This design comes from an exercise in tuning for small area and a short achievable clock period on the open sky130 flow, not from production work. At most, simulation tests tie the RTL to the original design; equivalence was not proved. Some runs may be left out. An edit can pass the tests and still lose a function that they never use. The RTL of runs 2 to 8 was laid out without a check of its function.

$ cat flow/run.sh
#!/bin/bash
# synth_recipe.tcl (not shown) runs the flow's synth.tcl, then flattens the netlist and writes it again
# the make line also repeats each setting of config.mk as NAME=value (left out here)
make -C /OpenROAD-flow-scripts/flow DESIGN_CONFIG=/design/flow/config.mk WORK_HOME=/design/flow/orfs CLKGATE_MAP_FILE= SYNTH_SCRIPT=/design/flow/synth_recipe.tcl finish
$ cat flow/config.mk
export PLATFORM = sky130hd
export DESIGN_NAME = sigma_delta_dac_3rdorder
export DESIGN_NICKNAME = sigma_delta_dac_3rdorder
export VERILOG_FILES = /design/flow/design.v
export SDC_FILE = /design/flow/constraint.sdc
export NUM_CORES = 4
export LEC_CHECK = 0
export CAP_MARGIN = 20
export CORE_MARGIN = 2
export CORE_UTILIZATION = 40
export SLEW_MARGIN = 20
$ cat flow/constraint.sdc
create_clock -name core_clock -period 7.0 [get_ports {clk}]
set_input_delay 1.4000 -clock core_clock [delete_from_list [all_inputs] [get_ports {clk}]]
set_output_delay 1.4000 -clock core_clock [all_outputs]
set_load 0.01 [all_outputs]
$ cat flow/design.v
module sigma_delta_dac_3rdorder(
  input clk,
  input reset_n,
  input [15:0] d, 
  output reg q
);
wire clk_ena=1'b1;
wire [23:0] w_data_in_p0;
wire [23:0] w_data_err_p0;
wire [23:0] w_data_int_p0;
reg  [23:0] r_data_fwd_p1;
assign w_data_in_p0  = { {5{!d[15]}}, d[14:0],4'b0 };
assign w_data_err_p0 = w_data_in_p0 - w_data_qt_p2;
assign w_data_int_p0 = { {3{w_data_err_p0[23]}}, w_data_err_p0[22:2] }  
                     + r_data_fwd_p1;
always @(negedge reset_n or posedge clk)
  if (!reset_n)
    r_data_fwd_p1 <= 24'd0;
  else if (clk_ena)
    r_data_fwd_p1 <= w_data_int_p0;
wire [23:0] w_data_fb1_p1;
wire [23:0] w_data_fb2_p1;
wire [23:0] w_data_lpf_p1;
reg  [23:0] r_data_lpf_p2;
assign w_data_fb1_p1 = { {3{r_data_fwd_p1[23]}}, r_data_fwd_p1[22:2] }  
                     - { {3{w_data_qt_p2[23]}},  w_data_qt_p2[22:2] };  
assign w_data_fb2_p1 = w_data_fb1_p1
                     - { {14{r_data_fwd_p2[23]}}, r_data_fwd_p2[22:13] };  
assign w_data_lpf_p1 = w_data_fb2_p1 + r_data_lpf_p2;
always @(negedge reset_n or posedge clk)
  if (!reset_n)
    r_data_lpf_p2 <= 24'd0;
  else if (clk_ena)
    r_data_lpf_p2 <= w_data_lpf_p1;
wire [23:0] w_data_fb3_p1;
wire [23:0] w_data_int_p1;
reg  [23:0] r_data_fwd_p2;
assign w_data_fb3_p1 = { {2{w_data_lpf_p1[23]}}, w_data_lpf_p1[22:1] }  
                     - { {2{w_data_qt_p2[23]}},  w_data_qt_p2[22:1] };  
assign w_data_int_p1 = w_data_fb3_p1 + r_data_fwd_p2;
always @(negedge reset_n or posedge clk)
  if (!reset_n)
    r_data_fwd_p2 <= 24'd0;
  else if (clk_ena)
    r_data_fwd_p2 <= w_data_int_p1;
wire [23:0] w_data_qt_p2;
assign w_data_qt_p2 = (r_data_fwd_p2[23]) ? 24'hF00000 : 24'h100000;
always @(negedge reset_n or posedge clk)
  if (!reset_n)
    q <= 1'b0;
  else if (clk_ena)
    q <= ~r_data_fwd_p2[23];
endmodule
Figure 1. Critical path on the layout (run 1).
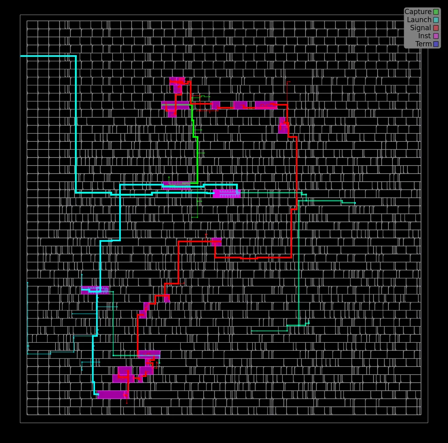
setup TNS: 0 ns
Post-Layout Cell Count: 1076
fin util: 44.6%
min Tclk post-route: 5.15 ns
Final WS setup: 1.85 ns

Figure 2. Clock network drawn from the DEF (run 1).
Drawn at 4 px/um.
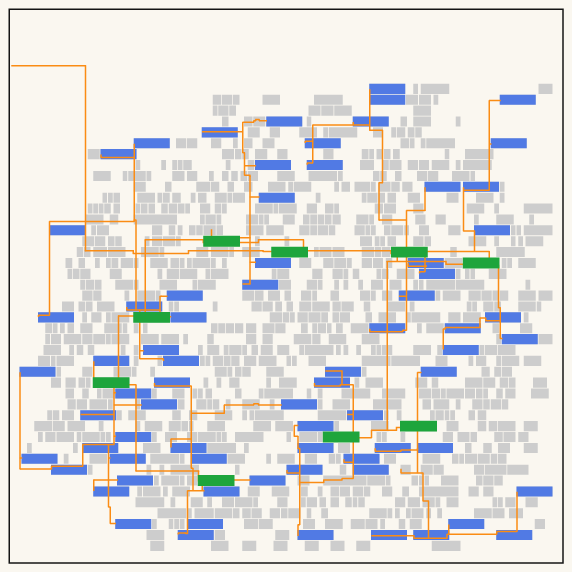
flip-flops: in blue, count 71. clock drivers: in green, count 9. clock wires: in orange, length 1270 um.
There are 10 routed clock nets.

==> out/results.txt, run 1 <==
FF+latch count, synth: 71
Synth unique cells: 64
Post-CTS Setup Repair Bufs: 0
Final Hold Violating Endpoints: 0
Die footprint: 0.0191 mm2
Max Fanout on Critical Path: 5
Ratio of cells with drive above 1 in the final layout: 3.54%
Slew headroom: 59.7%
Most frequent cell after synthesis: inv_1
Chip width: 138 um
Max-slew violation count: 0
Maximum clock frequency: 194 MHz
Antenna diodes: 0
DRC viols: 0
Top cells by count, synth: 164 x inv_1, 109 x ha_1, 71 x dfrtp_1, 60 x a21oi_1, 51 x nand2_1
Hold_buf cts: 0
Largest net degree at the start of global routing: 72
Worst r2r src: r_data_fwd_p1[2]
Crit path required time: 7.26 ns
Final HPWL DP: 12600 um
H-Tree Depth: 3
Gp weighted congestion: 0.898
Max clock buf depth: 2
Synth Area per Inst: 8.69 um2
Seq/Total Area, Yosys: 24.7%
Tcrit/Tclk final: 73.6%
RSZ-0062 raised after global routing: no
Initial antenna violation count: 0
I/O Pins: 19
Synth-to-layout area growth: 10.3%
Starting Density: 40.4%
R2r setup slk: 1.85 ns
Crit path from: r_data_fwd_p1[2]
PostCTS Resize Cnt: 0
DR iter-0 viols: 276
Synth Flop Type: dfrtp_1
Clock-pin slew on the worst setup and hold paths: 0.06 ns
Global-route wire length before repair: 26900 um
Post-DP Area: 0.00759 mm2
Syn Nets: 981
Die Y: 138 um
Post-route ant nets: 0
Crit path capture type: register
Hold path depth: 1
Critical path type: reg -> reg
Reg-to-reg endpoint: r_data_fwd_p2[23]
DR WL/cell: 14.6 um
Cell accounting for the most synthesized area: dfrtp_1
Fin Clk Skew: 0.00658 ns
Gr ovfl total: 0
Asr flop ratio synth: 100%
Outcome: no timing/DRC/antenna violations
Hold Path Class: reg -> reg
Total CTS buffers: 9
Worst-Skew Late Latency: 0.34 ns
# nets final: 996
Post-synth EDFFs: 0
CP Data Arrival Time: 5.41 ns
CTS tree: yes
Initial DRT Pass Iterations: 6
Top cell type's share of synthesized area: 24.7%
Via count: 5551
Syn Inst Count: 827
Vias in the first global route: 5520
Synthesized area: 0.00719 mm2
Max-cap violations: 0
Overall Global Routing Usage: 17.3%
I/O Buffers: 18
Setup Viol. Count Final: 0
Clock sinks: 71
Drt total wl: 15800 um
R2R depth: 20
Largest cells by area after synthesis: dfrtp_1 25%, ha_1 19%, inv_1 8.6%, fa_1 7.5%, xnor2_1 5.4%
Min Hold Slack: 0.481 ns
Root buf cell: clkbuf_16
Vias/cell: 5.16
Startpoint Class: register
Pin slew with the least headroom to its limit: 0.598 ns
Critical path endpoint: r_data_fwd_p2[23]
Warnings from Yosys: 1
HP Start: r_data_fwd_p2[0]
Figure 3. Cell classes on the final placement (run 1).
Drawn at 3 px/um. Fill, decap, tap and diode cells in gray.
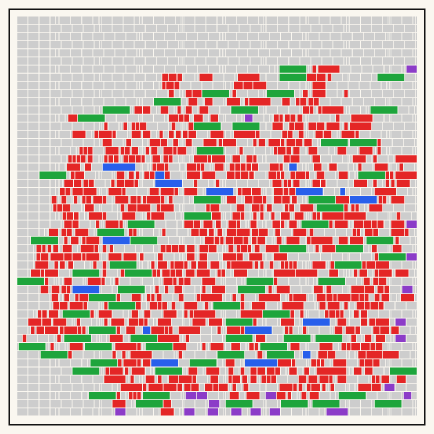
sequential cells: in green, cells 71. combinational and other logic: in red, cells 740. clock drivers and dummy loads: in blue, cells 16. remaining buffers and delay cells: in purple, cells 20.
std cell rows: 49
final instance area: 0.00793 mm2
CORE AREA: 0.0178 mm2

==> run 1: sequential cells by signal, summed over array words and instances (netlist names) <==
name and flops:
r_data_fwd_p2 24, r_data_lpf_p2 24, r_data_fwd_p1 22, q 1
==> run 1: through the flow <==
step                      setup WS (ns)  instances
final                              1.85       1076
after CTS                          1.81       1075
after global routing               1.39       1076
after floorplan                    1.86        827
after detailed placement           1.85       1059
after global placement             1.85       1059
==> run 1: layout make-up <==
class,count,area (um2)
well taps,229,287
fillers,1782,9850
inverters,164,616
clock buffers,9,225
clock inverters,7,96.3
repair buffers,20,205
multi-input cells,576,4720
flip-flops and latches,71,1780
==> run 1: worst min-delay path by stage <==
stage | endpoint | slack [ns]
2_1_floorplan | r_data_fwd_p2[0] | 0.46
3_5_place_dp | r_data_fwd_p2[0] | 0.47
5_1_grt | r_data_fwd_p2[0] | 0.51
4_1_cts | r_data_fwd_p2[0] | 0.49
6_report | r_data_fwd_p2[0] | 0.48
3_3_place_gp | r_data_fwd_p2[0] | 0.47
==> run 1: worst max-delay path, stage by stage, from the launching register on <==
cell,delay (ns)
dfrtp_1,0.34
inv_1,0.05
ha_1,0.29
fa_1,0.42
inv_1,0.06
ha_1,0.15
inv_1,0.05
fa_1,0.40
nor2b_1,0.12
o21ai_1,0.08
a21oi_1,0.37
o2111ai_1,0.37
nand3_1,0.14
nor4bb_1,0.46
fa_1,0.51
ha_1,0.36
a21o_1,0.19
or2_2,0.28
o31ai_1,0.21
a211oi_1,0.09
o211ai_1,0.10
==> run 1: kinds of logic after synthesis <==
| family | count (synthesis) | synth area share [%] |
|---|---|---|
| compound gates | 195 | 18.0 |
| buf+inv | 180 | 9.54 |
| simple gates | 173 | 12.4 |
| fa+ha+maj | 136 | 26.5 |
| flops | 71 | 24.7 |
| xor+xnor | 70 | 8.53 |
| mux | 2 | 0.313 |
==> run 1: per-layer routing <==
metal  global-route usage (%)  vias to the layer above  part of all wire [%]
met5                        0                        -                     0
met4                     4.99                        0                   1.7
met3                     3.43                       20                   3.5
met2                     29.4                      105                    47
met1                     22.6                     2587                    47
li1                         -                     2839                     -
==> run 1: cell usage in the layout, fill, tap and decap left out, types with 5 or more instances in the layout <==
cell type / instances
a21o_1: 34
nor2_1: 30
o211ai_1: 11
a21oi_1: 60
clkdlybuf4s50_1: 17
and3_1: 7
inv_1: 164
nor2b_1: 5
nand2b_1: 5
a211oi_1: 7
xnor2_1: 44
o21ai_0: 22
and2_1: 10
xor2_1: 26
o21a_1: 11
a31oi_1: 6
nand4_1: 11
ha_1: 109
fa_1: 27
clkbuf_16: 9
dfrtp_1: 71
nand3_1: 17
o21bai_1: 8
nand2_1: 51
nor3_1: 13
Figure 4. Drive-strength map (run 1).
Drawn at 4 px/um.
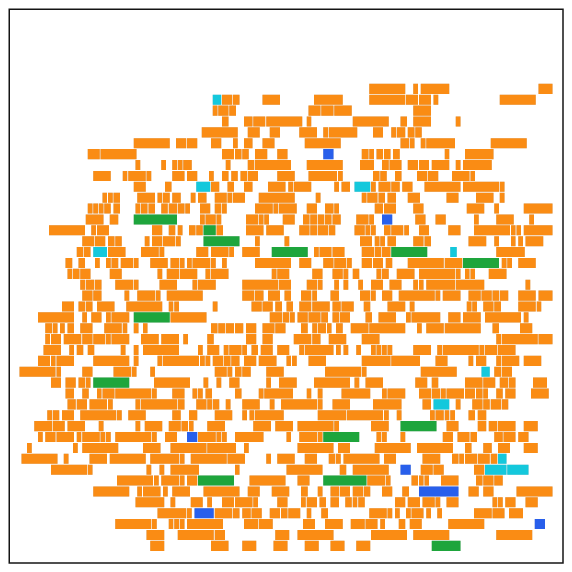

==> run 1 -> run 2 <==
==> flow/design.v (replaced) <==
module sigma_delta_dac_3rdorder(
  input clk,
  input reset_n,
  input [15:0] d,
  output reg q
);
reg  [21:0] a;
reg  [23:0] l;
reg  [23:0] f;
wire        s = f[23];
wire [21:0] a_in = { {5{~s}}, d[15], ~d[15], d[14:0] };
wire [21:0] a_nx = a + a_in;
wire [23:0] o2 = { {2{a[21]}}, a };
wire [23:0] o3 = { {5{~s}}, s, {8{~s}}, ~f[22:13] };
wire [23:0] x  = l ^ o2 ^ o3;
wire [23:0] y  = { (l[22:0] & o2[22:0]) | (l[22:0] & o3[22:0]) | (o2[22:0] & o3[22:0]), 1'b1 };
wire [24:0] l_sum = {1'b0, x} + {1'b0, y};
wire [23:0] fc = { f[23:19] + {~s, ~s, ~s, ~s, 1'b1}, f[18:0] };
wire [23:0] xs = { 1'b0, x[23:1] };
wire [23:0] ys = { 1'b0, y[23:1] };
wire [23:0] s1 = fc ^ xs ^ ys;
wire [23:0] c1 = (fc & xs) | (fc & ys) | (xs & ys);
wire [23:0] t  = s1 + { c1[22:0], x[0] };
wire [23:0] f_nx = { t[23] ^ l_sum[23] ^ l_sum[24], t[22:0] };
always @(negedge reset_n or posedge clk)
  if (!reset_n) begin
    a <= 22'd0;
    l <= 24'd0;
    f <= 24'd0;
    q <= 1'b0;
  end else begin
    a <= a_nx;
    l <= l_sum[23:0];
    f <= f_nx;
    q <= ~s;
  end
endmodule
Figure 5. Drive-strength map (run 2).
Drawn at 4 px/um.
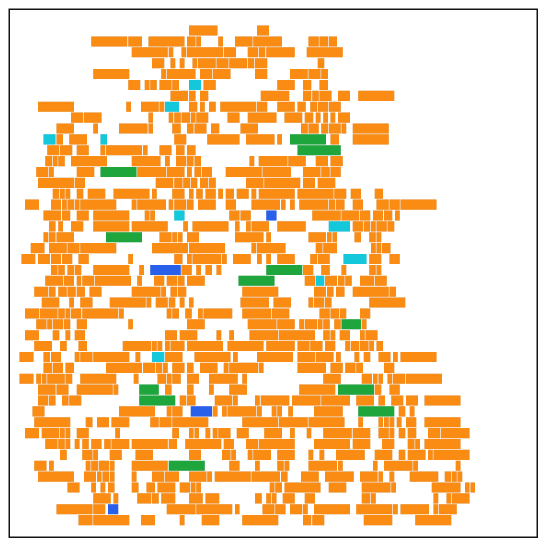
_3 and _4 cells: in blue, cells 4. _0 and _1 cells: in orange, cells 687. _6 and larger: in green, cells 12. _2 cells: in cyan, cells 9.
final instance area: 0.00725 mm2
synth-to-layout area growth: 11.3%
Non-clk bufs: 18
Final WS setup: 2.74 ns

Figure 6. Routed metal, one color a layer (run 2).
Drawn at 6 px/um. Two of the layers only.
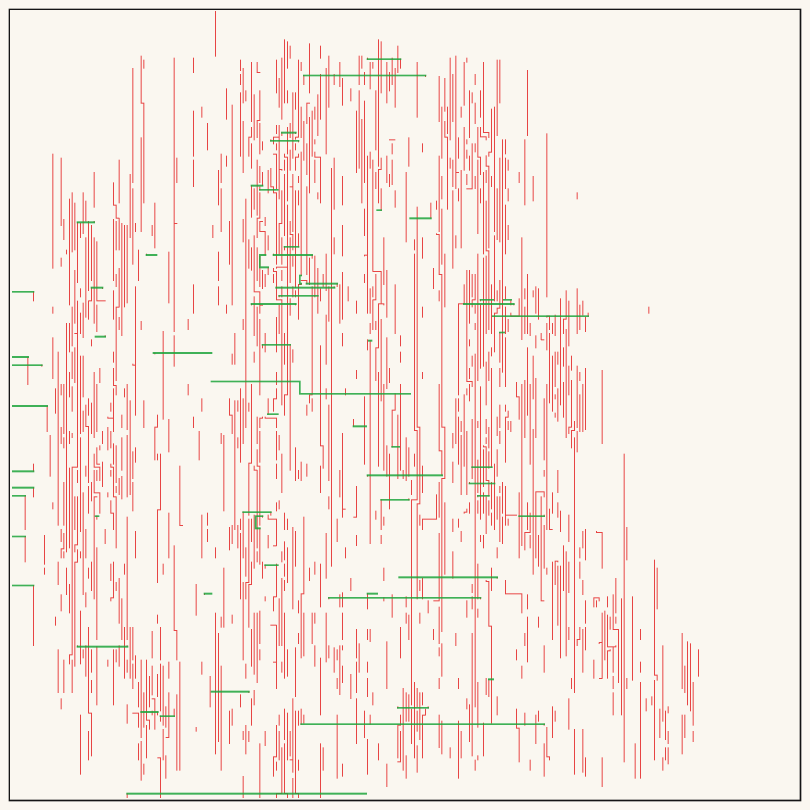
metal 3: in green, wire length 397 um. metal 2: in red, wire length 6590 um.

Figure 7. Clock network drawn from the DEF (run 2).
Drawn at 4 px/um.
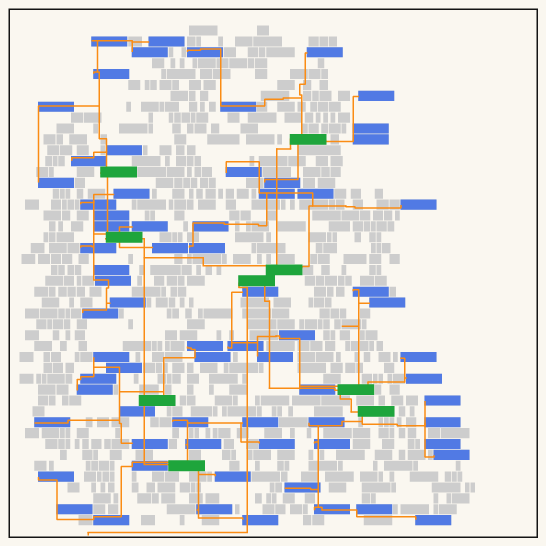
clock wires: in orange, length 1200 um. clock drivers: in green, count 9. flip-flops: in blue, count 71.
Position of the flops: widely spread.
Worst-Skew Late Latency: 0.34 ns

==> run 2 against run 1 <==
Highest routed layer unchanged. Synthesized area decreased by 9.3%. Global-route usage increased by 0.55 points. Critical path type unchanged. Sequential share of layout area increased by 2.1 points. Register-to-register slack gained 0.89 ns. Synthesized cell count fell by 18%. Non-clock buffer count decreased by 2. Routed wire length down 8.4%. Worst hold slack better by 0.023 ns. Still clean.
==> out/results.txt, run 2 <==
Slowest cell on crit path: dfrtp_1
Post-CTS Setup Repair Bufs: 0 (unchanged)
Max clock buf depth: 2 (unchanged)
Slew headroom: 37.4% (-22 points)
I/O Buffers: 18 (unchanged)
Top cells by count, synth: 118 x inv_1, 71 x dfrtp_1, 71 x ha_1, 50 x fa_1, 46 x a21oi_1
Buf+Inv Stages, Crit Path: 1 (-2)
Multi-input combinational cell area: 0.00428 mm2 (-9.3%)
I/O Pins: 19 (unchanged)
Overall Global Routing Usage: 17.9% (+0.55 points)
Fin Clk Skew: 0.00720 ns (+0.000619 ns)
DRC viols: 0 (unchanged)
Gr ovfl total: 0 (unchanged)
Synth Flop Type: dfrtp_1
Min Hold Slack: 0.503 ns (+0.0226 ns)
Crit path capture type: register
Largest regs: f: 24 flops, l: 24 flops, a: 22 flops
RSZ-0062 raised after global routing: no
Startpoint Class: register
Worst path max stage delay: 0.87 ns (+0.36 ns)
H-Tree Depth: 3 (unchanged)
Antenna diodes: 0 (unchanged)
Most frequent cell after synthesis: inv_1
Min Tclk post-route: 4.26 ns (-0.889 ns)
Global-route wire length before repair: 24700 um (-8.3%)
Setup Viol. Count Final: 0 (unchanged)
Synth Area per Inst: 9.55 um2 (+9.9%)
Tcrit/Tclk final: 60.9% (-13 points)
Storage cell area: 0.00178 mm2 (unchanged)
Via count: 4826 (-13%)
Max Fanout on Critical Path: 15 (+10)
Die Y: 132 um (-4.7%)
Initial DRT Pass Iterations: 5 (-1)
Synthesized area: 0.00651 mm2 (-9.3%)
Critical path type: reg -> reg
Total CTS buffers: 9 (unchanged)
Ratio of cells with drive above 1 in the final layout: 3.51% (-0.031 points)
Chip width: 132 um (-4.7%)
FF+latch count, synth: 71 (unchanged)
Std cell rows: 46 (-6.1%)
Post-DP Area: 0.00695 mm2 (-8.4%)
CP Data Arrival Time: 4.47 ns (-0.94 ns)
Starting Density: 41.0% (+0.59 points)
Vias/cell: 5.20 (+0.80%)
Outcome: no timing/DRC/antenna violations
Warnings from Yosys: 1 (unchanged)
Most frequent cells in the layout: 118 x inv_1, 71 x ha_1, 71 x dfrtp_1
PostCTS Resize Cnt: 0 (unchanged)
Clock-pin slew on the worst setup and hold paths: 0.06 ns (about the same)
Most common cell after layout, fill and taps aside: inv_1
Largest cells by area after synthesis: dfrtp_1 27%, fa_1 15%, ha_1 14%, inv_1 6.8%, xnor2_1 5.8%
Clock sinks: 71 (unchanged)
Maximum clock frequency: 235 MHz (+21%)
Syn Inst Count: 682 (-18%)
# nets final: 847 (-15%)
Hold_buf cts: 0 (unchanged)
Die footprint: 0.0173 mm2 (-9.1%)
Top cell by count, worst path: fa_1
CTS tree: yes
Synth unique cells: 57 (-11%)
Fillers: 1532 (-14%)
Root buf cell: clkbuf_16
DR iter-0 viols: 225 (-18%)
Max-cap violations: 0 (unchanged)
Final HPWL DP: 11500 um (-8.2%)
Fin util: 45.6% (+1.0 points)
Final Hold Violating Endpoints: 0 (unchanged)
Delay-heaviest family, CP: adder cells
Cell accounting for the most synthesized area: dfrtp_1
DR WL/cell: 15.6 um (+6.2%)
Pin slew with the least headroom to its limit: 0.939 ns (+0.341 ns)
Max-slew violation count: 0 (unchanged)
Initial antenna violation count: 0 (unchanged)
Hold Path Class: reg -> reg
Drt total wl: 14400 um (-8.4%)
Cells along the critical path: fa_1 -> inv_1 -> fa_1 -> ha_1 -> a21oi_1 -> o21ai_0 -> a31oi_1 -> o41ai_2 -> a221oi_2 -> o211ai_1 -> xnor2_1 -> xnor3_1
Setup TNS: 0 ns (unchanged)
Seq/Total Area, Yosys: 27.3% (+2.5 points)
Asr flop ratio synth: 100% (unchanged)
Gp weighted congestion: 0.881 (-1.8%)
Post-synth EDFFs: 0 (unchanged)
Largest net degree at the start of global routing: 72 (unchanged)
Crit path required time: 7.21 ns (-0.05 ns)
Syn Nets: 821 (-16%)
Top cell type's share of synthesized area: 27.3% (+2.5 points)
CORE AREA: 0.0159 mm2 (-11%)
Post-route ant nets: 0 (unchanged)
Vias in the first global route: 5056 (-8.4%)
[run 2: changes by cell type after synthesis, moves of 4 or more]
cell,before,now
inv_1,164,118
ha_1,109,71
fa_1,27,50
nand2_1,51,30
a21oi_1,60,46
a21o_1,34,25
clkbuf_1,12,3
nor2b_1,5,14
and2_1,10,2
xor2_1,26,19
nor2_1,30,36
nand4_1,11,6
o21a_1,11,7
[run 2: kinds of logic after synthesis]
kind of cell | Yosys count | synth area share, %
xor gates and xnor gates | 63 | 8.68
buffers and inverters | 121 | 6.97
DFF | 71 | 27.3
adders and majority gates | 121 | 29.0
and+or+nand+nor | 142 | 10.9
AOI/OAI and AO/OA | 164 | 17.2
[run 2: worst register-to-register path, stage by stage (launching register included)]
cell,delay [ns]
dfrtp_1,0.87
fa_1,0.55
inv_1,0.11
fa_1,0.43
ha_1,0.36
a21oi_1,0.23
o21ai_0,0.12
a31oi_1,0.24
o41ai_2,0.15
a221oi_2,0.32
o211ai_1,0.19
xnor2_1,0.23
xnor3_1,0.34
[run 2: layout make-up]
class	instances	share of cell area, %
flip-flops and latches	71	24.5
inverters	118	6.11
multi-input cells	490	59.1
well taps	216	3.73
clock inverters	3	0.587
repair buffers	18	2.45
clock buffers	12	3.54
[run 2: path summary, 6_finish.rpt]
path,slack (ns),end,start,cells after the start
worst max-delay path,2.74,f[23],f[23],12
worst min-delay path,0.50,a[0],a[0],1
worst max register to register,2.74,f[23],f[23],12
worst min register to register,0.50,a[0],a[0],1
max in group asynchronous,5.19,l[13],reset_n,1
min in group asynchronous,1.20,a[3],reset_n,1
[run 2: per-stage QoR]
| stage | instances | setup WS, ns |
|---|---|---|
| after floorplan | 682 | 3.31 |
| after global placement | 913 | 2.69 |
| after detailed placement | 913 | 2.63 |
| after CTS | 928 | 2.76 |
| after global routing | 928 | 2.53 |
| final | 928 | 2.74 |
[run 2: routing by layer]
metal,up-vias,global-route usage (%),share of wire (%)
li1,2374,-,-
met3,27,2.12,2.8
met5,-,0,0
met2,98,28.5,46
met4,0,7.79,3.1
met1,2327,24.6,49
Figure 8. Critical path on the layout (run 2).
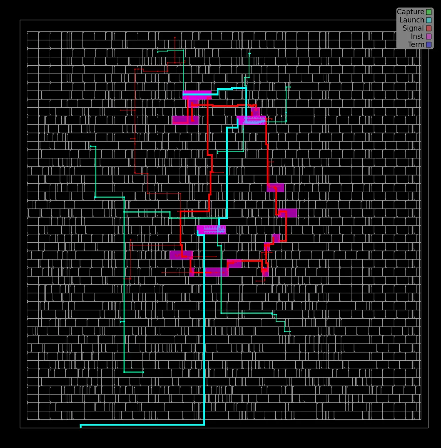

==> run 2 -> run 3 <==
--- a/flow/config.mk
+++ b/flow/config.mk
@@ -10,2 +10,3 @@
 export CORE_UTILIZATION = 40
+export SETUP_SLACK_MARGIN = 4.0
 export SLEW_MARGIN = 20
Figure 9. Critical path on the layout (run 3).
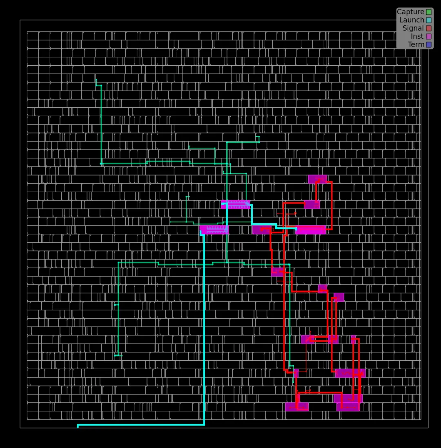
min Tclk post-route: 3.79 ns
fin util: 55.6%
Post-Layout Cell Count: 1011
Final WS setup: 3.21 ns

Figure 10. Routed metal, one color a layer (run 3).
Drawn at 6 px/um. Two of the layers only.
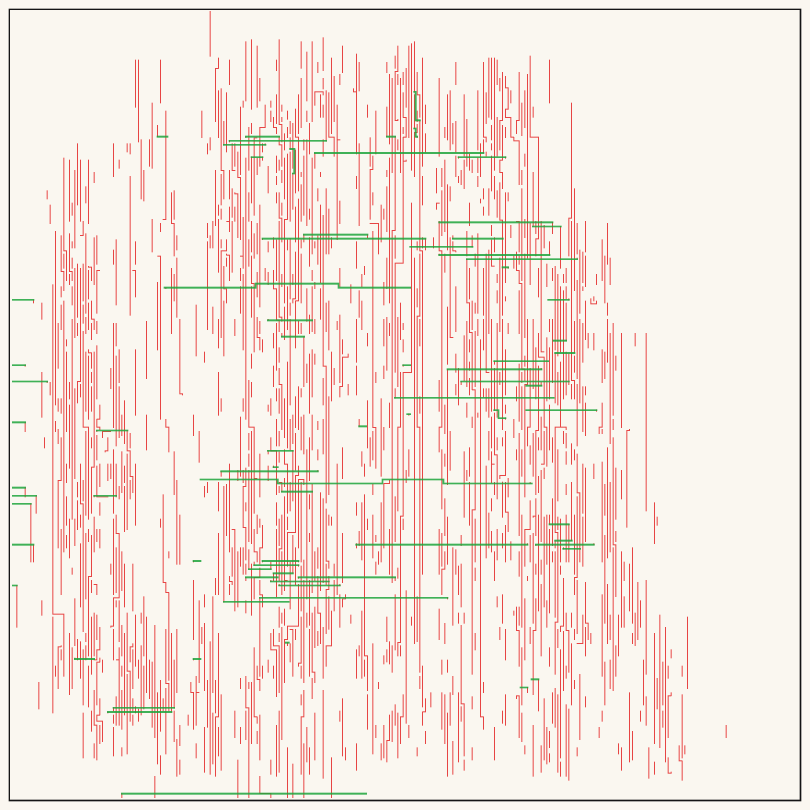
metal 2: in red, wire length 8660 um. metal 3: in green, wire length 688 um.

Figure 11. Cell classes on the final placement (run 3).
Drawn at 4 px/um. Fill, decap, tap and diode cells in gray.
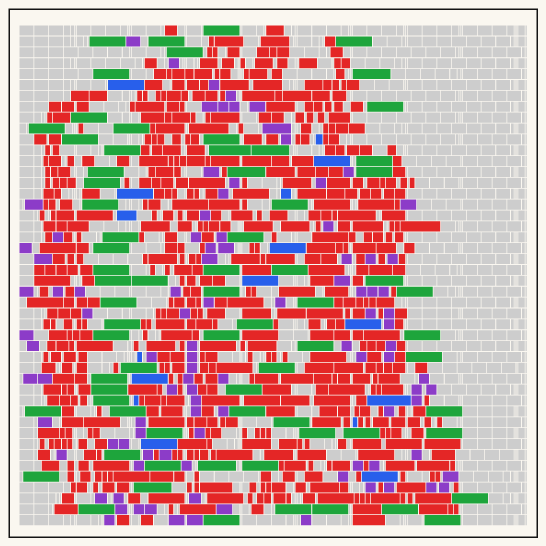
sequential cells: in green, cells 71. clock drivers and dummy loads: in blue, cells 16. remaining buffers and delay cells: in purple, cells 100. combinational and other logic: in red, cells 608.
final instance area: 0.00884 mm2
Seq/total area: 20.2%

==> run 3 against run 2 <==
Via count increased by 12%. Highest routed layer unchanged. Final cell count up 8.9%. Design area up 22%. Register-to-register slack gained 0.48 ns. Sequential share of layout area down 4.3 points. Die area did not move. Critical path type unchanged.
==> out/results.txt, run 3 <==
Top cell by count, worst path: inv_2
Cell accounting for the most synthesized area: dfrtp_1
Synthesized area: 0.00651 mm2 (unchanged)
Fillers: 1323 (-14%)
Buf+Inv Stages, Crit Path: 4 (+3)
DR WL/cell: 17.4 um (+12%)
Ratio of cells with drive above 1 in the final layout: 31.8% (+28 points)
Outcome: no timing/DRC/antenna violations
Top cell type's share of synthesized area: 27.3% (unchanged)
Synth unique cells: 57 (unchanged)
Warnings from Yosys: 1 (unchanged)
Pin slew with the least headroom to its limit: 0.949 ns (+0.0104 ns)
Tcrit/Tclk final: 54.1% (-6.8 points)
CP Data Arrival Time: 4.02 ns (-0.45 ns)
Hold Path Class: reg -> reg
Setup Viol. Count Final: 0 (unchanged)
Chip width: 132 um (unchanged)
Root buf cell: clkbuf_16
Most common cell after layout, fill and taps aside: inv_1
Overall Global Routing Usage: 20.0% (+2.1 points)
Largest net degree at the start of global routing: 72 (unchanged)
I/O Pins: 19 (unchanged)
Post-synth EDFFs: 0 (unchanged)
Storage cell area: 0.00179 mm2 (+0.63%)
FF+latch count, synth: 71 (unchanged)
Std cell rows: 46 (unchanged)
Fin Clk Skew: 0.00796 ns (+0.000758 ns)
Final HPWL DP: 11900 um (+3.1%)
Min Hold Slack: 0.554 ns (+0.0501 ns)
Die footprint: 0.0173 mm2 (unchanged)
Synth Flop Type: dfrtp_1
Vias in the first global route: 5455 (+7.9%)
Maximum clock frequency: 264 MHz (+13%)
Max-cap violations: 0 (unchanged)
Syn Nets: 821 (unchanged)
I/O Buffers: 18 (unchanged)
Antenna diodes: 0 (unchanged)
Final Hold Violating Endpoints: 0 (unchanged)
Largest regs: f: 24 flops, l: 24 flops, a: 22 flops
Max clock buf depth: 2 (unchanged)
Max-slew violation count: 0 (unchanged)
Multi-input combinational cell area: 0.00520 mm2 (+21%)
Worst path max stage delay: 0.54 ns (-0.33 ns)
CORE AREA: 0.0159 mm2 (unchanged)
Startpoint Class: register
Clock-pin slew on the worst setup and hold paths: 0.06 ns (about the same)
Most frequent cells in the layout: 100 x inv_1, 73 x buf_4, 64 x dfrtp_1
Pre-CTS WS: 3.04 ns (+0.411 ns)
Crit path required time: 7.23 ns (+0.02 ns)
Critical path type: reg -> reg
Seq/Total Area, Yosys: 27.3% (unchanged)
Cells along the critical path: inv_2 -> fa_1 -> inv_2 -> fa_1 -> inv_2 -> ha_4 -> inv_2 -> fa_2 -> nor2b_2 -> o21ai_2 -> a21boi_2 -> o211ai_1 -> a21boi_2 -> o311ai_2 -> or4b_4 -> o311ai_2
Post-route ant nets: 0 (unchanged)
CTS tree: yes
Total CTS buffers: 9 (unchanged)
Initial antenna violation count: 0 (unchanged)
Global-route wire length before repair: 27400 um (+11%)
Die Y: 132 um (unchanged)
Crit path capture type: register
Slew headroom: 36.7% (-0.69 points)
Synth-to-layout area growth: 35.7%
Setup TNS: 0 ns (unchanged)
Via count: 5414 (+12%)
Syn Inst Count: 682 (unchanged)
Delay-heaviest family, CP: adder cells
Asr flop ratio synth: 100% (unchanged)
Gp weighted congestion: 0.853 (-3.2%)
Starting Density: 41.0% (unchanged)
Initial DRT Pass Iterations: 5 (unchanged)
Largest cells by area after synthesis: dfrtp_1 27%, fa_1 15%, ha_1 14%, inv_1 6.8%, xnor2_1 5.8%
RSZ-0062 raised after global routing: yes
Drt total wl: 17600 um (+22%)
Vias/cell: 5.36 (+3.0%)
Clock sinks: 71 (unchanged)
Slowest cell on crit path: fa_1
DRC viols: 0 (unchanged)
Worst-Skew Late Latency: 0.35 ns (about the same)
Max Fanout on Critical Path: 2 (-13)
Top cells by count, synth: 118 x inv_1, 71 x dfrtp_1, 71 x ha_1, 50 x fa_1, 46 x a21oi_1
Gr ovfl total: 0 (unchanged)
DR iter-0 viols: 385 (+71%)
Most frequent cell after synthesis: inv_1
# nets final: 929 (+9.7%)
Synth Area per Inst: 9.55 um2 (unchanged)
## run 3: routing by layer
metal | GRT usage [%] | up-vias | part of all wire [%]
met5 | 0 | - | 0
met4 | 6.28 | 0 | 1.6
met3 | 3.05 | 25 | 3.9
met2 | 33.7 | 122 | 49
met1 | 26.3 | 2723 | 45
li1 | - | 2544 | -
## run 3: timing repair
action	CTS	global route
hold buffers	0	0
gates resized for setup	125	69
pin swaps	63	79
setup buffers	50	32
setup endpoints to repair	36	38
## run 3: cell type report
class                           instances  share of cell area [%]
Timing Repair Buffer                  100                    9.48
Inverter                              118                    5.05
Multi-Input combinational cell        490                    58.9
Sequential cell                        71                    20.2
Tap cell                              216                    3.06
Clock buffer                           13                    2.83
Clock inverter                          3                   0.481
## run 3: stage by stage
step / area (um2) / cells
2_1_floorplan: 6630 / 682
3_3_place_gp: 7060 / 913
3_5_place_dp: 7060 / 913
4_1_cts: 8280 / 979
5_1_grt: 8840 / 1011
6_report: 8840 / 1011
## run 3: worst paths after layout
path,cells past startpoint,start,endpoint,slack (ns)
worst min-delay path,1,a[0],a[0],0.55
worst max-delay path,16,f[14],f[14],3.21
max in group asynchronous,1,reset_n,f[23],5.08
worst min register to register,1,a[0],a[0],0.55
worst max register to register,16,f[14],f[14],3.21
min in group asynchronous,1,reset_n,a[6],1.20
## run 3: logic make-up after synthesis
| logic type | share of synthesized area [%] |
|---|---|
| compound gates | 17.2 |
| xor+xnor | 8.68 |
| fa+ha+maj | 29.0 |
| buf+inv | 6.97 |
| flops | 27.3 |
| simple gates | 10.9 |
Figure 12. Drive-strength map (run 3).
Drawn at 4 px/um.
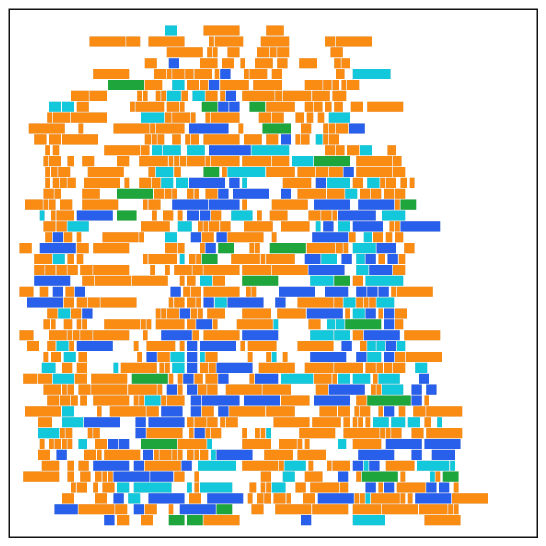

==> run 3 -> run 4 <==
--- a/flow/config.mk
+++ b/flow/config.mk
@@ -7,2 +7,3 @@
 export LEC_CHECK = 0
+export ABC_AREA = 1
 export CAP_MARGIN = 20
@@ -10,3 +11,2 @@
 export CORE_UTILIZATION = 40
-export SETUP_SLACK_MARGIN = 4.0
 export SLEW_MARGIN = 20
Figure 13. Drive-strength map (run 4).
Drawn at 4 px/um.
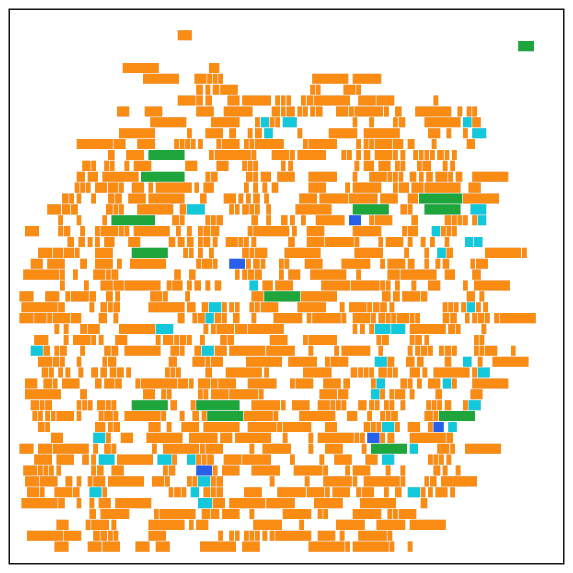
_3 and _4 cells: in blue, cells 5. _6 and larger: in green, cells 14. _0 and _1 cells: in orange, cells 886. _2 cells: in cyan, cells 41.
synth-to-layout area growth: 11.6%
final instance area: 0.00805 mm2
Final WS setup: 3.10 ns

Figure 14. Routed metal, one color a layer (run 4).
Drawn at 6 px/um. Two of the layers only.
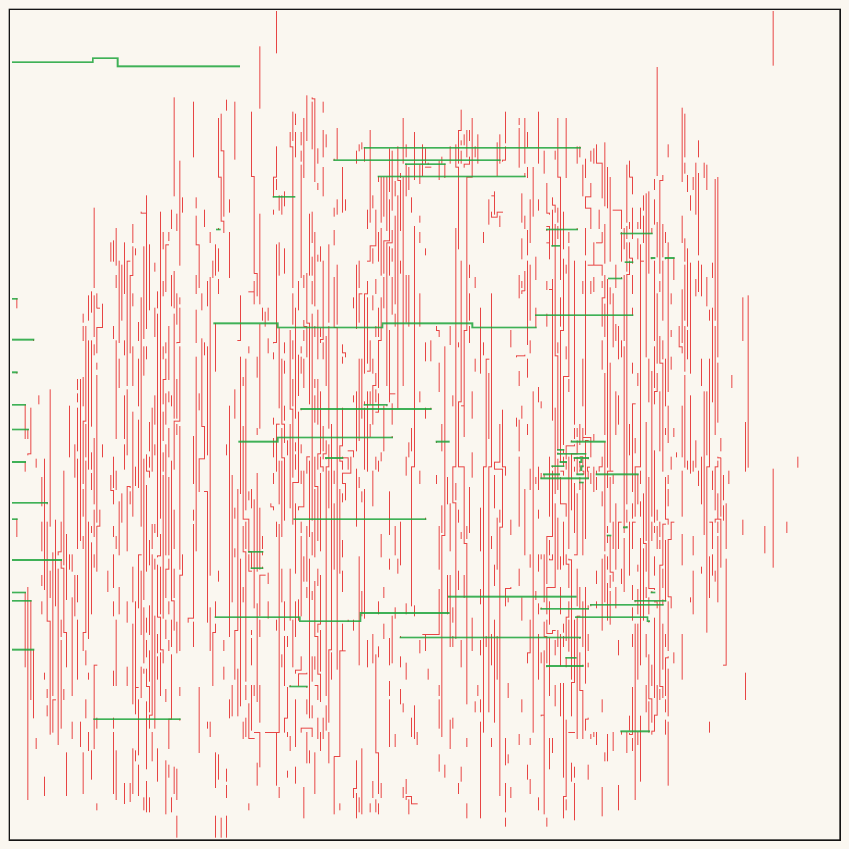
metal 3: in green, wire length 538 um. metal 2: in red, wire length 8600 um.

==> run 4 against run 3 <==
Still clean on timing, DRC and antenna. Critical path depth rose by 1. Maximum frequency fell by 2.9%. Non-clock buffer count fell by 82. Global-route usage rose by 0.49 points. First-iteration DRC count fell by 13%. Utilization fell by 11 points. Clock skew rose by 0.00074 ns. Design area fell by 9.0%.
==> out/results.txt, run 4 <==
Outcome: no timing/DRC/antenna violations
Starting Density: 40.4% (-0.61 points)
Largest cells by area after synthesis: dfrtp_1 25%, fa_1 14%, ha_1 12%, nand2_1 9.6%, inv_1 9.4%
Vias/cell: 4.92 (-8.1%)
Ratio of cells with drive above 1 in the final layout: 6.34% (-25 points)
Largest regs: f: 24 flops, l: 24 flops, a: 22 flops
Most frequent cell after synthesis: nand2_1
Cell accounting for the most synthesized area: dfrtp_1
DR WL/cell: 15.5 um (-11%)
Asr flop ratio synth: 100% (unchanged)
FF+latch count, synth: 71 (unchanged)
Maximum clock frequency: 256 MHz (-2.9%)
Top cells by count, synth: 185 x nand2_1, 181 x inv_1, 71 x dfrtp_1, 71 x ha_1, 60 x a21oi_1
Std cell rows: 49 (+6.5%)
Root buf cell: clkbuf_16
DR iter-0 viols: 334 (-13%)
Via count: 5783 (+6.8%)
Slew headroom: 49.3% (+13 points)
Max Fanout on Critical Path: 15 (+13)
Max clock buf depth: 2 (unchanged)
Crit path capture type: register
Cells along the critical path: inv_1 -> ha_1 -> a21oi_1 -> nand2_1 -> xor2_1 -> fa_1 -> ha_1 -> nand2_1 -> inv_1 -> nand2_1 -> nand2_1 -> a21oi_1 -> nand4_1 -> nand2_1 -> nand2_1 -> nand3_1 -> nand2_1
RSZ-0062 raised after global routing: no
Pre-CTS WS: 3.14 ns (+0.0943 ns)
Most frequent cells in the layout: 185 x nand2_1, 181 x inv_1, 71 x ha_1, 71 x dfrtp_1, 60 x a21oi_1
PostCTS Resize Cnt: 0 (-100%)
Max-slew violation count: 0 (unchanged)
DRC viols: 0 (unchanged)
Largest net degree at the start of global routing: 72 (unchanged)
Max-cap violations: 0 (unchanged)
Fin util: 45.1% (-11 points)
Post-synth EDFFs: 0 (unchanged)
I/O Buffers: 18 (unchanged)
Crit path required time: 7.24 ns (about the same)
Synth Flop Type: dfrtp_1
Synthesized area: 0.00721 mm2 (+11%)
R2r setup slk: 3.10 ns (-0.12 ns)
Clock sinks: 71 (unchanged)
Startpoint Class: register
I/O Pins: 19 (unchanged)
Hold Path Class: reg -> reg
Vias in the first global route: 5977 (+9.6%)
Total CTS buffers: 9 (unchanged)
Min Tclk post-route: 3.90 ns (+0.115 ns)
Top Metal Used: met4
H-Tree Depth: 3
Initial antenna violation count: 0 (unchanged)
CTS tree: yes
Final HPWL DP: 15400 um (+30%)
Warnings from Yosys: 1 (unchanged)
Overall Global Routing Usage: 20.4% (+0.49 points)
Synth Area per Inst: 7.90 um2 (-17%)
Syn Inst Count: 912 (+34%)
Gr ovfl total: 0 (unchanged)
# nets final: 1080 (+16%)
Global-route wire length before repair: 30500 um (+11%)
Die footprint: 0.0191 mm2 (+10%)
Setup TNS: 0 ns (unchanged)
Post-CTS Setup Repair Bufs: 0 (-100%)
R2R depth: 17 (+1)
Met1 WL: 8700 um (+9.8%)
Synth unique cells: 37 (-35%)
Worst r2r src: f[23]
Crit path from: f[23]
CORE AREA: 0.0178 mm2 (+12%)
Drt total wl: 18200 um (+3.7%)
Die Y: 138 um (+5.0%)
Top cell type's share of synthesized area: 24.6% (-2.6 points)
Antenna diodes: 0 (unchanged)
Post-route ant nets: 0 (unchanged)
Critical path endpoint: f[23]
Final Hold Violating Endpoints: 0 (unchanged)
Worst path max stage delay: 0.83 ns (+0.29 ns)
Chip width: 138 um (+5.0%)
Syn Nets: 1051 (+28%)
Gp weighted congestion: 0.875 (+2.5%)
Metal3 WL: 538 um (-22%)
Pin slew with the least headroom to its limit: 0.761 ns (-0.189 ns)
Hold_buf cts: 0 (unchanged)
Seq/Total Area, Yosys: 24.6% (-2.6 points)
CP Data Arrival Time: 4.14 ns (+0.12 ns)
Tcrit/Tclk final: 55.7% (+1.6 points)
Metal2 WL: 8600 um (-0.73%)
Setup Viol. Count Final: 0 (unchanged)
Initial DRT Pass Iterations: 5 (unchanged)
Most common cell after layout, fill and taps aside: nand2_1
Slowest cell on crit path: dfrtp_1
Critical path type: reg -> reg
Top cell by count, worst path: nand2_1
Reg-to-reg endpoint: f[23]
Clock-pin slew on the worst setup and hold paths: 0.06 ns (about the same)
Fillers: 1801 (+36%)
Figure 15. Clock network drawn from the DEF (run 4).
Drawn at 4 px/um.
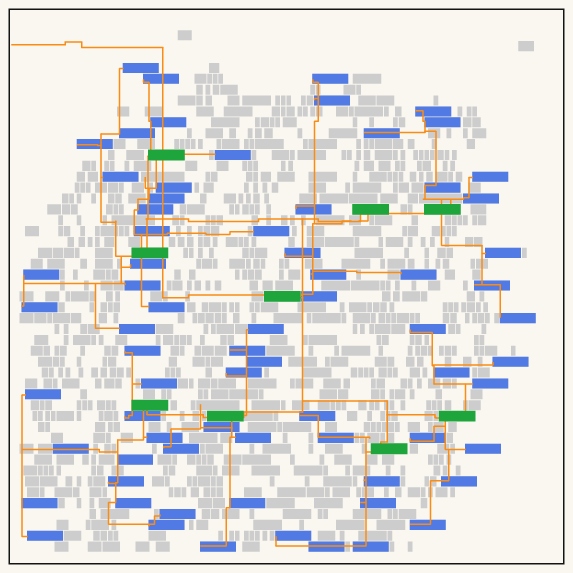
clock drivers: in green, count 9. clock wires: in orange, length 1310 um. flip-flops: in blue, count 71.
There are 10 routed clock nets.
Fin Clk Skew: 0.00869 ns
Worst-Skew Late Latency: 0.35 ns

==> run 4: kinds of logic after synthesis <==
group	Yosys count	share of synthesized area, %
and+or+nand+nor	346	21.3
AOI/OAI and AO/OA	132	11.0
adders and majority gates	121	26.2
DFF	71	24.6
xor gates and xnor gates	61	7.41
buffers and inverters	181	9.43
==> run 4: layout make-up <==
cell class | count | area, um2 | area share (%)
timing repair buffer | 18 | 181 | 2.25
tap | 229 | 287 | 3.56
sequential | 71 | 1780 | 22.1
inverter | 181 | 679 | 8.44
clock inverter | 7 | 145 | 1.80
clock buffer | 9 | 225 | 2.80
multi-input combinational | 660 | 4750 | 59.1
==> run 4: through the flow <==
step	instances	hold slack [ns]	instance area [um2]
floorplan	912	0.478	7210
finish	1175	0.515	8050
global placement	1159	0.497	7670
CTS	1175	0.526	8040
global route	1175	0.561	8050
detailed placement	1159	0.517	7670
==> run 4: worst max-delay path: cells and delay by family, from the launching register on <==
family,cells,cell delay (ns)
buffers and inverters,2,0.44
adder cells (fa/ha/maj),3,1.27
flip-flops,1,0.83
AO/OA/AOI/OAI,2,0.39
AND/OR/NAND/NOR,9,0.70
XOR/XNOR,1,0.16
==> run 4: layer usage <==
layer	GRT usage [%]	up-vias
met1	28.2	2703
met2	33.5	96
met5	0	-
li1	-	2961
met3	3.39	23
met4	5.42	0
==> run 4: worst min-delay path by stage <==
stage	startpoint	end	slack, ns	cells past startpoint
detailed placement	a[0]	a[0]	0.52	1
global placement	a[0]	a[0]	0.50	1
CTS	a[0]	a[0]	0.53	1
finish	a[0]	a[0]	0.52	1
floorplan	a[0]	a[0]	0.48	1
global route	a[0]	a[0]	0.56	1
Figure 16. Cell classes on the final placement (run 4).
Drawn at 3 px/um. Fill, decap, tap and diode cells in gray.
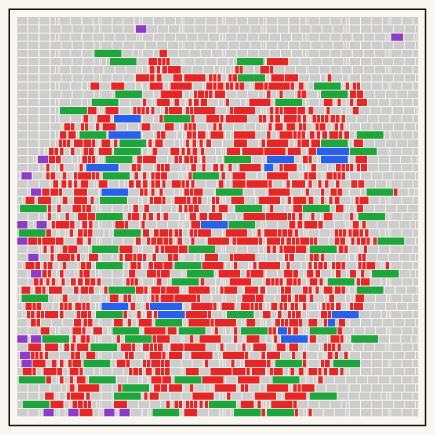

## Run 5: files that changed since run 4, shown whole
==> flow/design.v <==
module sigma_delta_dac_3rdorder(
  input clk,
  input reset_n,
  input [15:0] d,
  output reg q
);
reg  [21:0] ao;
reg  [23:0] lr;
reg  [22:0] f;
reg         nf23;   
reg         s;      
wire [23:0] l = lr ^ 24'd0;
wire [21:0] a_in = { {5{nf23}}, d[15], ~d[15], d[14:0] };
wire [21:0] a_sum_p = ao ^ a_in;
wire [21:0] a_sum_g0 = ao & a_in;
wire a_sum_G1 = a_sum_g0[1] | ((a_sum_p[1] & ao[0]) & a_in[0]);
wire a_sum_G2 = a_sum_g0[3] | (a_sum_p[3] & a_sum_g0[2]);
wire a_sum_P2 = a_sum_p[3] & a_sum_p[2];
wire a_sum_G3 = a_sum_g0[5] | (a_sum_p[5] & a_sum_g0[4]);
wire a_sum_P3 = a_sum_p[5] & a_sum_p[4];
wire a_sum_G4 = a_sum_g0[7] | (a_sum_p[7] & a_sum_g0[6]);
wire a_sum_P4 = a_sum_p[7] & a_sum_p[6];
wire a_sum_G5 = a_sum_g0[9] | (a_sum_p[9] & a_sum_g0[8]);
wire a_sum_P5 = a_sum_p[9] & a_sum_p[8];
wire a_sum_G6 = a_sum_g0[11] | (a_sum_p[11] & a_sum_g0[10]);
wire a_sum_P6 = a_sum_p[11] & a_sum_p[10];
wire a_sum_G7 = a_sum_g0[13] | (a_sum_p[13] & a_sum_g0[12]);
wire a_sum_P7 = a_sum_p[13] & a_sum_p[12];
wire a_sum_G8 = a_sum_g0[15] | (a_sum_p[15] & a_sum_g0[14]);
wire a_sum_P8 = a_sum_p[15] & a_sum_p[14];
wire a_sum_G9 = a_sum_g0[17] | (a_sum_p[17] & a_sum_g0[16]);
wire a_sum_P9 = a_sum_p[17] & a_sum_p[16];
wire a_sum_G10 = a_sum_g0[19] | (a_sum_p[19] & a_sum_g0[18]);
wire a_sum_P10 = a_sum_p[19] & a_sum_p[18];
wire a_sum_G11 = a_sum_g0[21] | (a_sum_p[21] & a_sum_g0[20]);
wire a_sum_P11 = a_sum_p[21] & a_sum_p[20];
wire a_sum_H12 = a_sum_g0[2] | (a_sum_p[2] & a_sum_g0[1]);
wire a_sum_Q12 = a_sum_p[2] & a_sum_p[1];
wire a_sum_G13 = a_sum_H12 | (a_sum_Q12 & a_sum_g0[0]);
wire a_sum_G14 = a_sum_G2 | (a_sum_P2 & a_sum_G1);
wire a_sum_G15 = a_sum_g0[6] | (a_sum_p[6] & a_sum_G3);
wire a_sum_P15 = a_sum_p[6] & a_sum_P3;
wire a_sum_G16 = a_sum_G4 | (a_sum_P4 & a_sum_G3);
wire a_sum_P16 = a_sum_P4 & a_sum_P3;
wire a_sum_G17 = a_sum_g0[10] | (a_sum_p[10] & a_sum_G5);
wire a_sum_P17 = a_sum_p[10] & a_sum_P5;
wire a_sum_G18 = a_sum_G6 | (a_sum_P6 & a_sum_G5);
wire a_sum_P18 = a_sum_P6 & a_sum_P5;
wire a_sum_G19 = a_sum_g0[14] | (a_sum_p[14] & a_sum_G7);
wire a_sum_P19 = a_sum_p[14] & a_sum_P7;
wire a_sum_G20 = a_sum_G8 | (a_sum_P8 & a_sum_G7);
wire a_sum_P20 = a_sum_P8 & a_sum_P7;
wire a_sum_G21 = a_sum_g0[18] | (a_sum_p[18] & a_sum_G9);
wire a_sum_P21 = a_sum_p[18] & a_sum_P9;
wire a_sum_G22 = a_sum_G10 | (a_sum_P10 & a_sum_G9);
wire a_sum_P22 = a_sum_P10 & a_sum_P9;
wire a_sum_H23 = a_sum_g0[4] | (a_sum_p[4] & a_sum_g0[3]);
wire a_sum_Q23 = a_sum_p[4] & a_sum_p[3];
wire a_sum_G24 = a_sum_H23 | (a_sum_Q23 & a_sum_G13);
wire a_sum_G25 = a_sum_G3 | (a_sum_P3 & a_sum_G14);
wire a_sum_G26 = a_sum_G15 | (a_sum_P15 & a_sum_G14);
wire a_sum_G27 = a_sum_G16 | (a_sum_P16 & a_sum_G14);
wire a_sum_G28 = a_sum_g0[12] | (a_sum_p[12] & a_sum_G18);
wire a_sum_P28 = a_sum_p[12] & a_sum_P18;
wire a_sum_G29 = a_sum_G7 | (a_sum_P7 & a_sum_G18);
wire a_sum_P29 = a_sum_P7 & a_sum_P18;
wire a_sum_G30 = a_sum_G19 | (a_sum_P19 & a_sum_G18);
wire a_sum_P30 = a_sum_P19 & a_sum_P18;
wire a_sum_G31 = a_sum_G20 | (a_sum_P20 & a_sum_G18);
wire a_sum_P31 = a_sum_P20 & a_sum_P18;
wire a_sum_G32 = a_sum_g0[20] | (a_sum_p[20] & a_sum_G22);
wire a_sum_P32 = a_sum_p[20] & a_sum_P22;
wire a_sum_G33 = a_sum_G11 | (a_sum_P11 & a_sum_G22);
wire a_sum_P33 = a_sum_P11 & a_sum_P22;
wire a_sum_H34 = a_sum_g0[8] | (a_sum_p[8] & a_sum_g0[7]);
wire a_sum_Q34 = a_sum_p[8] & a_sum_p[7];
wire a_sum_G35 = a_sum_H34 | (a_sum_Q34 & a_sum_G26);
wire a_sum_G36 = a_sum_G5 | (a_sum_P5 & a_sum_G27);
wire a_sum_G37 = a_sum_G17 | (a_sum_P17 & a_sum_G27);
wire a_sum_G38 = a_sum_G18 | (a_sum_P18 & a_sum_G27);
wire a_sum_G39 = a_sum_G28 | (a_sum_P28 & a_sum_G27);
wire a_sum_G40 = a_sum_G29 | (a_sum_P29 & a_sum_G27);
wire a_sum_G41 = a_sum_G30 | (a_sum_P30 & a_sum_G27);
wire a_sum_G42 = a_sum_G31 | (a_sum_P31 & a_sum_G27);
wire a_sum_H43 = a_sum_g0[16] | (a_sum_p[16] & a_sum_g0[15]);
wire a_sum_Q43 = a_sum_p[16] & a_sum_p[15];
wire a_sum_G44 = a_sum_H43 | (a_sum_Q43 & a_sum_G41);
wire a_sum_G45 = a_sum_G9 | (a_sum_P9 & a_sum_G42);
wire a_sum_G46 = a_sum_G21 | (a_sum_P21 & a_sum_G42);
wire a_sum_G47 = a_sum_G22 | (a_sum_P22 & a_sum_G42);
wire a_sum_G48 = a_sum_G32 | (a_sum_P32 & a_sum_G42);
wire a_sum_G49 = a_sum_G33 | (a_sum_P33 & a_sum_G42);
wire [22:0] a_sum;
assign a_sum[0] = a_sum_p[0];
assign a_sum[1] = a_sum_p[1] ^ a_sum_g0[0];
assign a_sum[2] = a_sum_p[2] ^ a_sum_G1;
assign a_sum[3] = a_sum_p[3] ^ a_sum_G13;
assign a_sum[4] = a_sum_p[4] ^ a_sum_G14;
assign a_sum[5] = a_sum_p[5] ^ a_sum_G24;
assign a_sum[6] = a_sum_p[6] ^ a_sum_G25;
assign a_sum[7] = a_sum_p[7] ^ a_sum_G26;
assign a_sum[8] = a_sum_p[8] ^ a_sum_G27;
assign a_sum[9] = a_sum_p[9] ^ a_sum_G35;
assign a_sum[10] = a_sum_p[10] ^ a_sum_G36;
assign a_sum[11] = a_sum_p[11] ^ a_sum_G37;
assign a_sum[12] = a_sum_p[12] ^ a_sum_G38;
assign a_sum[13] = a_sum_p[13] ^ a_sum_G39;
assign a_sum[14] = a_sum_p[14] ^ a_sum_G40;
assign a_sum[15] = a_sum_p[15] ^ a_sum_G41;
assign a_sum[16] = a_sum_p[16] ^ a_sum_G42;
assign a_sum[17] = a_sum_p[17] ^ a_sum_G44;
assign a_sum[18] = a_sum_p[18] ^ a_sum_G45;
assign a_sum[19] = a_sum_p[19] ^ a_sum_G46;
assign a_sum[20] = a_sum_p[20] ^ a_sum_G47;
assign a_sum[21] = a_sum_p[21] ^ a_sum_G48;
assign a_sum[22] = a_sum_G49;
wire [23:0] o2 = { 2'b00, ao };
wire [23:0] o3 = { 2'b11, s, nf23, nf23, s, {8{nf23}}, ~f[22:13] };
wire [23:0] x  = l ^ o2 ^ o3;
wire [23:0] y  = { (l[22:0] & o2[22:0]) | (l[22:0] & o3[22:0]) | (o2[22:0] & o3[22:0]), 1'b1 };
wire [23:0] l_sum_p = x ^ y;
wire [23:0] l_sum_g0 = x & y;
wire l_sum_G1 = l_sum_g0[1] | ((l_sum_p[1] & x[0]) & y[0]);
wire l_sum_G2 = l_sum_g0[3] | (l_sum_p[3] & l_sum_g0[2]);
wire l_sum_P2 = l_sum_p[3] & l_sum_p[2];
wire l_sum_G3 = l_sum_g0[5] | (l_sum_p[5] & l_sum_g0[4]);
wire l_sum_P3 = l_sum_p[5] & l_sum_p[4];
wire l_sum_G4 = l_sum_g0[7] | (l_sum_p[7] & l_sum_g0[6]);
wire l_sum_P4 = l_sum_p[7] & l_sum_p[6];
wire l_sum_G5 = l_sum_g0[9] | (l_sum_p[9] & l_sum_g0[8]);
wire l_sum_P5 = l_sum_p[9] & l_sum_p[8];
wire l_sum_G6 = l_sum_g0[11] | (l_sum_p[11] & l_sum_g0[10]);
wire l_sum_P6 = l_sum_p[11] & l_sum_p[10];
wire l_sum_G7 = l_sum_g0[13] | (l_sum_p[13] & l_sum_g0[12]);
wire l_sum_P7 = l_sum_p[13] & l_sum_p[12];
wire l_sum_G8 = l_sum_g0[15] | (l_sum_p[15] & l_sum_g0[14]);
wire l_sum_P8 = l_sum_p[15] & l_sum_p[14];
wire l_sum_G9 = l_sum_g0[17] | (l_sum_p[17] & l_sum_g0[16]);
wire l_sum_P9 = l_sum_p[17] & l_sum_p[16];
wire l_sum_G10 = l_sum_g0[19] | (l_sum_p[19] & l_sum_g0[18]);
wire l_sum_P10 = l_sum_p[19] & l_sum_p[18];
wire l_sum_G11 = l_sum_g0[21] | (l_sum_p[21] & l_sum_g0[20]);
wire l_sum_P11 = l_sum_p[21] & l_sum_p[20];
wire l_sum_G12 = l_sum_g0[23] | (l_sum_p[23] & l_sum_g0[22]);
wire l_sum_P12 = l_sum_p[23] & l_sum_p[22];
wire l_sum_H13 = l_sum_g0[2] | (l_sum_p[2] & l_sum_g0[1]);
wire l_sum_Q13 = l_sum_p[2] & l_sum_p[1];
wire l_sum_G14 = l_sum_H13 | (l_sum_Q13 & l_sum_g0[0]);
wire l_sum_G15 = l_sum_G2 | (l_sum_P2 & l_sum_G1);
wire l_sum_G16 = l_sum_g0[6] | (l_sum_p[6] & l_sum_G3);
wire l_sum_P16 = l_sum_p[6] & l_sum_P3;
wire l_sum_G17 = l_sum_G4 | (l_sum_P4 & l_sum_G3);
wire l_sum_P17 = l_sum_P4 & l_sum_P3;
wire l_sum_G18 = l_sum_g0[10] | (l_sum_p[10] & l_sum_G5);
wire l_sum_P18 = l_sum_p[10] & l_sum_P5;
wire l_sum_G19 = l_sum_G6 | (l_sum_P6 & l_sum_G5);
wire l_sum_P19 = l_sum_P6 & l_sum_P5;
wire l_sum_G20 = l_sum_g0[14] | (l_sum_p[14] & l_sum_G7);
wire l_sum_P20 = l_sum_p[14] & l_sum_P7;
wire l_sum_G21 = l_sum_G8 | (l_sum_P8 & l_sum_G7);
wire l_sum_P21 = l_sum_P8 & l_sum_P7;
wire l_sum_G22 = l_sum_g0[18] | (l_sum_p[18] & l_sum_G9);
wire l_sum_P22 = l_sum_p[18] & l_sum_P9;
wire l_sum_G23 = l_sum_G10 | (l_sum_P10 & l_sum_G9);
wire l_sum_P23 = l_sum_P10 & l_sum_P9;
wire l_sum_G24 = l_sum_g0[22] | (l_sum_p[22] & l_sum_G11);
wire l_sum_P24 = l_sum_p[22] & l_sum_P11;
wire l_sum_G25 = l_sum_G12 | (l_sum_P12 & l_sum_G11);
wire l_sum_P25 = l_sum_P12 & l_sum_P11;
wire l_sum_H26 = l_sum_g0[4] | (l_sum_p[4] & l_sum_g0[3]);
wire l_sum_Q26 = l_sum_p[4] & l_sum_p[3];
wire l_sum_G27 = l_sum_H26 | (l_sum_Q26 & l_sum_G14);
wire l_sum_G28 = l_sum_G3 | (l_sum_P3 & l_sum_G15);
wire l_sum_G29 = l_sum_G16 | (l_sum_P16 & l_sum_G15);
wire l_sum_G30 = l_sum_G17 | (l_sum_P17 & l_sum_G15);
wire l_sum_G31 = l_sum_g0[12] | (l_sum_p[12] & l_sum_G19);
wire l_sum_P31 = l_sum_p[12] & l_sum_P19;
wire l_sum_G32 = l_sum_G7 | (l_sum_P7 & l_sum_G19);
wire l_sum_P32 = l_sum_P7 & l_sum_P19;
wire l_sum_G33 = l_sum_G20 | (l_sum_P20 & l_sum_G19);
wire l_sum_P33 = l_sum_P20 & l_sum_P19;
wire l_sum_G34 = l_sum_G21 | (l_sum_P21 & l_sum_G19);
wire l_sum_P34 = l_sum_P21 & l_sum_P19;
wire l_sum_G35 = l_sum_g0[20] | (l_sum_p[20] & l_sum_G23);
wire l_sum_P35 = l_sum_p[20] & l_sum_P23;
wire l_sum_G36 = l_sum_G11 | (l_sum_P11 & l_sum_G23);
wire l_sum_P36 = l_sum_P11 & l_sum_P23;
wire l_sum_G37 = l_sum_G24 | (l_sum_P24 & l_sum_G23);
wire l_sum_P37 = l_sum_P24 & l_sum_P23;
wire l_sum_G38 = l_sum_G25 | (l_sum_P25 & l_sum_G23);
wire l_sum_P38 = l_sum_P25 & l_sum_P23;
wire l_sum_H39 = l_sum_g0[8] | (l_sum_p[8] & l_sum_g0[7]);
wire l_sum_Q39 = l_sum_p[8] & l_sum_p[7];
wire l_sum_G40 = l_sum_H39 | (l_sum_Q39 & l_sum_G29);
wire l_sum_G41 = l_sum_G5 | (l_sum_P5 & l_sum_G30);
wire l_sum_G42 = l_sum_G18 | (l_sum_P18 & l_sum_G30);
wire l_sum_G43 = l_sum_G19 | (l_sum_P19 & l_sum_G30);
wire l_sum_G44 = l_sum_G31 | (l_sum_P31 & l_sum_G30);
wire l_sum_G45 = l_sum_G32 | (l_sum_P32 & l_sum_G30);
wire l_sum_G46 = l_sum_G33 | (l_sum_P33 & l_sum_G30);
wire l_sum_G47 = l_sum_G34 | (l_sum_P34 & l_sum_G30);
wire l_sum_H48 = l_sum_g0[16] | (l_sum_p[16] & l_sum_g0[15]);
wire l_sum_Q48 = l_sum_p[16] & l_sum_p[15];
wire l_sum_G49 = l_sum_H48 | (l_sum_Q48 & l_sum_G46);
wire l_sum_G50 = l_sum_G9 | (l_sum_P9 & l_sum_G47);
wire l_sum_G51 = l_sum_G22 | (l_sum_P22 & l_sum_G47);
wire l_sum_G52 = l_sum_G23 | (l_sum_P23 & l_sum_G47);
wire l_sum_G53 = l_sum_G35 | (l_sum_P35 & l_sum_G47);
wire l_sum_G54 = l_sum_G36 | (l_sum_P36 & l_sum_G47);
wire l_sum_G55 = l_sum_G37 | (l_sum_P37 & l_sum_G47);
wire l_sum_G56 = l_sum_G38 | (l_sum_P38 & l_sum_G47);
wire [24:0] l_sum;
assign l_sum[0] = l_sum_p[0];
assign l_sum[1] = l_sum_p[1] ^ l_sum_g0[0];
assign l_sum[2] = l_sum_p[2] ^ l_sum_G1;
assign l_sum[3] = l_sum_p[3] ^ l_sum_G14;
assign l_sum[4] = l_sum_p[4] ^ l_sum_G15;
assign l_sum[5] = l_sum_p[5] ^ l_sum_G27;
assign l_sum[6] = l_sum_p[6] ^ l_sum_G28;
assign l_sum[7] = l_sum_p[7] ^ l_sum_G29;
assign l_sum[8] = l_sum_p[8] ^ l_sum_G30;
assign l_sum[9] = l_sum_p[9] ^ l_sum_G40;
assign l_sum[10] = l_sum_p[10] ^ l_sum_G41;
assign l_sum[11] = l_sum_p[11] ^ l_sum_G42;
assign l_sum[12] = l_sum_p[12] ^ l_sum_G43;
assign l_sum[13] = l_sum_p[13] ^ l_sum_G44;
assign l_sum[14] = l_sum_p[14] ^ l_sum_G45;
assign l_sum[15] = l_sum_p[15] ^ l_sum_G46;
assign l_sum[16] = l_sum_p[16] ^ l_sum_G47;
assign l_sum[17] = l_sum_p[17] ^ l_sum_G49;
assign l_sum[18] = l_sum_p[18] ^ l_sum_G50;
assign l_sum[19] = l_sum_p[19] ^ l_sum_G51;
assign l_sum[20] = l_sum_p[20] ^ l_sum_G52;
assign l_sum[21] = l_sum_p[21] ^ l_sum_G53;
assign l_sum[22] = l_sum_p[22] ^ l_sum_G54;
assign l_sum[23] = l_sum_p[23] ^ l_sum_G55;
assign l_sum[24] = l_sum_G56;
wire [4:0]  fh = { s, f[22:19] } + { nf23, nf23, nf23, nf23, 1'b1 };
wire [23:0] fc = { fh, f[18:0] };
wire [23:0] xs = { 1'b0, x[23:1] };
wire [23:0] ys = { 1'b0, y[23:1] };
wire [23:0] s1 = fc ^ xs ^ ys;
wire [23:0] c1 = (fc & xs) | (fc & ys) | (xs & ys);
wire [23:0] c1s = { c1[22:0], x[0] };
wire [23:0] t_p = s1 ^ c1s;
wire [23:0] t_g0 = s1 & c1s;
wire t_G1 = t_g0[1] | ((t_p[1] & s1[0]) & c1s[0]);
wire t_G2 = t_g0[3] | (t_p[3] & t_g0[2]);
wire t_P2 = t_p[3] & t_p[2];
wire t_G3 = t_g0[5] | (t_p[5] & t_g0[4]);
wire t_P3 = t_p[5] & t_p[4];
wire t_G4 = t_g0[7] | (t_p[7] & t_g0[6]);
wire t_P4 = t_p[7] & t_p[6];
wire t_G5 = t_g0[9] | (t_p[9] & t_g0[8]);
wire t_P5 = t_p[9] & t_p[8];
wire t_G6 = t_g0[11] | (t_p[11] & t_g0[10]);
wire t_P6 = t_p[11] & t_p[10];
wire t_G7 = t_g0[13] | (t_p[13] & t_g0[12]);
wire t_P7 = t_p[13] & t_p[12];
wire t_G8 = t_g0[15] | (t_p[15] & t_g0[14]);
wire t_P8 = t_p[15] & t_p[14];
wire t_G9 = t_g0[17] | (t_p[17] & t_g0[16]);
wire t_P9 = t_p[17] & t_p[16];
wire t_G10 = t_g0[19] | (t_p[19] & t_g0[18]);
wire t_P10 = t_p[19] & t_p[18];
wire t_G11 = t_g0[21] | (t_p[21] & t_g0[20]);
wire t_P11 = t_p[21] & t_p[20];
wire t_G12 = t_g0[23] | (t_p[23] & t_g0[22]);
wire t_P12 = t_p[23] & t_p[22];
wire t_H13 = t_g0[2] | (t_p[2] & t_g0[1]);
wire t_Q13 = t_p[2] & t_p[1];
wire t_G14 = t_H13 | (t_Q13 & t_g0[0]);
wire t_G15 = t_G2 | (t_P2 & t_G1);
wire t_G16 = t_g0[6] | (t_p[6] & t_G3);
wire t_P16 = t_p[6] & t_P3;
wire t_G17 = t_G4 | (t_P4 & t_G3);
wire t_P17 = t_P4 & t_P3;
wire t_G18 = t_g0[10] | (t_p[10] & t_G5);
wire t_P18 = t_p[10] & t_P5;
wire t_G19 = t_G6 | (t_P6 & t_G5);
wire t_P19 = t_P6 & t_P5;
wire t_G20 = t_g0[14] | (t_p[14] & t_G7);
wire t_P20 = t_p[14] & t_P7;
wire t_G21 = t_G8 | (t_P8 & t_G7);
wire t_P21 = t_P8 & t_P7;
wire t_G22 = t_g0[18] | (t_p[18] & t_G9);
wire t_P22 = t_p[18] & t_P9;
wire t_G23 = t_G10 | (t_P10 & t_G9);
wire t_P23 = t_P10 & t_P9;
wire t_G24 = t_g0[22] | (t_p[22] & t_G11);
wire t_P24 = t_p[22] & t_P11;
wire t_G25 = t_G12 | (t_P12 & t_G11);
wire t_P25 = t_P12 & t_P11;
wire t_H26 = t_g0[4] | (t_p[4] & t_g0[3]);
wire t_Q26 = t_p[4] & t_p[3];
wire t_G27 = t_H26 | (t_Q26 & t_G14);
wire t_G28 = t_G3 | (t_P3 & t_G15);
wire t_G29 = t_G16 | (t_P16 & t_G15);
wire t_G30 = t_G17 | (t_P17 & t_G15);
wire t_G31 = t_g0[12] | (t_p[12] & t_G19);
wire t_P31 = t_p[12] & t_P19;
wire t_G32 = t_G7 | (t_P7 & t_G19);
wire t_P32 = t_P7 & t_P19;
wire t_G33 = t_G20 | (t_P20 & t_G19);
wire t_P33 = t_P20 & t_P19;
wire t_G34 = t_G21 | (t_P21 & t_G19);
wire t_P34 = t_P21 & t_P19;
wire t_G35 = t_g0[20] | (t_p[20] & t_G23);
wire t_P35 = t_p[20] & t_P23;
wire t_G36 = t_G11 | (t_P11 & t_G23);
wire t_P36 = t_P11 & t_P23;
wire t_G37 = t_G24 | (t_P24 & t_G23);
wire t_P37 = t_P24 & t_P23;
wire t_G38 = t_G25 | (t_P25 & t_G23);
wire t_P38 = t_P25 & t_P23;
wire t_H39 = t_g0[8] | (t_p[8] & t_g0[7]);
wire t_Q39 = t_p[8] & t_p[7];
wire t_G40 = t_H39 | (t_Q39 & t_G29);
wire t_G41 = t_G5 | (t_P5 & t_G30);
wire t_G42 = t_G18 | (t_P18 & t_G30);
wire t_G43 = t_G19 | (t_P19 & t_G30);
wire t_G44 = t_G31 | (t_P31 & t_G30);
wire t_G45 = t_G32 | (t_P32 & t_G30);
wire t_G46 = t_G33 | (t_P33 & t_G30);
wire t_G47 = t_G34 | (t_P34 & t_G30);
wire t_H48 = t_g0[16] | (t_p[16] & t_g0[15]);
wire t_Q48 = t_p[16] & t_p[15];
wire t_G49 = t_H48 | (t_Q48 & t_G46);
wire t_G50 = t_G9 | (t_P9 & t_G47);
wire t_G51 = t_G22 | (t_P22 & t_G47);
wire t_G52 = t_G23 | (t_P23 & t_G47);
wire t_G53 = t_G35 | (t_P35 & t_G47);
wire t_G54 = t_G36 | (t_P36 & t_G47);
wire t_G55 = t_G37 | (t_P37 & t_G47);
wire t_G56 = t_G38 | (t_P38 & t_G47);
wire [24:0] t;
assign t[0] = t_p[0];
assign t[1] = t_p[1] ^ t_g0[0];
assign t[2] = t_p[2] ^ t_G1;
assign t[3] = t_p[3] ^ t_G14;
assign t[4] = t_p[4] ^ t_G15;
assign t[5] = t_p[5] ^ t_G27;
assign t[6] = t_p[6] ^ t_G28;
assign t[7] = t_p[7] ^ t_G29;
assign t[8] = t_p[8] ^ t_G30;
assign t[9] = t_p[9] ^ t_G40;
assign t[10] = t_p[10] ^ t_G41;
assign t[11] = t_p[11] ^ t_G42;
assign t[12] = t_p[12] ^ t_G43;
assign t[13] = t_p[13] ^ t_G44;
assign t[14] = t_p[14] ^ t_G45;
assign t[15] = t_p[15] ^ t_G46;
assign t[16] = t_p[16] ^ t_G47;
assign t[17] = t_p[17] ^ t_G49;
assign t[18] = t_p[18] ^ t_G50;
assign t[19] = t_p[19] ^ t_G51;
assign t[20] = t_p[20] ^ t_G52;
assign t[21] = t_p[21] ^ t_G53;
assign t[22] = t_p[22] ^ t_G54;
assign t[23] = t_p[23] ^ t_G55;
assign t[24] = t_G56;
always @(negedge reset_n or posedge clk)
  if (!reset_n) begin
    ao   <= 22'h200000;
    lr   <= 24'd0;
    f    <= 23'd0;
    nf23 <= 1'b1;
    s    <= 1'b0;
    q    <= 1'b0;
  end else begin
    ao   <= a_sum[21:0];
    lr   <= l_sum[23:0] ^ 24'd0;
    f    <= t[22:0];
    nf23 <= ~(t[23] ^ l_sum[23] ^ l_sum[24]);
    s    <= t[23] ^ l_sum[23] ^ l_sum[24];
    q    <= nf23;
  end
endmodule
==> flow/config.mk <==
export PLATFORM = sky130hd
export DESIGN_NAME = sigma_delta_dac_3rdorder
export DESIGN_NICKNAME = sigma_delta_dac_3rdorder
export VERILOG_FILES = /design/flow/design.v
export SDC_FILE = /design/flow/constraint.sdc
export NUM_CORES = 4
export LEC_CHECK = 0
export CAP_MARGIN = 20
export CORE_MARGIN = 2
export CORE_UTILIZATION = 40
export SETUP_SLACK_MARGIN = 3.0
export SLEW_MARGIN = 20
Figure 17. Cell classes on the final placement (run 5).
Drawn at 4 px/um. Fill, decap, tap and diode cells in gray.
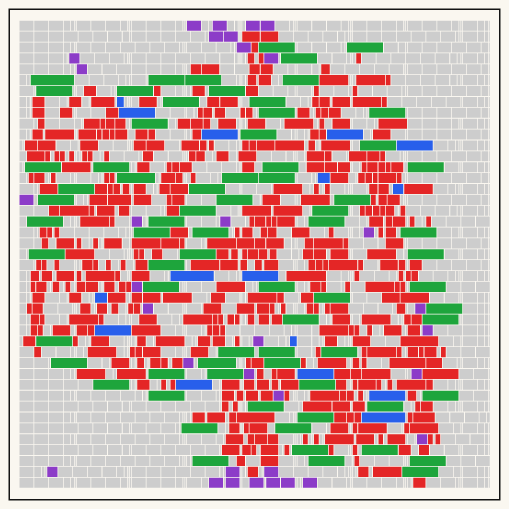
remaining buffers and delay cells: in purple, cells 33. sequential cells: in green, cells 72. clock drivers and dummy loads: in blue, cells 16. combinational and other logic: in red, cells 458.

Figure 18. Clock network drawn from the DEF (run 5).
Drawn at 4 px/um.
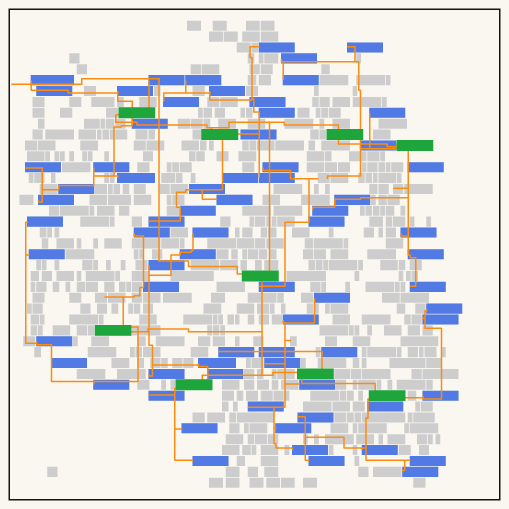
clock wires: in orange, length 1250 um. clock drivers: in green, count 9. flip-flops: in blue, count 72.
There are 10 routed clock nets.

Figure 19. Drive-strength map (run 5).
Drawn at 4 px/um.
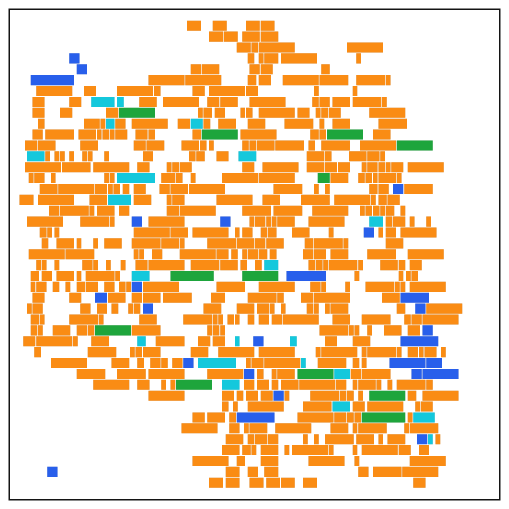
_3 and _4 cells: in blue, cells 26. _0 and _1 cells: in orange, cells 520. _6 and larger: in green, cells 12. _2 cells: in cyan, cells 21.

==> run 5 against run 4 <==
Still clean on timing, DRC and antenna. Sequential cell count is 1 higher. Final cell count decreased by 35%. Synthesized area down 22%. Worst hold slack improved by 0.018 ns. Register-to-register slack lost 0.16 ns. Critical path type unchanged. Largest cell class unchanged. Highest routed layer unchanged.
==> out/results.txt, run 5 <==
Outcome: no timing/DRC/antenna violations
Syn Nets: 665 (-37%)
Final instance area: 0.00658 mm2 (-18%)
DRC viols: 0 (unchanged)
Worst path max stage delay: 0.54 ns (-0.29 ns)
Initial DRT Pass Iterations: 4 (-1)
Startpoint Class: register
Post-synth EDFFs: 0 (unchanged)
Vias/cell: 5.02 (+2.0%)
Root buf cell: clkbuf_16
Final WS setup: 2.94 ns (-0.162 ns)
Asr flop ratio synth: 100% (unchanged)
Warnings from Yosys: 1 (unchanged)
Top cells by count, synth: 70 x dfrtp_1, 70 x ha_1, 70 x inv_1, 47 x fa_1, 46 x nor2_1
Metal2 WL: 5690 um (-34%)
Hold Path Class: reg -> reg
I/O Pins: 19 (unchanged)
Cells along the critical path: inv_2 -> fa_1 -> inv_1 -> fa_1 -> inv_2 -> ha_4 -> or3_4 -> o221ai_4 -> o22ai_4 -> a21bo_2 -> a221o_1 -> a21o_1 -> o41a_1 -> xnor2_2 -> xor2_1
Max clock buf depth: 2 (unchanged)
Worst-Skew Late Latency: 0.35 ns (about the same)
Top Metal Used: met4
Vias in the first global route: 4077 (-32%)
HP Start: ao[0]
CORE AREA: 0.0138 mm2 (-23%)
Synth-to-layout area growth: 17.6%
Slowest cell on crit path: fa_1
Most common cell after layout, fill and taps aside: dfrtp_1
Post-Synth Simple-Gate Area: 8.32% (-13 points)
Pre-CTS WS: 2.43 ns (-0.703 ns)
Max-slew violation count: 0 (unchanged)
Fin util: 47.7% (+2.6 points)
Hold path endpoint: ao[0]
# nets final: 709 (-34%)
Post-DP Area: 0.00600 mm2 (-22%)
Antenna diodes: 0 (unchanged)
Starting Density: 40.6% (+0.21 points)
Worst r2r src: f[15]
Metal3 WL: 335 um (-38%)
Hold path depth: 1 (unchanged)
Seq/Total Area, Yosys: 32.3% (+7.6 points)
Post-Layout Cell Count: 759 (-35%)
Largest cells by area after synthesis: dfrtp_1 31%, fa_1 17%, ha_1 16%, xnor2_1 6.3%, inv_1 4.7%
Delay-heaviest family, CP: compound AO/OA/AOI/OAI gates
R2R depth: 15 (-2)
XOR/XNOR Fraction of Synth Area: 9.06% (+1.6 points)
Fin Clk Skew: 0.00490 ns (-0.00379 ns)
Setup Viol. Count Final: 0 (unchanged)
Largest Register: lr
Adder-Cell Fraction of Synth Area: 32.5% (+6.3 points)
Hold_buf cts: 0 (unchanged)
H-Tree Depth: 3 (unchanged)
Min Tclk post-route: 4.06 ns (+0.162 ns)
Synth Area per Inst: 10.6 um2 (+34%)
Global-route wire length before repair: 20000 um (-35%)
Critical path type: reg -> reg
Largest regs: lr: 24 flops, f: 23 flops, ao: 22 flops
Overall Global Routing Usage: 17.6% (-2.9 points)
Met1 WL: 5000 um (-43%)
Most frequent cells in the layout: 69 x dfrtp_1, 67 x inv_1, 67 x ha_1
Die Y: 122 um (-12%)
DR WL/cell: 14.8 um (-4.2%)
Max Fanout on Critical Path: 4 (-11)
Initial antenna violation count: 0 (unchanged)
Cell accounting for the most synthesized area: dfrtp_1
Min Hold Slack: 0.533 ns (+0.0177 ns)
I/O Buffers: 18 (unchanged)
Die footprint: 0.0149 mm2 (-22%)
Clock-pin slew on the worst setup and hold paths: 0.06 ns (about the same)
Final HPWL DP: 8700 um (-44%)
Largest family of logic cells by synthesized area: adder cells
Crit path capture type: register
Largest net degree at the start of global routing: 73 (+1.4%)
Std cell rows: 43 (-12%)
Crit path required time: 7.22 ns (-0.02 ns)
Tcrit/Tclk final: 58.0% (+2.3 points)
Pin slew with the least headroom to its limit: 0.939 ns (+0.179 ns)
Setup TNS: 0 ns (unchanged)
Post-route ant nets: 0 (unchanged)
RSZ-0062 raised after global routing: yes
Buf+Inv Stages, Crit Path: 3 (+1)
Chip width: 122 um (-12%)
Compound-gate portion of the synthesized area: 13.2% (+2.2 points)
Gp weighted congestion: 0.818 (-6.5%)
DR iter-0 viols: 165 (-51%)
FF+latch count, synth: 72 (+1.4%)
R2r setup slk: 2.94 ns (-0.16 ns)
Top cell type's share of synthesized area: 31.3% (+6.7 points)
Gr ovfl total: 0 (unchanged)
Synthesized area: 0.00559 mm2 (-22%)
Maximum clock frequency: 246 MHz (-4.0%)
Clock sinks: 72 (+1.4%)
Placed insts: 728 (-37%)
CTS tree: yes
Max-cap violations: 0 (unchanged)
Ratio of cells with drive above 1 in the final layout: 10.2% (+3.8 points)
Total CTS buffers: 9 (unchanged)
CP Data Arrival Time: 4.28 ns (+0.14 ns)
-- run 5: cells by family (layout without fill, tap and decap cells) --
kind of cell	Yosys count	in the layout
adder cells (fa/ha/maj)	117	117
buffers and inverters	70	119
XOR/XNOR	57	57
AO/OA/AOI/OAI	111	111
AND/OR/NAND/NOR	103	103
flip-flops	72	72
-- run 5: area by class of cell --
cell class                 instances  area, um2
sequential                        72       1810
fill                            1305       7200
clock inverter                     7       95.1
tap                              180        225
inverter                          70        263
clock buffer                       9        225
timing repair buffer              33        290
multi-input combinational        388       3670
-- run 5: per-layer routing --
layer  global-route usage (%)  vias up
met5                        0        -
met4                     5.53        0
met3                     4.69       14
met2                     29.8       30
met1                     21.8     1874
li1                         -     1891
-- run 5: worst max-delay path by stage --
stage	from	endpoint	slack (ns)	depth (start not counted)
final	f[15]	s	2.94	15
after detailed placement	d[1]	ao[21]	2.43	10
after global routing	ao[3]	s	2.79	14
after floorplan	nf23	s	3.02	12
after CTS	lr[2]	s	2.89	14
after global placement	d[2]	ao[21]	2.54	10
-- run 5: repair_timing --
| item | in CTS | in global routing |
|---|---|---|
| resized for setup | 17 | 12 |
| endpoints found under the hold margin | 0 | 0 |
| endpoints found under the setup margin | 10 | 7 |
| pin swaps | 9 | 6 |
| setup buffers | 12 | 3 |
Figure 20. Routed metal, one color a layer (run 5).
Drawn at 6 px/um. Two of the layers only.
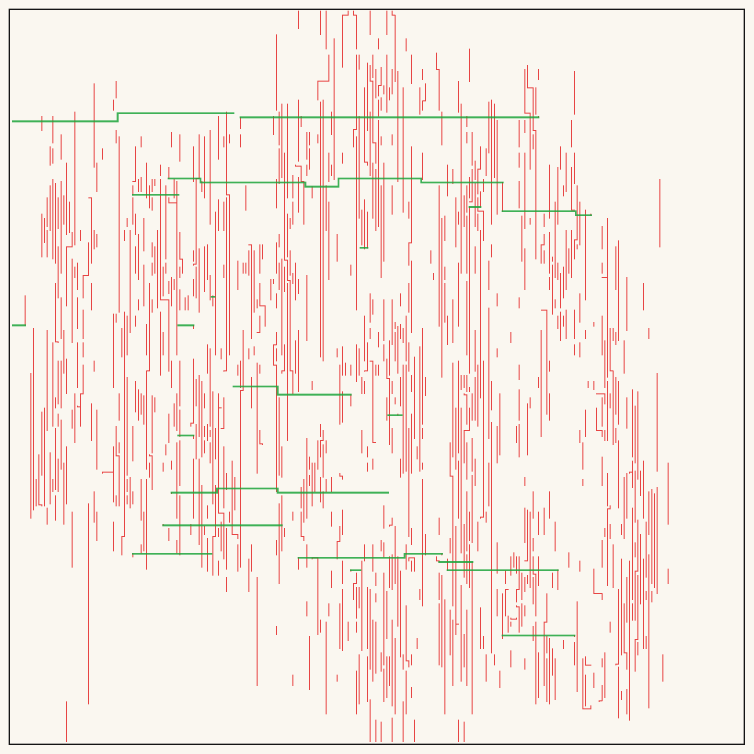

==> run 5 -> run 6 <==
--- a/flow/design.v
+++ b/flow/design.v
@@ -11,4 +11,5 @@
 reg         s;      
+reg         na;     
 wire [23:0] l = lr ^ 24'd0;
-wire [21:0] a_in = { {5{nf23}}, d[15], ~d[15], d[14:0] };
+wire [21:0] a_in = { {5{na}}, d[15], ~d[15], d[14:0] };
 wire [21:0] a_sum_p = ao ^ a_in;
@@ -368,2 +369,3 @@
     s    <= 1'b0;
+    na   <= 1'b1;
     q    <= 1'b0;
@@ -375,3 +377,4 @@
     s    <= t[23] ^ l_sum[23] ^ l_sum[24];
-    q    <= nf23;
+    na   <= (t[23] ^ l_sum[24]) ~^ l_sum[23];
+    q    <= na;
   end
Figure 21. Routed metal, one color a layer (run 6).
Drawn at 6 px/um. Two of the layers only.
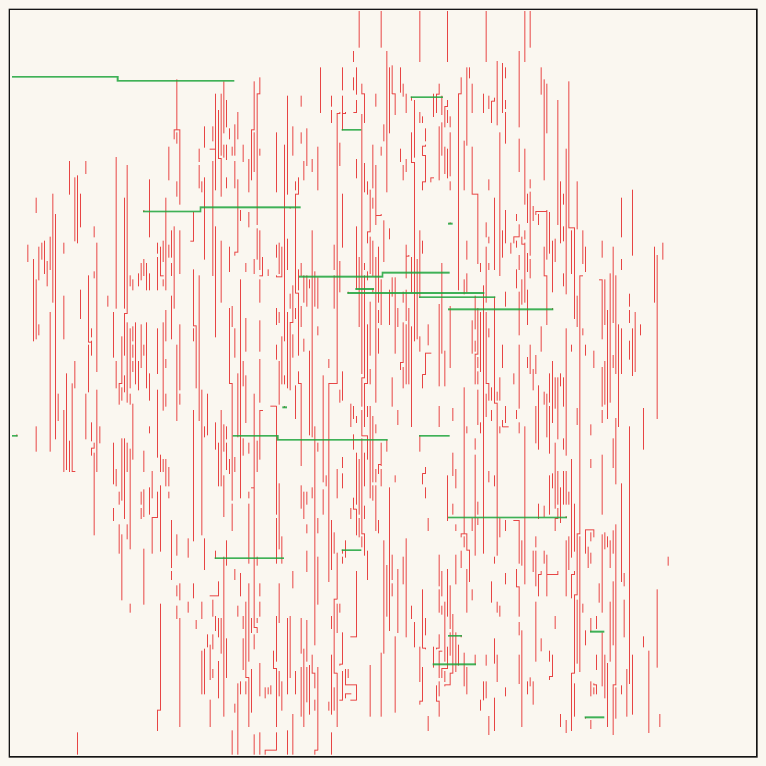
metal 2: in red, wire length 5420 um. metal 3: in green, wire length 233 um.

Figure 22. Clock network drawn from the DEF (run 6).
Drawn at 4 px/um.
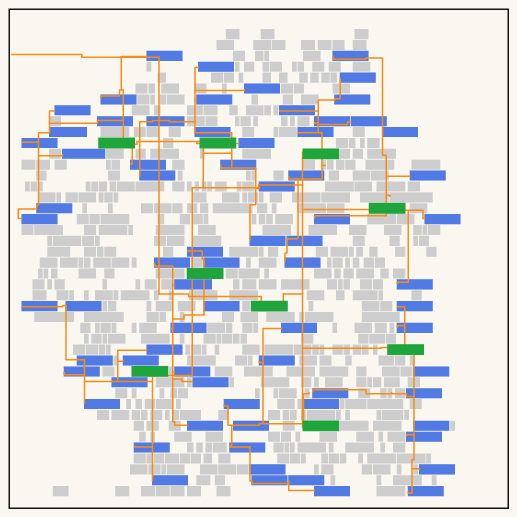
clock wires: in orange, length 1200 um. flip-flops: in blue, count 73. clock drivers: in green, count 9.
Position of the flops: widely spread.

Figure 23. Drive-strength map (run 6).
Drawn at 4 px/um.
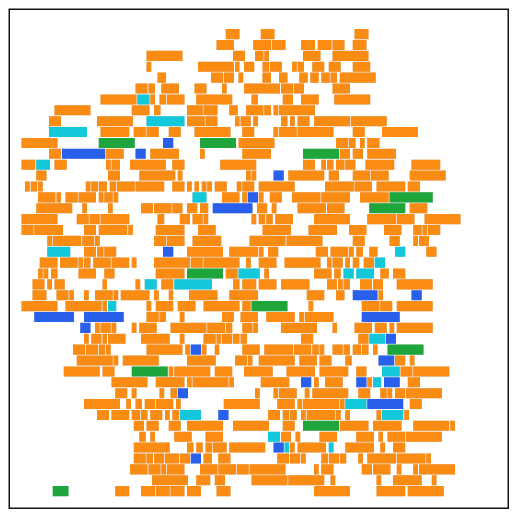
_0 and _1 cells: in orange, cells 517. _3 and _4 cells: in blue, cells 24. _6 and larger: in green, cells 11. _2 cells: in cyan, cells 23.
Final WS setup: 3.13 ns
synth-to-layout area growth: 14.7%

==> run 6 against run 5 <==
Still clean on timing, DRC and antenna. First-iteration DRC count shrank 30%. Critical path type unchanged.
==> out/results.txt, run 6 <==
Outcome: no timing/DRC/antenna violations
CTS tree: yes
RSZ-0062 raised after global routing: no
Placed insts: 725 (-0.41%)
Warnings from Yosys: 1 (unchanged)
Fin Clk Skew: 0.00539 ns (+0.000485 ns)
Ratio of cells with drive above 1 in the final layout: 10.1% (-0.10 points)
Cell accounting for the most synthesized area: dfrtp_1
Max Fanout on Critical Path: 4 (unchanged)
Std cell rows: 43 (unchanged)
Antenna diodes: 0 (unchanged)
Hold_buf cts: 0 (unchanged)
Top cell type's share of synthesized area: 30.2% (-1.1 points)
Post-Layout Cell Count: 755 (-0.53%)
Pin slew with the least headroom to its limit: 0.696 ns (-0.244 ns)
Critical path type: reg -> reg
Starting Density: 41.4% (+0.81 points)
Min Tclk post-route: 3.87 ns (-0.192 ns)
Clock sinks: 73 (+1.4%)
Final HPWL DP: 8910 um (+2.4%)
Largest regs: lr: 24 flops, f: 23 flops, ao: 22 flops
Max clock buf depth: 2 (unchanged)
Die Y: 124 um (+1.7%)
R2R depth: 12 (-3)
Largest Register: lr
Asr flop ratio synth: 100% (unchanged)
Largest cells by area after synthesis: dfrtp_1 30%, fa_1 16%, ha_1 15%, xnor2_1 7.7%, inv_1 4.6%
Setup TNS: 0 ns (unchanged)
Post-Synth Simple-Gate Area: 7.84% (-0.48 points)
DRC viols: 0 (unchanged)
Total CTS buffers: 9 (unchanged)
Post-synth EDFFs: 0 (unchanged)
CORE AREA: 0.0140 mm2 (+1.6%)
Min Hold Slack: 0.462 ns (-0.0707 ns)
Initial antenna violation count: 0 (unchanged)
Storage cell area: 0.00184 mm2 (+1.5%)
Worst-Skew Late Latency: 0.34 ns (about the same)
Maximum clock frequency: 258 MHz (+5.0%)
Hold path depth: 0 (-1)
Overall Global Routing Usage: 15.8% (-1.7 points)
Startpoint Class: register
Post-DP Area: 0.00620 mm2 (+3.4%)
Final instance area: 0.00664 mm2 (+1.0%)
Max-cap violations: 0 (unchanged)
Synth Area per Inst: 11.0 um2 (+4.4%)
Compound-gate portion of the synthesized area: 14.5% (+1.3 points)
Tcrit/Tclk final: 55.3% (-2.7 points)
Vias in the first global route: 4014 (-1.5%)
Largest net degree at the start of global routing: 74 (+1.4%)
Synthesized area: 0.00579 mm2 (+3.6%)
# nets final: 705 (-0.56%)
Crit path capture type: register
Adder-Cell Fraction of Synth Area: 31.4% (-1.1 points)
DR WL/cell: 14.9 um (+0.42%)
Largest family of logic cells by synthesized area: adder cells
DR iter-0 viols: 115 (-30%)
Max-slew violation count: 0 (unchanged)
CP Data Arrival Time: 4.14 ns (-0.14 ns)
run 6: changes by cell type in the layout (fill, tap and decap cells not counted), moves of 5 or more:
| cell | previous run | this run |
|---|---|---|
| a21oi_1 | 32 | 26 |
| clkbuf_1 | 0 | 6 |
| nand2_1 | 16 | 11 |
| nor2_1 | 45 | 37 |
| nor3_1 | 15 | 7 |
| o21a_1 | 17 | 11 |
| or3_1 | 0 | 5 |
| xnor2_1 | 40 | 50 |
run 6: cell families after synthesis:
group | Yosys count
adders and majority gates | 117
AOI/OAI and AO/OA | 107
and+or+nand+nor | 91
DFF | 73
buffers and inverters | 71
xor gates and xnor gates | 67
run 6: critical path, cell delays in order, from the launching register on:
cell and delay (ns):
dfrtp_2 0.44, fa_1 0.52, inv_2 0.05, fa_1 0.50, ha_4 0.19, or3_4 0.38
o2111a_2 0.31, a311oi_4 0.34, o211a_4 0.25, o41ai_4 0.08, o41ai_4 0.35, xnor2_2 0.20
xor2_1 0.18
run 6: what timing repair did:
action | in CTS | in global routing
setup buffers | 0 | 14
gates resized for setup | 2 | 10
endpoints found under the setup margin | 3 | 5
pin swaps | 0 | 12
run 6: path summary, 6_finish.rpt:
kind / startpoint / end / slack [ns]
max: f[16] / na / 3.13
min: na / q / 0.46
max reg2reg: f[16] / na / 3.13
min reg2reg: na / q / 0.46
max in group asynchronous: reset_n / f[16] / 5.41
min in group asynchronous: reset_n / ao[6] / 1.09
run 6: layer usage:
layer	global-route usage [%]	share of wire, %	up-vias
li1	-	-	1879
met1	20.9	47	1835
met3	2.96	2.1	16
met4	6.28	2.4	0
met2	25.8	48	25
met5	0	0	-
run 6: cell type report:
cell class                      count  area share (%)
Clock inverter                      1           0.452
Multi-Input combinational cell    382            56.4
Sequential cell                    73            27.6
Inverter                           71            4.01
Timing Repair Buffer               33            4.43
Tap cell                          180            3.39
Clock buffer                       15            3.73
run 6: per-stage QoR:
stage	utilization [%]	setup WS, ns
6_report	47.5	3.13
5_1_grt	47.5	3.01
2_1_floorplan	-	3.30
3_5_place_dp	44.4	2.86
3_3_place_gp	44.4	2.91
4_1_cts	46.4	3.02
Figure 24. Critical path on the layout (run 6).
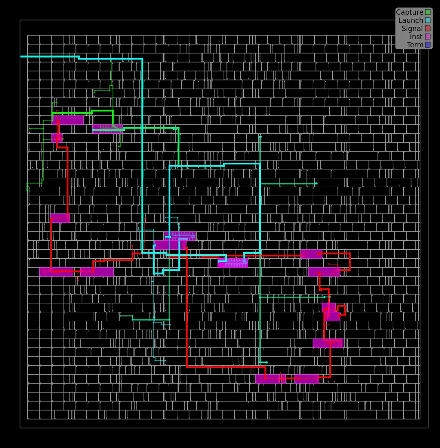

==> run 6 -> run 7 <==
==> flow/flow/run.sh (new file) <==
#!/bin/bash
# The standard layout (standard.sh), with two changes to how it is made:
#  - clock tree synthesis with its own options (below), without dummy loads;
#  - port buffers of the smallest buffer cell (every port still gets one).
# Each tool's full output is in the ORFS logs under orfs/logs; make's own
# output is in standard.log.
bash standard.sh \
  "CTS_ARGS=-sink_clustering_enable -repair_clock_nets -buf_list sky130_fd_sc_hd__clkbuf_8 -dont_use_dummy_load" \
  "BUFFER_PORTS_ARGS=-buffer_cell sky130_fd_sc_hd__buf_1" \
  finish > standard.log 2>&1
==> flow/standard.sh (new file) <==
#!/bin/bash
# synth_recipe.tcl (not shown) runs the flow's synth.tcl, then flattens the netlist and writes it again
# the make line also repeats each setting of config.mk as NAME=value (left out here)
make -C /OpenROAD-flow-scripts/flow DESIGN_CONFIG=/design/flow/config.mk WORK_HOME=/design/flow/orfs CLKGATE_MAP_FILE= SYNTH_SCRIPT=/design/flow/synth_recipe.tcl "${@:-finish}"
--- a/flow/config.mk
+++ b/flow/config.mk
@@ -10,3 +10,3 @@
 export CORE_UTILIZATION = 40
-export SETUP_SLACK_MARGIN = 3.0
+export SETUP_SLACK_MARGIN = 3.3
 export SLEW_MARGIN = 20
removed: flow/run.sh
Figure 25. Critical path on the layout (run 7).
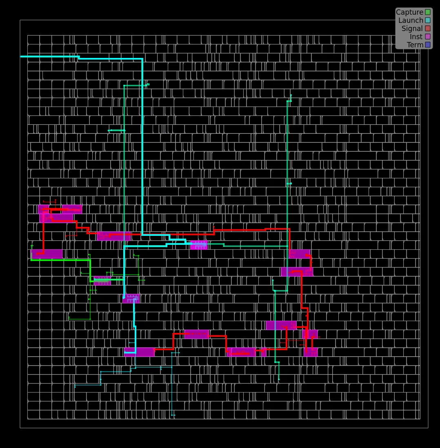
fin util: 46.6%
min Tclk post-route: 3.70 ns
Final WS setup: 3.30 ns
Post-Layout Cell Count: 753

Figure 26. Cell classes on the final placement (run 7).
Drawn at 4 px/um. Fill, decap, tap and diode cells in gray.
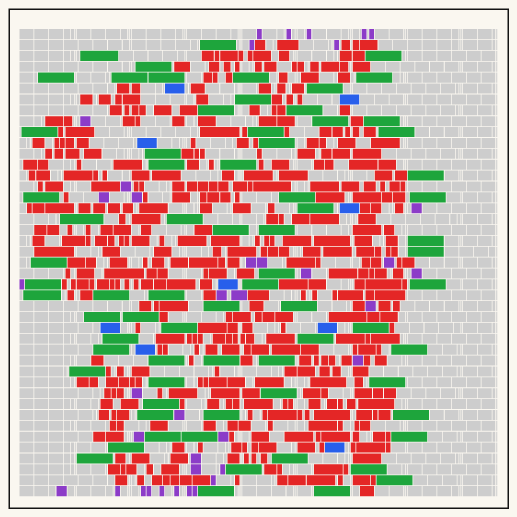
remaining buffers and delay cells: in purple, cells 38. clock drivers: in blue, cells 9. sequential cells: in green, cells 73. combinational and other logic: in red, cells 453.
Seq/total area: 28.1%
CORE AREA: 0.0140 mm2
std cell rows: 43
final instance area: 0.00652 mm2

Figure 27. Clock network drawn from the DEF (run 7).
Drawn at 4 px/um.
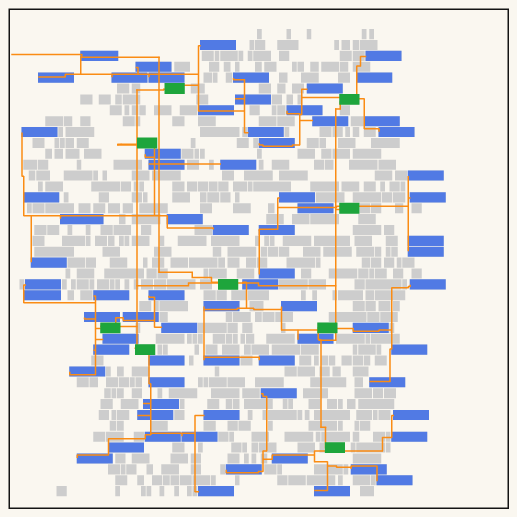
flip-flops: in blue, count 73. clock drivers: in green, count 9. clock wires: in orange, length 1130 um.
There are 10 routed clock nets. Position of the flops: widely spread.
Fin Clk Skew: 0.0155 ns

==> run 7 against run 6 <==
Final cell count is 0.26% lower. Sequential cell count stayed put. Synthesized area unchanged. Worst hold slack improved by 0.018 ns. Critical path type unchanged. Design area down 1.9%.
==> out/results.txt, run 7 <==
Pin slew with the least headroom to its limit: 0.971 ns (+0.275 ns)
Largest regs: lr: 24 flops, f: 23 flops, ao: 22 flops
Overall Global Routing Usage: 15.9% (+0.031 points)
Worst r2r src: ao[4]
Asr flop ratio synth: 100% (unchanged)
Hold Path Class: reg -> reg
Syn Inst Count: 526
Top cell type's share of synthesized area: 30.2% (unchanged)
DRC viols: 0 (unchanged)
Antenna diodes: 0 (unchanged)
Seq/Total Area, Yosys: 31.6%
Die footprint: 0.0155 mm2
Most frequent cells in the layout: 70 x inv_1, 70 x dfrtp_1, 65 x ha_1
Max Fanout on Critical Path: 4 (unchanged)
Largest cells by area after synthesis: dfrtp_1 30%, fa_1 16%, ha_1 15%, xnor2_1 7.7%, inv_1 4.6%
Warnings from Yosys: 1 (unchanged)
Ratio of cells with drive above 1 in the final layout: 12.4% (+2.3 points)
Gp weighted congestion: 0.788
Worst-Skew Late Latency: 0.37 ns (+0.03 ns)
Outcome: no timing/DRC/antenna violations
Max reg flops: 24
# nets final: 710 (+0.71%)
Post-synth EDFFs: 0 (unchanged)
DR iter-0 viols: 87 (-24%)
Max-slew violation count: 0 (unchanged)
Cell accounting for the most synthesized area: dfrtp_1
Chip width: 124 um
I/O Buffers: 18
Die Y: 124 um (unchanged)
Most frequent cell after synthesis: inv_1
CP Data Arrival Time: 3.99 ns (-0.15 ns)
Pre-CTS WS: 3.00 ns (+0.140 ns)
Fraction of met1 tracks used by global routing: 21.2% (+0.32 points)
Critical path type: reg -> reg
H-Tree Depth: 3
Startpoint Class: register
Met2 Use GR: 25.5% (-0.39 points)
Clock-pin slew on the worst setup and hold paths: 0.07 ns
Initial antenna violation count: 0 (unchanged)
R2r setup slk: 3.30 ns (+0.17 ns)
Largest net degree at the start of global routing: 74 (unchanged)
Vias/cell: 4.94
Fillers: 1306
Drt total wl: 11400 um
Syn Nets: 661
Setup TNS: 0 ns (unchanged)
Vias in the first global route: 4088 (+1.8%)
Global-route wire length before repair: 19700 um
DR WL/cell: 15.1 um (+1.2%)
Synth Area per Inst: 11.0 um2 (unchanged)
HP Start: na
Via count: 3723
Max clock buf depth: 2 (unchanged)
Max-cap violations: 0 (unchanged)
Setup Viol. Count Final: 0
Synth Flop Type: dfrtp_1
Crit path from: ao[4]
Maximum clock frequency: 270 MHz (+4.6%)
Synthesized area: 0.00579 mm2 (unchanged)
Total CTS buffers: 9 (unchanged)
Min Hold Slack: 0.480 ns (+0.0180 ns)
Crit path capture type: register
FF+latch count, synth: 73
Final HPWL DP: 8910 um (about the same)
I/O Pins: 19
Synth unique cells: 53
Synth-to-layout area growth: 12.5%
Starting Density: 41.4% (unchanged)
Top cells by count, synth: 71 x inv_1, 70 x dfrtp_1, 70 x ha_1, 51 x xnor2_1, 47 x fa_1
Slew headroom: 35.3%
CTS tree: yes
Post-route ant nets: 0
Initial DRT Pass Iterations: 4
Final Hold Violating Endpoints: 0
Gr ovfl total: 0
Root buf cell: clkbuf_8
GRT busiest layer: met2
Largest Register: lr
Clock sinks: 73 (unchanged)
Tcrit/Tclk final: 52.9% (-2.4 points)
Met3 Resource Use GR: 2.32% (-0.64 points)
RSZ-0062 raised after global routing: yes
Crit path required time: 7.28 ns
[run 7: path summary, 6_finish.rpt]
check                              end  depth (start not counted)
worst max-delay path                na                         13
worst min-delay path                 q                          0
worst max register to register      na                         13
worst min register to register       q                          0
max in group asynchronous       ao[12]                          1
min in group asynchronous        ao[5]                          1
[run 7: repair_timing]
action / in CTS / in global routing
gates cloned: 0 / 0
buffers inserted: 9 / 10
pin swaps: 5 / 9
hold buffers: 0 / 0
hold endpoints to repair: 0 / 0
setup endpoints to repair: 11 / 15
gates resized for setup: 4 / 23
[run 7: kinds of logic after synthesis]
| logic type | synth area share (%) |
|---|---|
| xor gates and xnor gates | 10.1 |
| DFF | 31.6 |
| buffers and inverters | 4.60 |
| AOI/OAI and AO/OA | 14.5 |
| adders and majority gates | 31.4 |
| and+or+nand+nor | 7.84 |
[run 7: final cells by class]
class / count / area, um2 / area share (%)
timing repair buffer: 38 / 225 / 3.45
sequential: 73 / 1830 / 28.1
multi-input combinational: 382 / 3840 / 59.0
clock buffer: 9 / 124 / 1.90
inverter: 71 / 267 / 4.09
tap: 180 / 225 / 3.45
[run 7: metrics by stage]
step | cell area, um2 | instances
finish | 6520 | 753
global route | 6520 | 753
CTS | 6310 | 743
detailed placement | 6110 | 725
global placement | 6110 | 725
floorplan | 5800 | 526
[run 7: critical path, stage by stage, from the launching register on]
cell      delay, ns
dfrtp_1        0.41
fa_1           0.57
inv_1          0.06
fa_1           0.49
inv_2          0.05
ha_4           0.15
or3_4          0.36
o2111a_2       0.29
a311oi_4       0.28
o211a_4        0.23
o41ai_4        0.09
o41ai_4        0.26
xnor2_2        0.19
xor2_1         0.19
[run 7: metal layers]
metal,wire length (um),part of all wire (%),up-vias
met3,230,2.0,21
li1,-,-,1869
met5,0,0,-
met1,5420,48,1800
met2,5360,47,33
met4,352,3.1,0
Figure 28. Drive-strength map (run 7).
Drawn at 4 px/um.
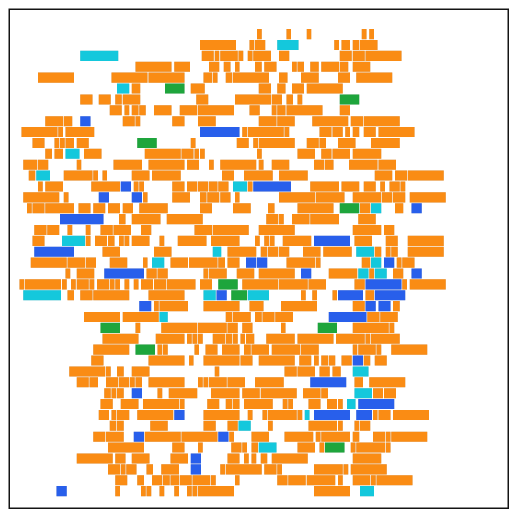

==> run 7 -> run 8 <==
--- a/flow/design.v
+++ b/flow/design.v
@@ -8,8 +8,8 @@
 reg  [23:0] lr;
-reg  [22:0] f;
-reg         nf23;   
-reg         s;      
-reg         na;     
+reg  [22:0] fr;
+reg         nf23;
+wire        s = ~nf23;
 wire [23:0] l = lr ^ 24'd0;
-wire [21:0] a_in = { {5{na}}, d[15], ~d[15], d[14:0] };
+wire [22:0] f = fr ^ 23'h7fe000;
+wire [21:0] a_in = { {5{nf23}}, d[15], ~d[15], d[14:0] };
 wire [21:0] a_sum_p = ao ^ a_in;
@@ -366,6 +366,4 @@
     lr   <= 24'd0;
-    f    <= 23'd0;
+    fr   <= 23'h7fe000;
     nf23 <= 1'b1;
-    s    <= 1'b0;
-    na   <= 1'b1;
     q    <= 1'b0;
@@ -374,7 +372,5 @@
     lr   <= l_sum[23:0] ^ 24'd0;
-    f    <= t[22:0];
+    fr   <= t[22:0] ^ 23'h7fe000;
     nf23 <= ~(t[23] ^ l_sum[23] ^ l_sum[24]);
-    s    <= t[23] ^ l_sum[23] ^ l_sum[24];
-    na   <= (t[23] ^ l_sum[24]) ~^ l_sum[23];
-    q    <= na;
+    q    <= nf23;
   end
==> flow/flow/run.sh (replaced) <==
#!/bin/bash
# The standard layout (standard.sh) with changes to how it is made:
#  - clock tree synthesis with its own options (below), without dummy loads;
#  - port buffers of the smallest buffer cell (every port still gets one);
#  - extra make settings: 
# Each tool's full output is in the ORFS logs under orfs/logs; make's own
# output is in standard.log.
bash standard.sh \
  "CTS_ARGS=-sink_clustering_enable -repair_clock_nets -buf_list sky130_fd_sc_hd__clkbuf_8 -dont_use_dummy_load" \
  "BUFFER_PORTS_ARGS=-buffer_cell sky130_fd_sc_hd__buf_1" \
   \
  finish > standard.log 2>&1
--- a/flow/config.mk
+++ b/flow/config.mk
@@ -10,3 +10,3 @@
 export CORE_UTILIZATION = 40
-export SETUP_SLACK_MARGIN = 3.3
+export SETUP_SLACK_MARGIN = 3.6
 export SLEW_MARGIN = 20
Figure 29. Drive-strength map (run 8).
Drawn at 4 px/um.
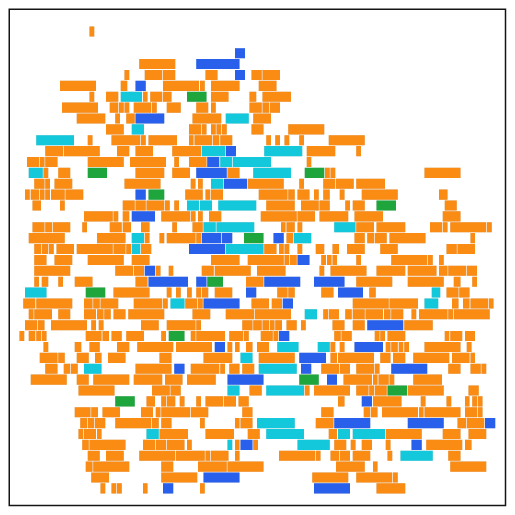
_0 and _1 cells: in orange, cells 487. _6 and larger: in green, cells 12. _3 and _4 cells: in blue, cells 44. _2 cells: in cyan, cells 41.

Figure 30. Critical path on the layout (run 8).
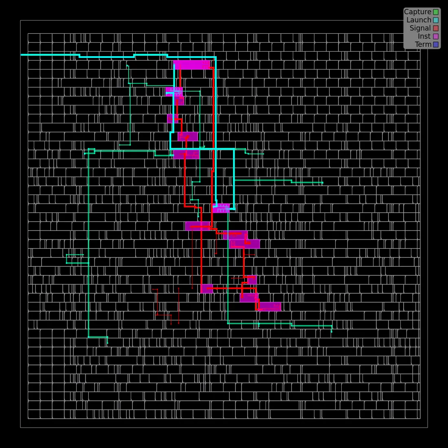
Final WS setup: 3.34 ns
fin util: 47.5%
min Tclk post-route: 3.66 ns
Post-Layout Cell Count: 764

==> run 8 against run 7 <==
Worst hold slack improved by 0.14 ns. Routed wire length increased by 2.4%. Sequential share of layout area decreased by 0.98 points. Register-to-register slack improved by 0.04 ns. Final cell count increased by 1.5%. Clock skew decreased by 0.0027 ns. Sequential cell count decreased by 2. Highest routed layer unchanged. Global-route usage increased by 1.5 points.
==> out/results.txt, run 8 <==
Chip width: 124 um (-0.54%)
HP Start: ao[0]
Worst path max stage delay: 0.68 ns (+0.11 ns)
Clock sinks: 71 (-2.7%)
Asr flop ratio synth: 100% (unchanged)
Std cell rows: 43 (unchanged)
Placed insts: 733 (+1.1%)
Max-cap violations: 0 (unchanged)
FF+latch count, synth: 71 (-2.7%)
Max Fanout on Critical Path: 6 (+2)
Setup TNS: 0 ns (unchanged)
DRC viols: 0 (unchanged)
Most common cell after layout, fill and taps aside: inv_1
Crit path capture type: register
Largest regs: lr: 24 flops, fr: 23 flops, ao: 22 flops
Synth Area per Inst: 10.7 um2 (-2.8%)
Max clock buf depth: 2 (unchanged)
Startpoint Class: register
Syn Nets: 672 (+1.7%)
Hold Path Class: reg -> reg
I/O Buffers: 18 (unchanged)
Most frequent cell after synthesis: inv_1
Tcrit/Tclk final: 52.3% (-0.60 points)
Critical path type: reg -> reg
Initial DRT Pass Iterations: 4 (unchanged)
RSZ-0062 raised after global routing: yes
Vias/cell: 5.04 (+1.9%)
Post-DP Area: 0.00606 mm2 (-0.74%)
Maximum clock frequency: 273 MHz (+1.1%)
Outcome: no timing/DRC/antenna violations
Cells along the critical path: fa_1 -> fa_1 -> ha_4 -> a21o_1 -> a311oi_2 -> nor3b_4 -> o32a_1 -> o31ai_4 -> o41ai_2 -> xnor2_1 -> xnor2_1
Root buf cell: clkbuf_8
Initial antenna violation count: 0 (unchanged)
DR WL/cell: 15.2 um (+0.92%)
DR iter-0 viols: 84 (-3.4%)
Syn Inst Count: 535 (+1.7%)
Top cells by count, synth: 87 x inv_1, 72 x ha_1, 59 x dfrtp_1, 47 x fa_1, 41 x xnor2_1
Drt total wl: 11600 um (+2.4%)
H-Tree Depth: 3 (unchanged)
Global-route wire length before repair: 20100 um (+1.9%)
Die footprint: 0.0153 mm2 (-1.1%)
Clock-pin slew on the worst setup and hold paths: 0.07 ns (about the same)
Final HPWL DP: 9040 um (+1.5%)
Top cell type's share of synthesized area: 25.8% (-4.5 points)
Final Hold Violating Endpoints: 0 (unchanged)
CP Data Arrival Time: 3.95 ns (-0.04 ns)
Vias in the first global route: 4275 (+4.6%)
Post-route ant nets: 0 (unchanged)
Synth unique cells: 49 (-7.5%)
Warnings from Yosys: 1 (unchanged)
I/O Pins: 19 (unchanged)
CTS tree: yes
Slowest cell on crit path: dfstp_4
Synth Flop Type: dfrtp_1
Die Y: 124 um (-0.54%)
Antenna diodes: 0 (unchanged)
Synthesized area: 0.00573 mm2 (-1.1%)
Via count: 3850 (+3.4%)
Setup Viol. Count Final: 0 (unchanged)
Max reg flops: 24 (unchanged)
Hold_buf cts: 0 (unchanged)
Slew headroom: 37.0% (+1.7 points)
Overall Global Routing Usage: 17.3% (+1.5 points)
Largest net degree at the start of global routing: 72 (-2.7%)
Min Hold Slack: 0.620 ns (+0.139 ns)
Worst r2r src: nf23
Buf+Inv Stages, Crit Path: 0 (-2)
Seq/Total Area, Yosys: 31.3% (-0.32 points)
Synth-to-layout area growth: 15.4%
Starting Density: 41.1% (-0.31 points)
Gp weighted congestion: 0.817 (+3.8%)
Gr ovfl total: 0 (unchanged)
Largest Register: lr
Most frequent cells in the layout: 86 x inv_1, 61 x ha_1, 59 x dfrtp_1
Cell accounting for the most synthesized area: dfrtp_1
Crit path required time: 7.29 ns (about the same)
Delay-heaviest family, CP: adder cells
Final instance area: 0.00661 mm2 (+1.4%)
Largest cells by area after synthesis: dfrtp_1 26%, fa_1 16%, ha_1 16%, xnor2_1 6.3%, inv_1 5.7%
Ratio of cells with drive above 1 in the final layout: 16.6% (+4.2 points)
Max-slew violation count: 0 (unchanged)
CORE AREA: 0.0139 mm2 (-0.38%)
Total CTS buffers: 9 (unchanged)
# nets final: 723 (+1.8%)
Crit path from: nf23
Pin slew with the least headroom to its limit: 0.945 ns (-0.0255 ns)
Post-synth EDFFs: 0 (unchanged)
Figure 31. Clock network drawn from the DEF (run 8).
Drawn at 4 px/um.
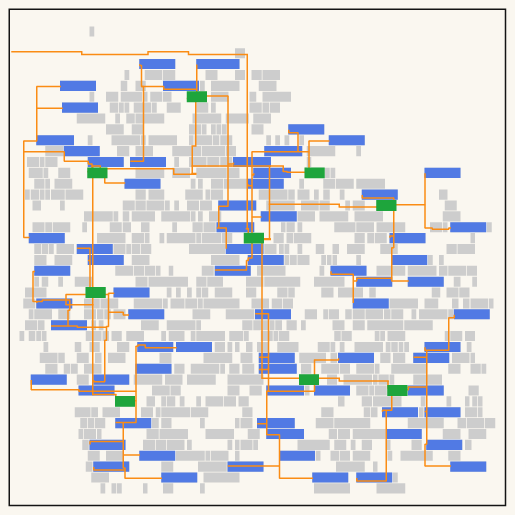
clock wires: in orange, length 1150 um. clock drivers: in green, count 9. flip-flops: in blue, count 71.
Position of the flops: widely spread.
Worst-Skew Late Latency: 0.37 ns
Fin Clk Skew: 0.0128 ns

==> run 8: cell types whose count changed after synthesis, moves of 4 or more <==
cell | previous run | this run
dfstp_2 | 3 | 12
inv_1 | 71 | 87
xor2_1 | 16 | 21
xnor2_1 | 51 | 41
or3_1 | 7 | 0
o21a_1 | 11 | 6
o21ai_0 | 11 | 7
nor2b_1 | 6 | 2
a21oi_1 | 26 | 40
dfrtp_1 | 70 | 59
a31oi_1 | 2 | 7
==> run 8: cell type report <==
| cell class | count | area, um2 |
|---|---|---|
| clock buffers | 9 | 124 |
| fillers | 1321 | 7320 |
| multi-input cells | 377 | 3890 |
| well taps | 180 | 225 |
| inverters | 87 | 327 |
| flip-flops and latches | 71 | 1800 |
| repair buffers | 40 | 248 |
==> run 8: per-layer routing <==
layer,part of all wire [%],up-vias,global-route usage [%]
li1,-,1895,-
met1,46,1908,21.9
met2,50,34,29.3
met3,2.5,13,3.57
met4,1.5,0,6.25
met5,0,-,0
==> run 8: metrics by stage <==
step / setup WS (ns) / util (%)
global placement: 3.20 / 43.5
finish: 3.34 / 47.5
global route: 3.15 / 47.5
CTS: 3.32 / 45.9
detailed placement: 3.02 / 43.5
floorplan: 3.46 / -
==> run 8: repair_timing <==
item	CTS	global route
gates cloned	0	0
pin swaps	23	23
endpoints found under the setup margin	17	19
gates resized for setup	21	26
buffers inserted	12	10
==> run 8: worst paths after layout <==
path / to / slack, ns / cells after the start
worst max-delay path: nf23 / 3.34 / 11
worst min-delay path: ao[0] / 0.62 / 1
worst max register to register: nf23 / 3.34 / 11
worst min register to register: ao[0] / 0.62 / 1
max in group asynchronous: lr[19] / 5.20 / 1
min in group asynchronous: ao[1] / 1.15 / 1
==> run 8: kinds of logic after synthesis <==
kind of cell / count (synthesis) / share of synthesized area, %
simple gates: 82 / 6.94
flops: 71 / 31.3
compound gates: 112 / 14.1
fa+ha+maj: 119 / 32.1
xor+xnor: 62 / 9.48
buf+inv: 87 / 5.70
mux: 2 / 0.349

==> layout pictures side by side <==
Routed metal, one color a layer.
Drawn at 6 px/um. Two of the layers only.
picture 1
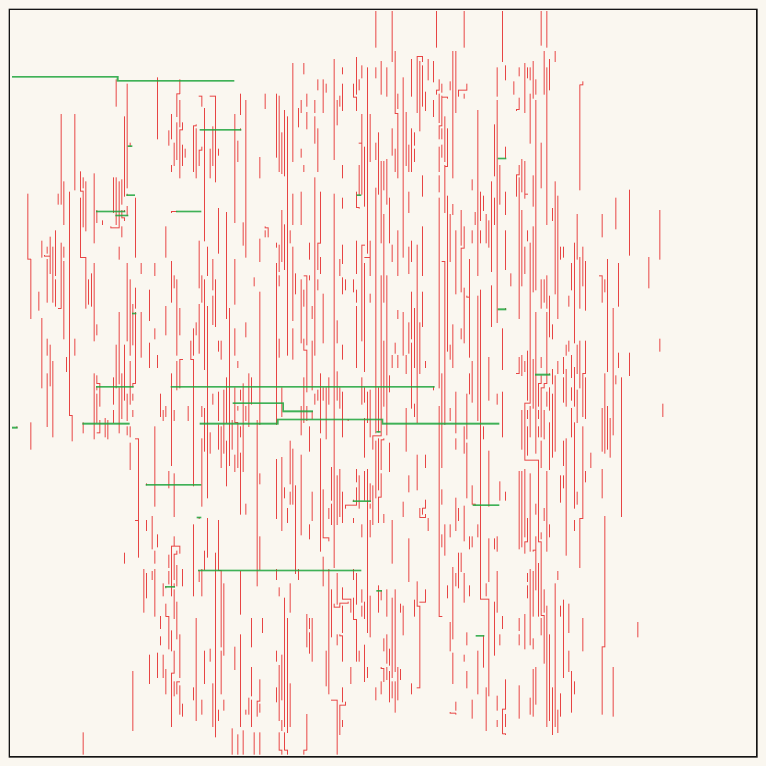
picture 2
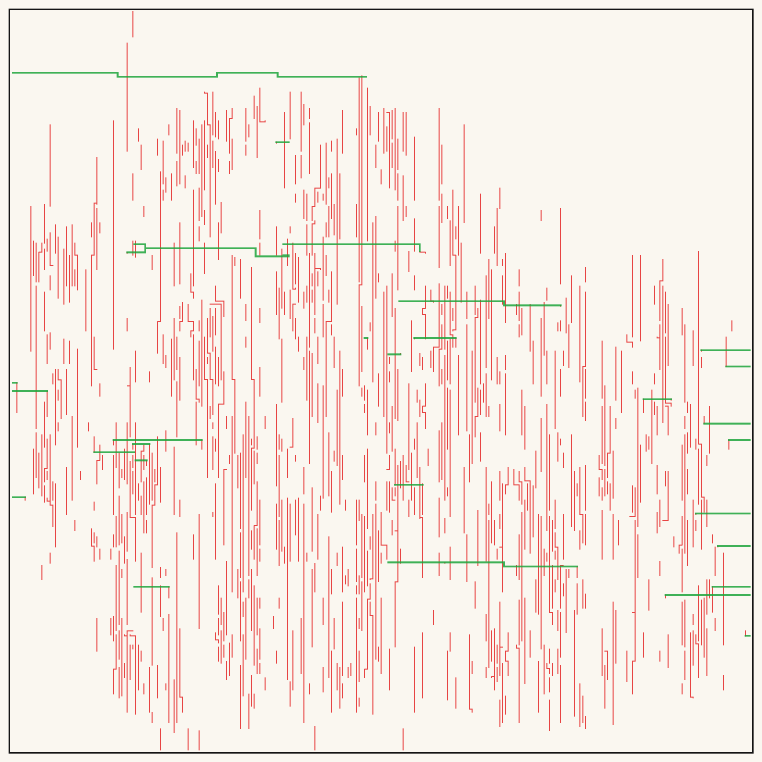
picture 3
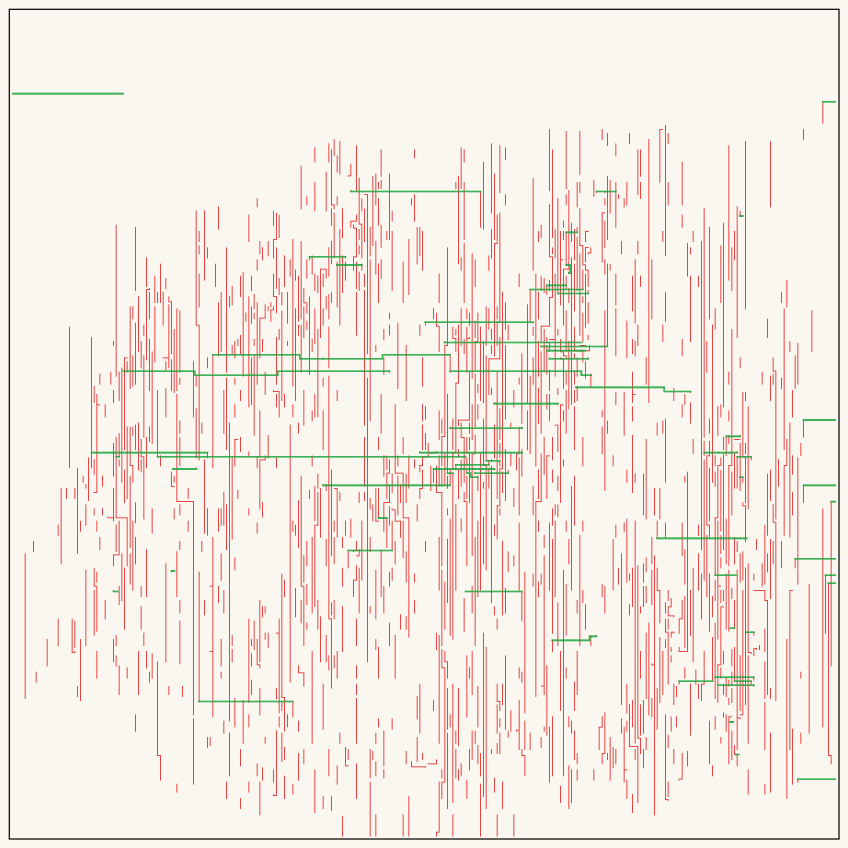
Picture 3 is run 1.
Picture 1 is run 7.
Picture 2 is run 8.
Of these, most wire: picture 3
Of these, largest die: picture 3


==> layout pictures side by side <==
Cell classes on the final placement.
Drawn at 4 px/um. Fill, decap, tap and diode cells in gray.
image #1
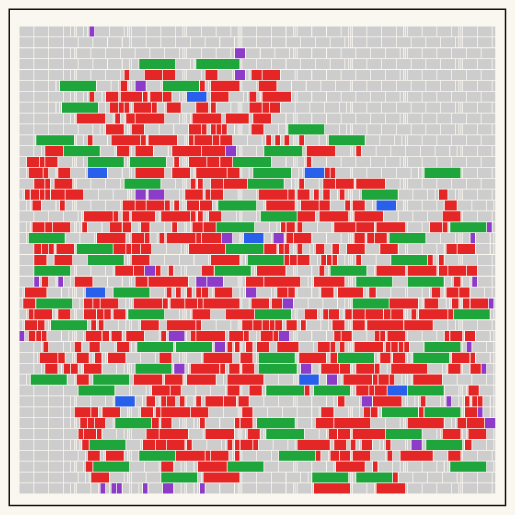
image #2
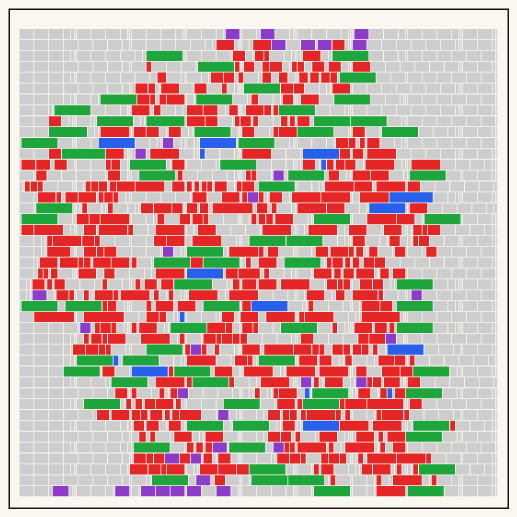
image #3
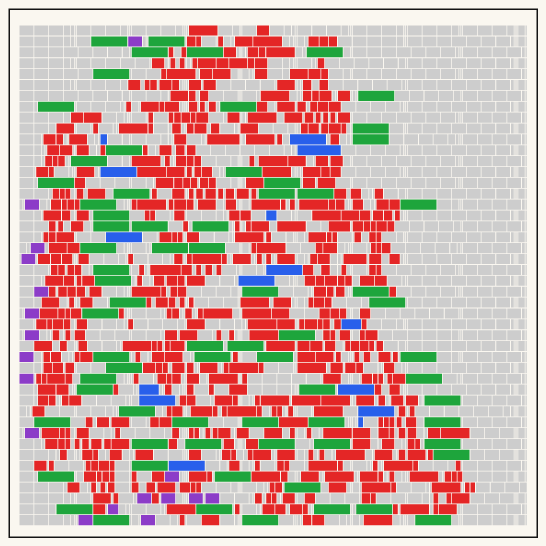
Image #3 is run 2.
Image #2 is run 6.
Image #1 is run 8.
Of these, most cells: image #3

Key to image #3:
remaining buffers and delay cells: in purple, cells 18. clock drivers and dummy loads: in blue, cells 15. combinational and other logic: in red, cells 608. sequential cells: in green, cells 71.

[afterwards: timing with drivers on the ports]
No port has a modelled driver above. Below, the same layouts with a new extraction and two added sets of constraints.
Step 1 sets driving cells, clkbuf_16 on the clock port and buf_2 on the other inputs (assumed; they add their load-dependent delay and slew).
Step 2 also shifts input and output timing later by t, the mid clock arrival at the registers, as if the neighbouring blocks saw the same clock.
a / b / c = no drivers / after step 1 / after step 2; a / b = the first two.
| run | t, ns | slack for setup (ns) | hold WS [ns] | cell pins on the clock port's net |
|---|---|---|---|---|
| run 1 | 0.380 | 1.848 / 1.848 / 1.848 | 0.481 / 0.481 / 0.481 | 1 |
| run 2 | 0.371 | 2.737 / 2.737 / 2.602 | 0.503 / 0.503 / 0.503 | 1 |
| run 3 | 0.383 | 3.214 / 3.214 / 3.214 | 0.554 / 0.554 / 0.554 | 1 |
| run 4 | 0.390 | 3.099 / 3.099 / 3.099 | 0.515 / 0.515 / 0.515 | 1 |
| run 5 | 0.385 | 2.937 / 2.937 / 2.810 | 0.533 / 0.533 / 0.533 | 1 |
| run 6 | 0.383 | 3.129 / 3.129 / 2.845 | 0.462 / 0.462 / 0.462 | 1 |
| run 7 | 0.393 | 3.298 / 3.298 / 3.143 | 0.480 / 0.480 / 0.480 | 1 |
| run 8 | 0.400 | 3.340 / 3.340 / 3.340 | 0.620 / 0.620 / 0.620 | 1 |
After both steps setup and hold are still met in every run listed. The setup slack of run 6, which loses most, moves by 0.000 ns with the drivers and by -0.284 ns with both steps.
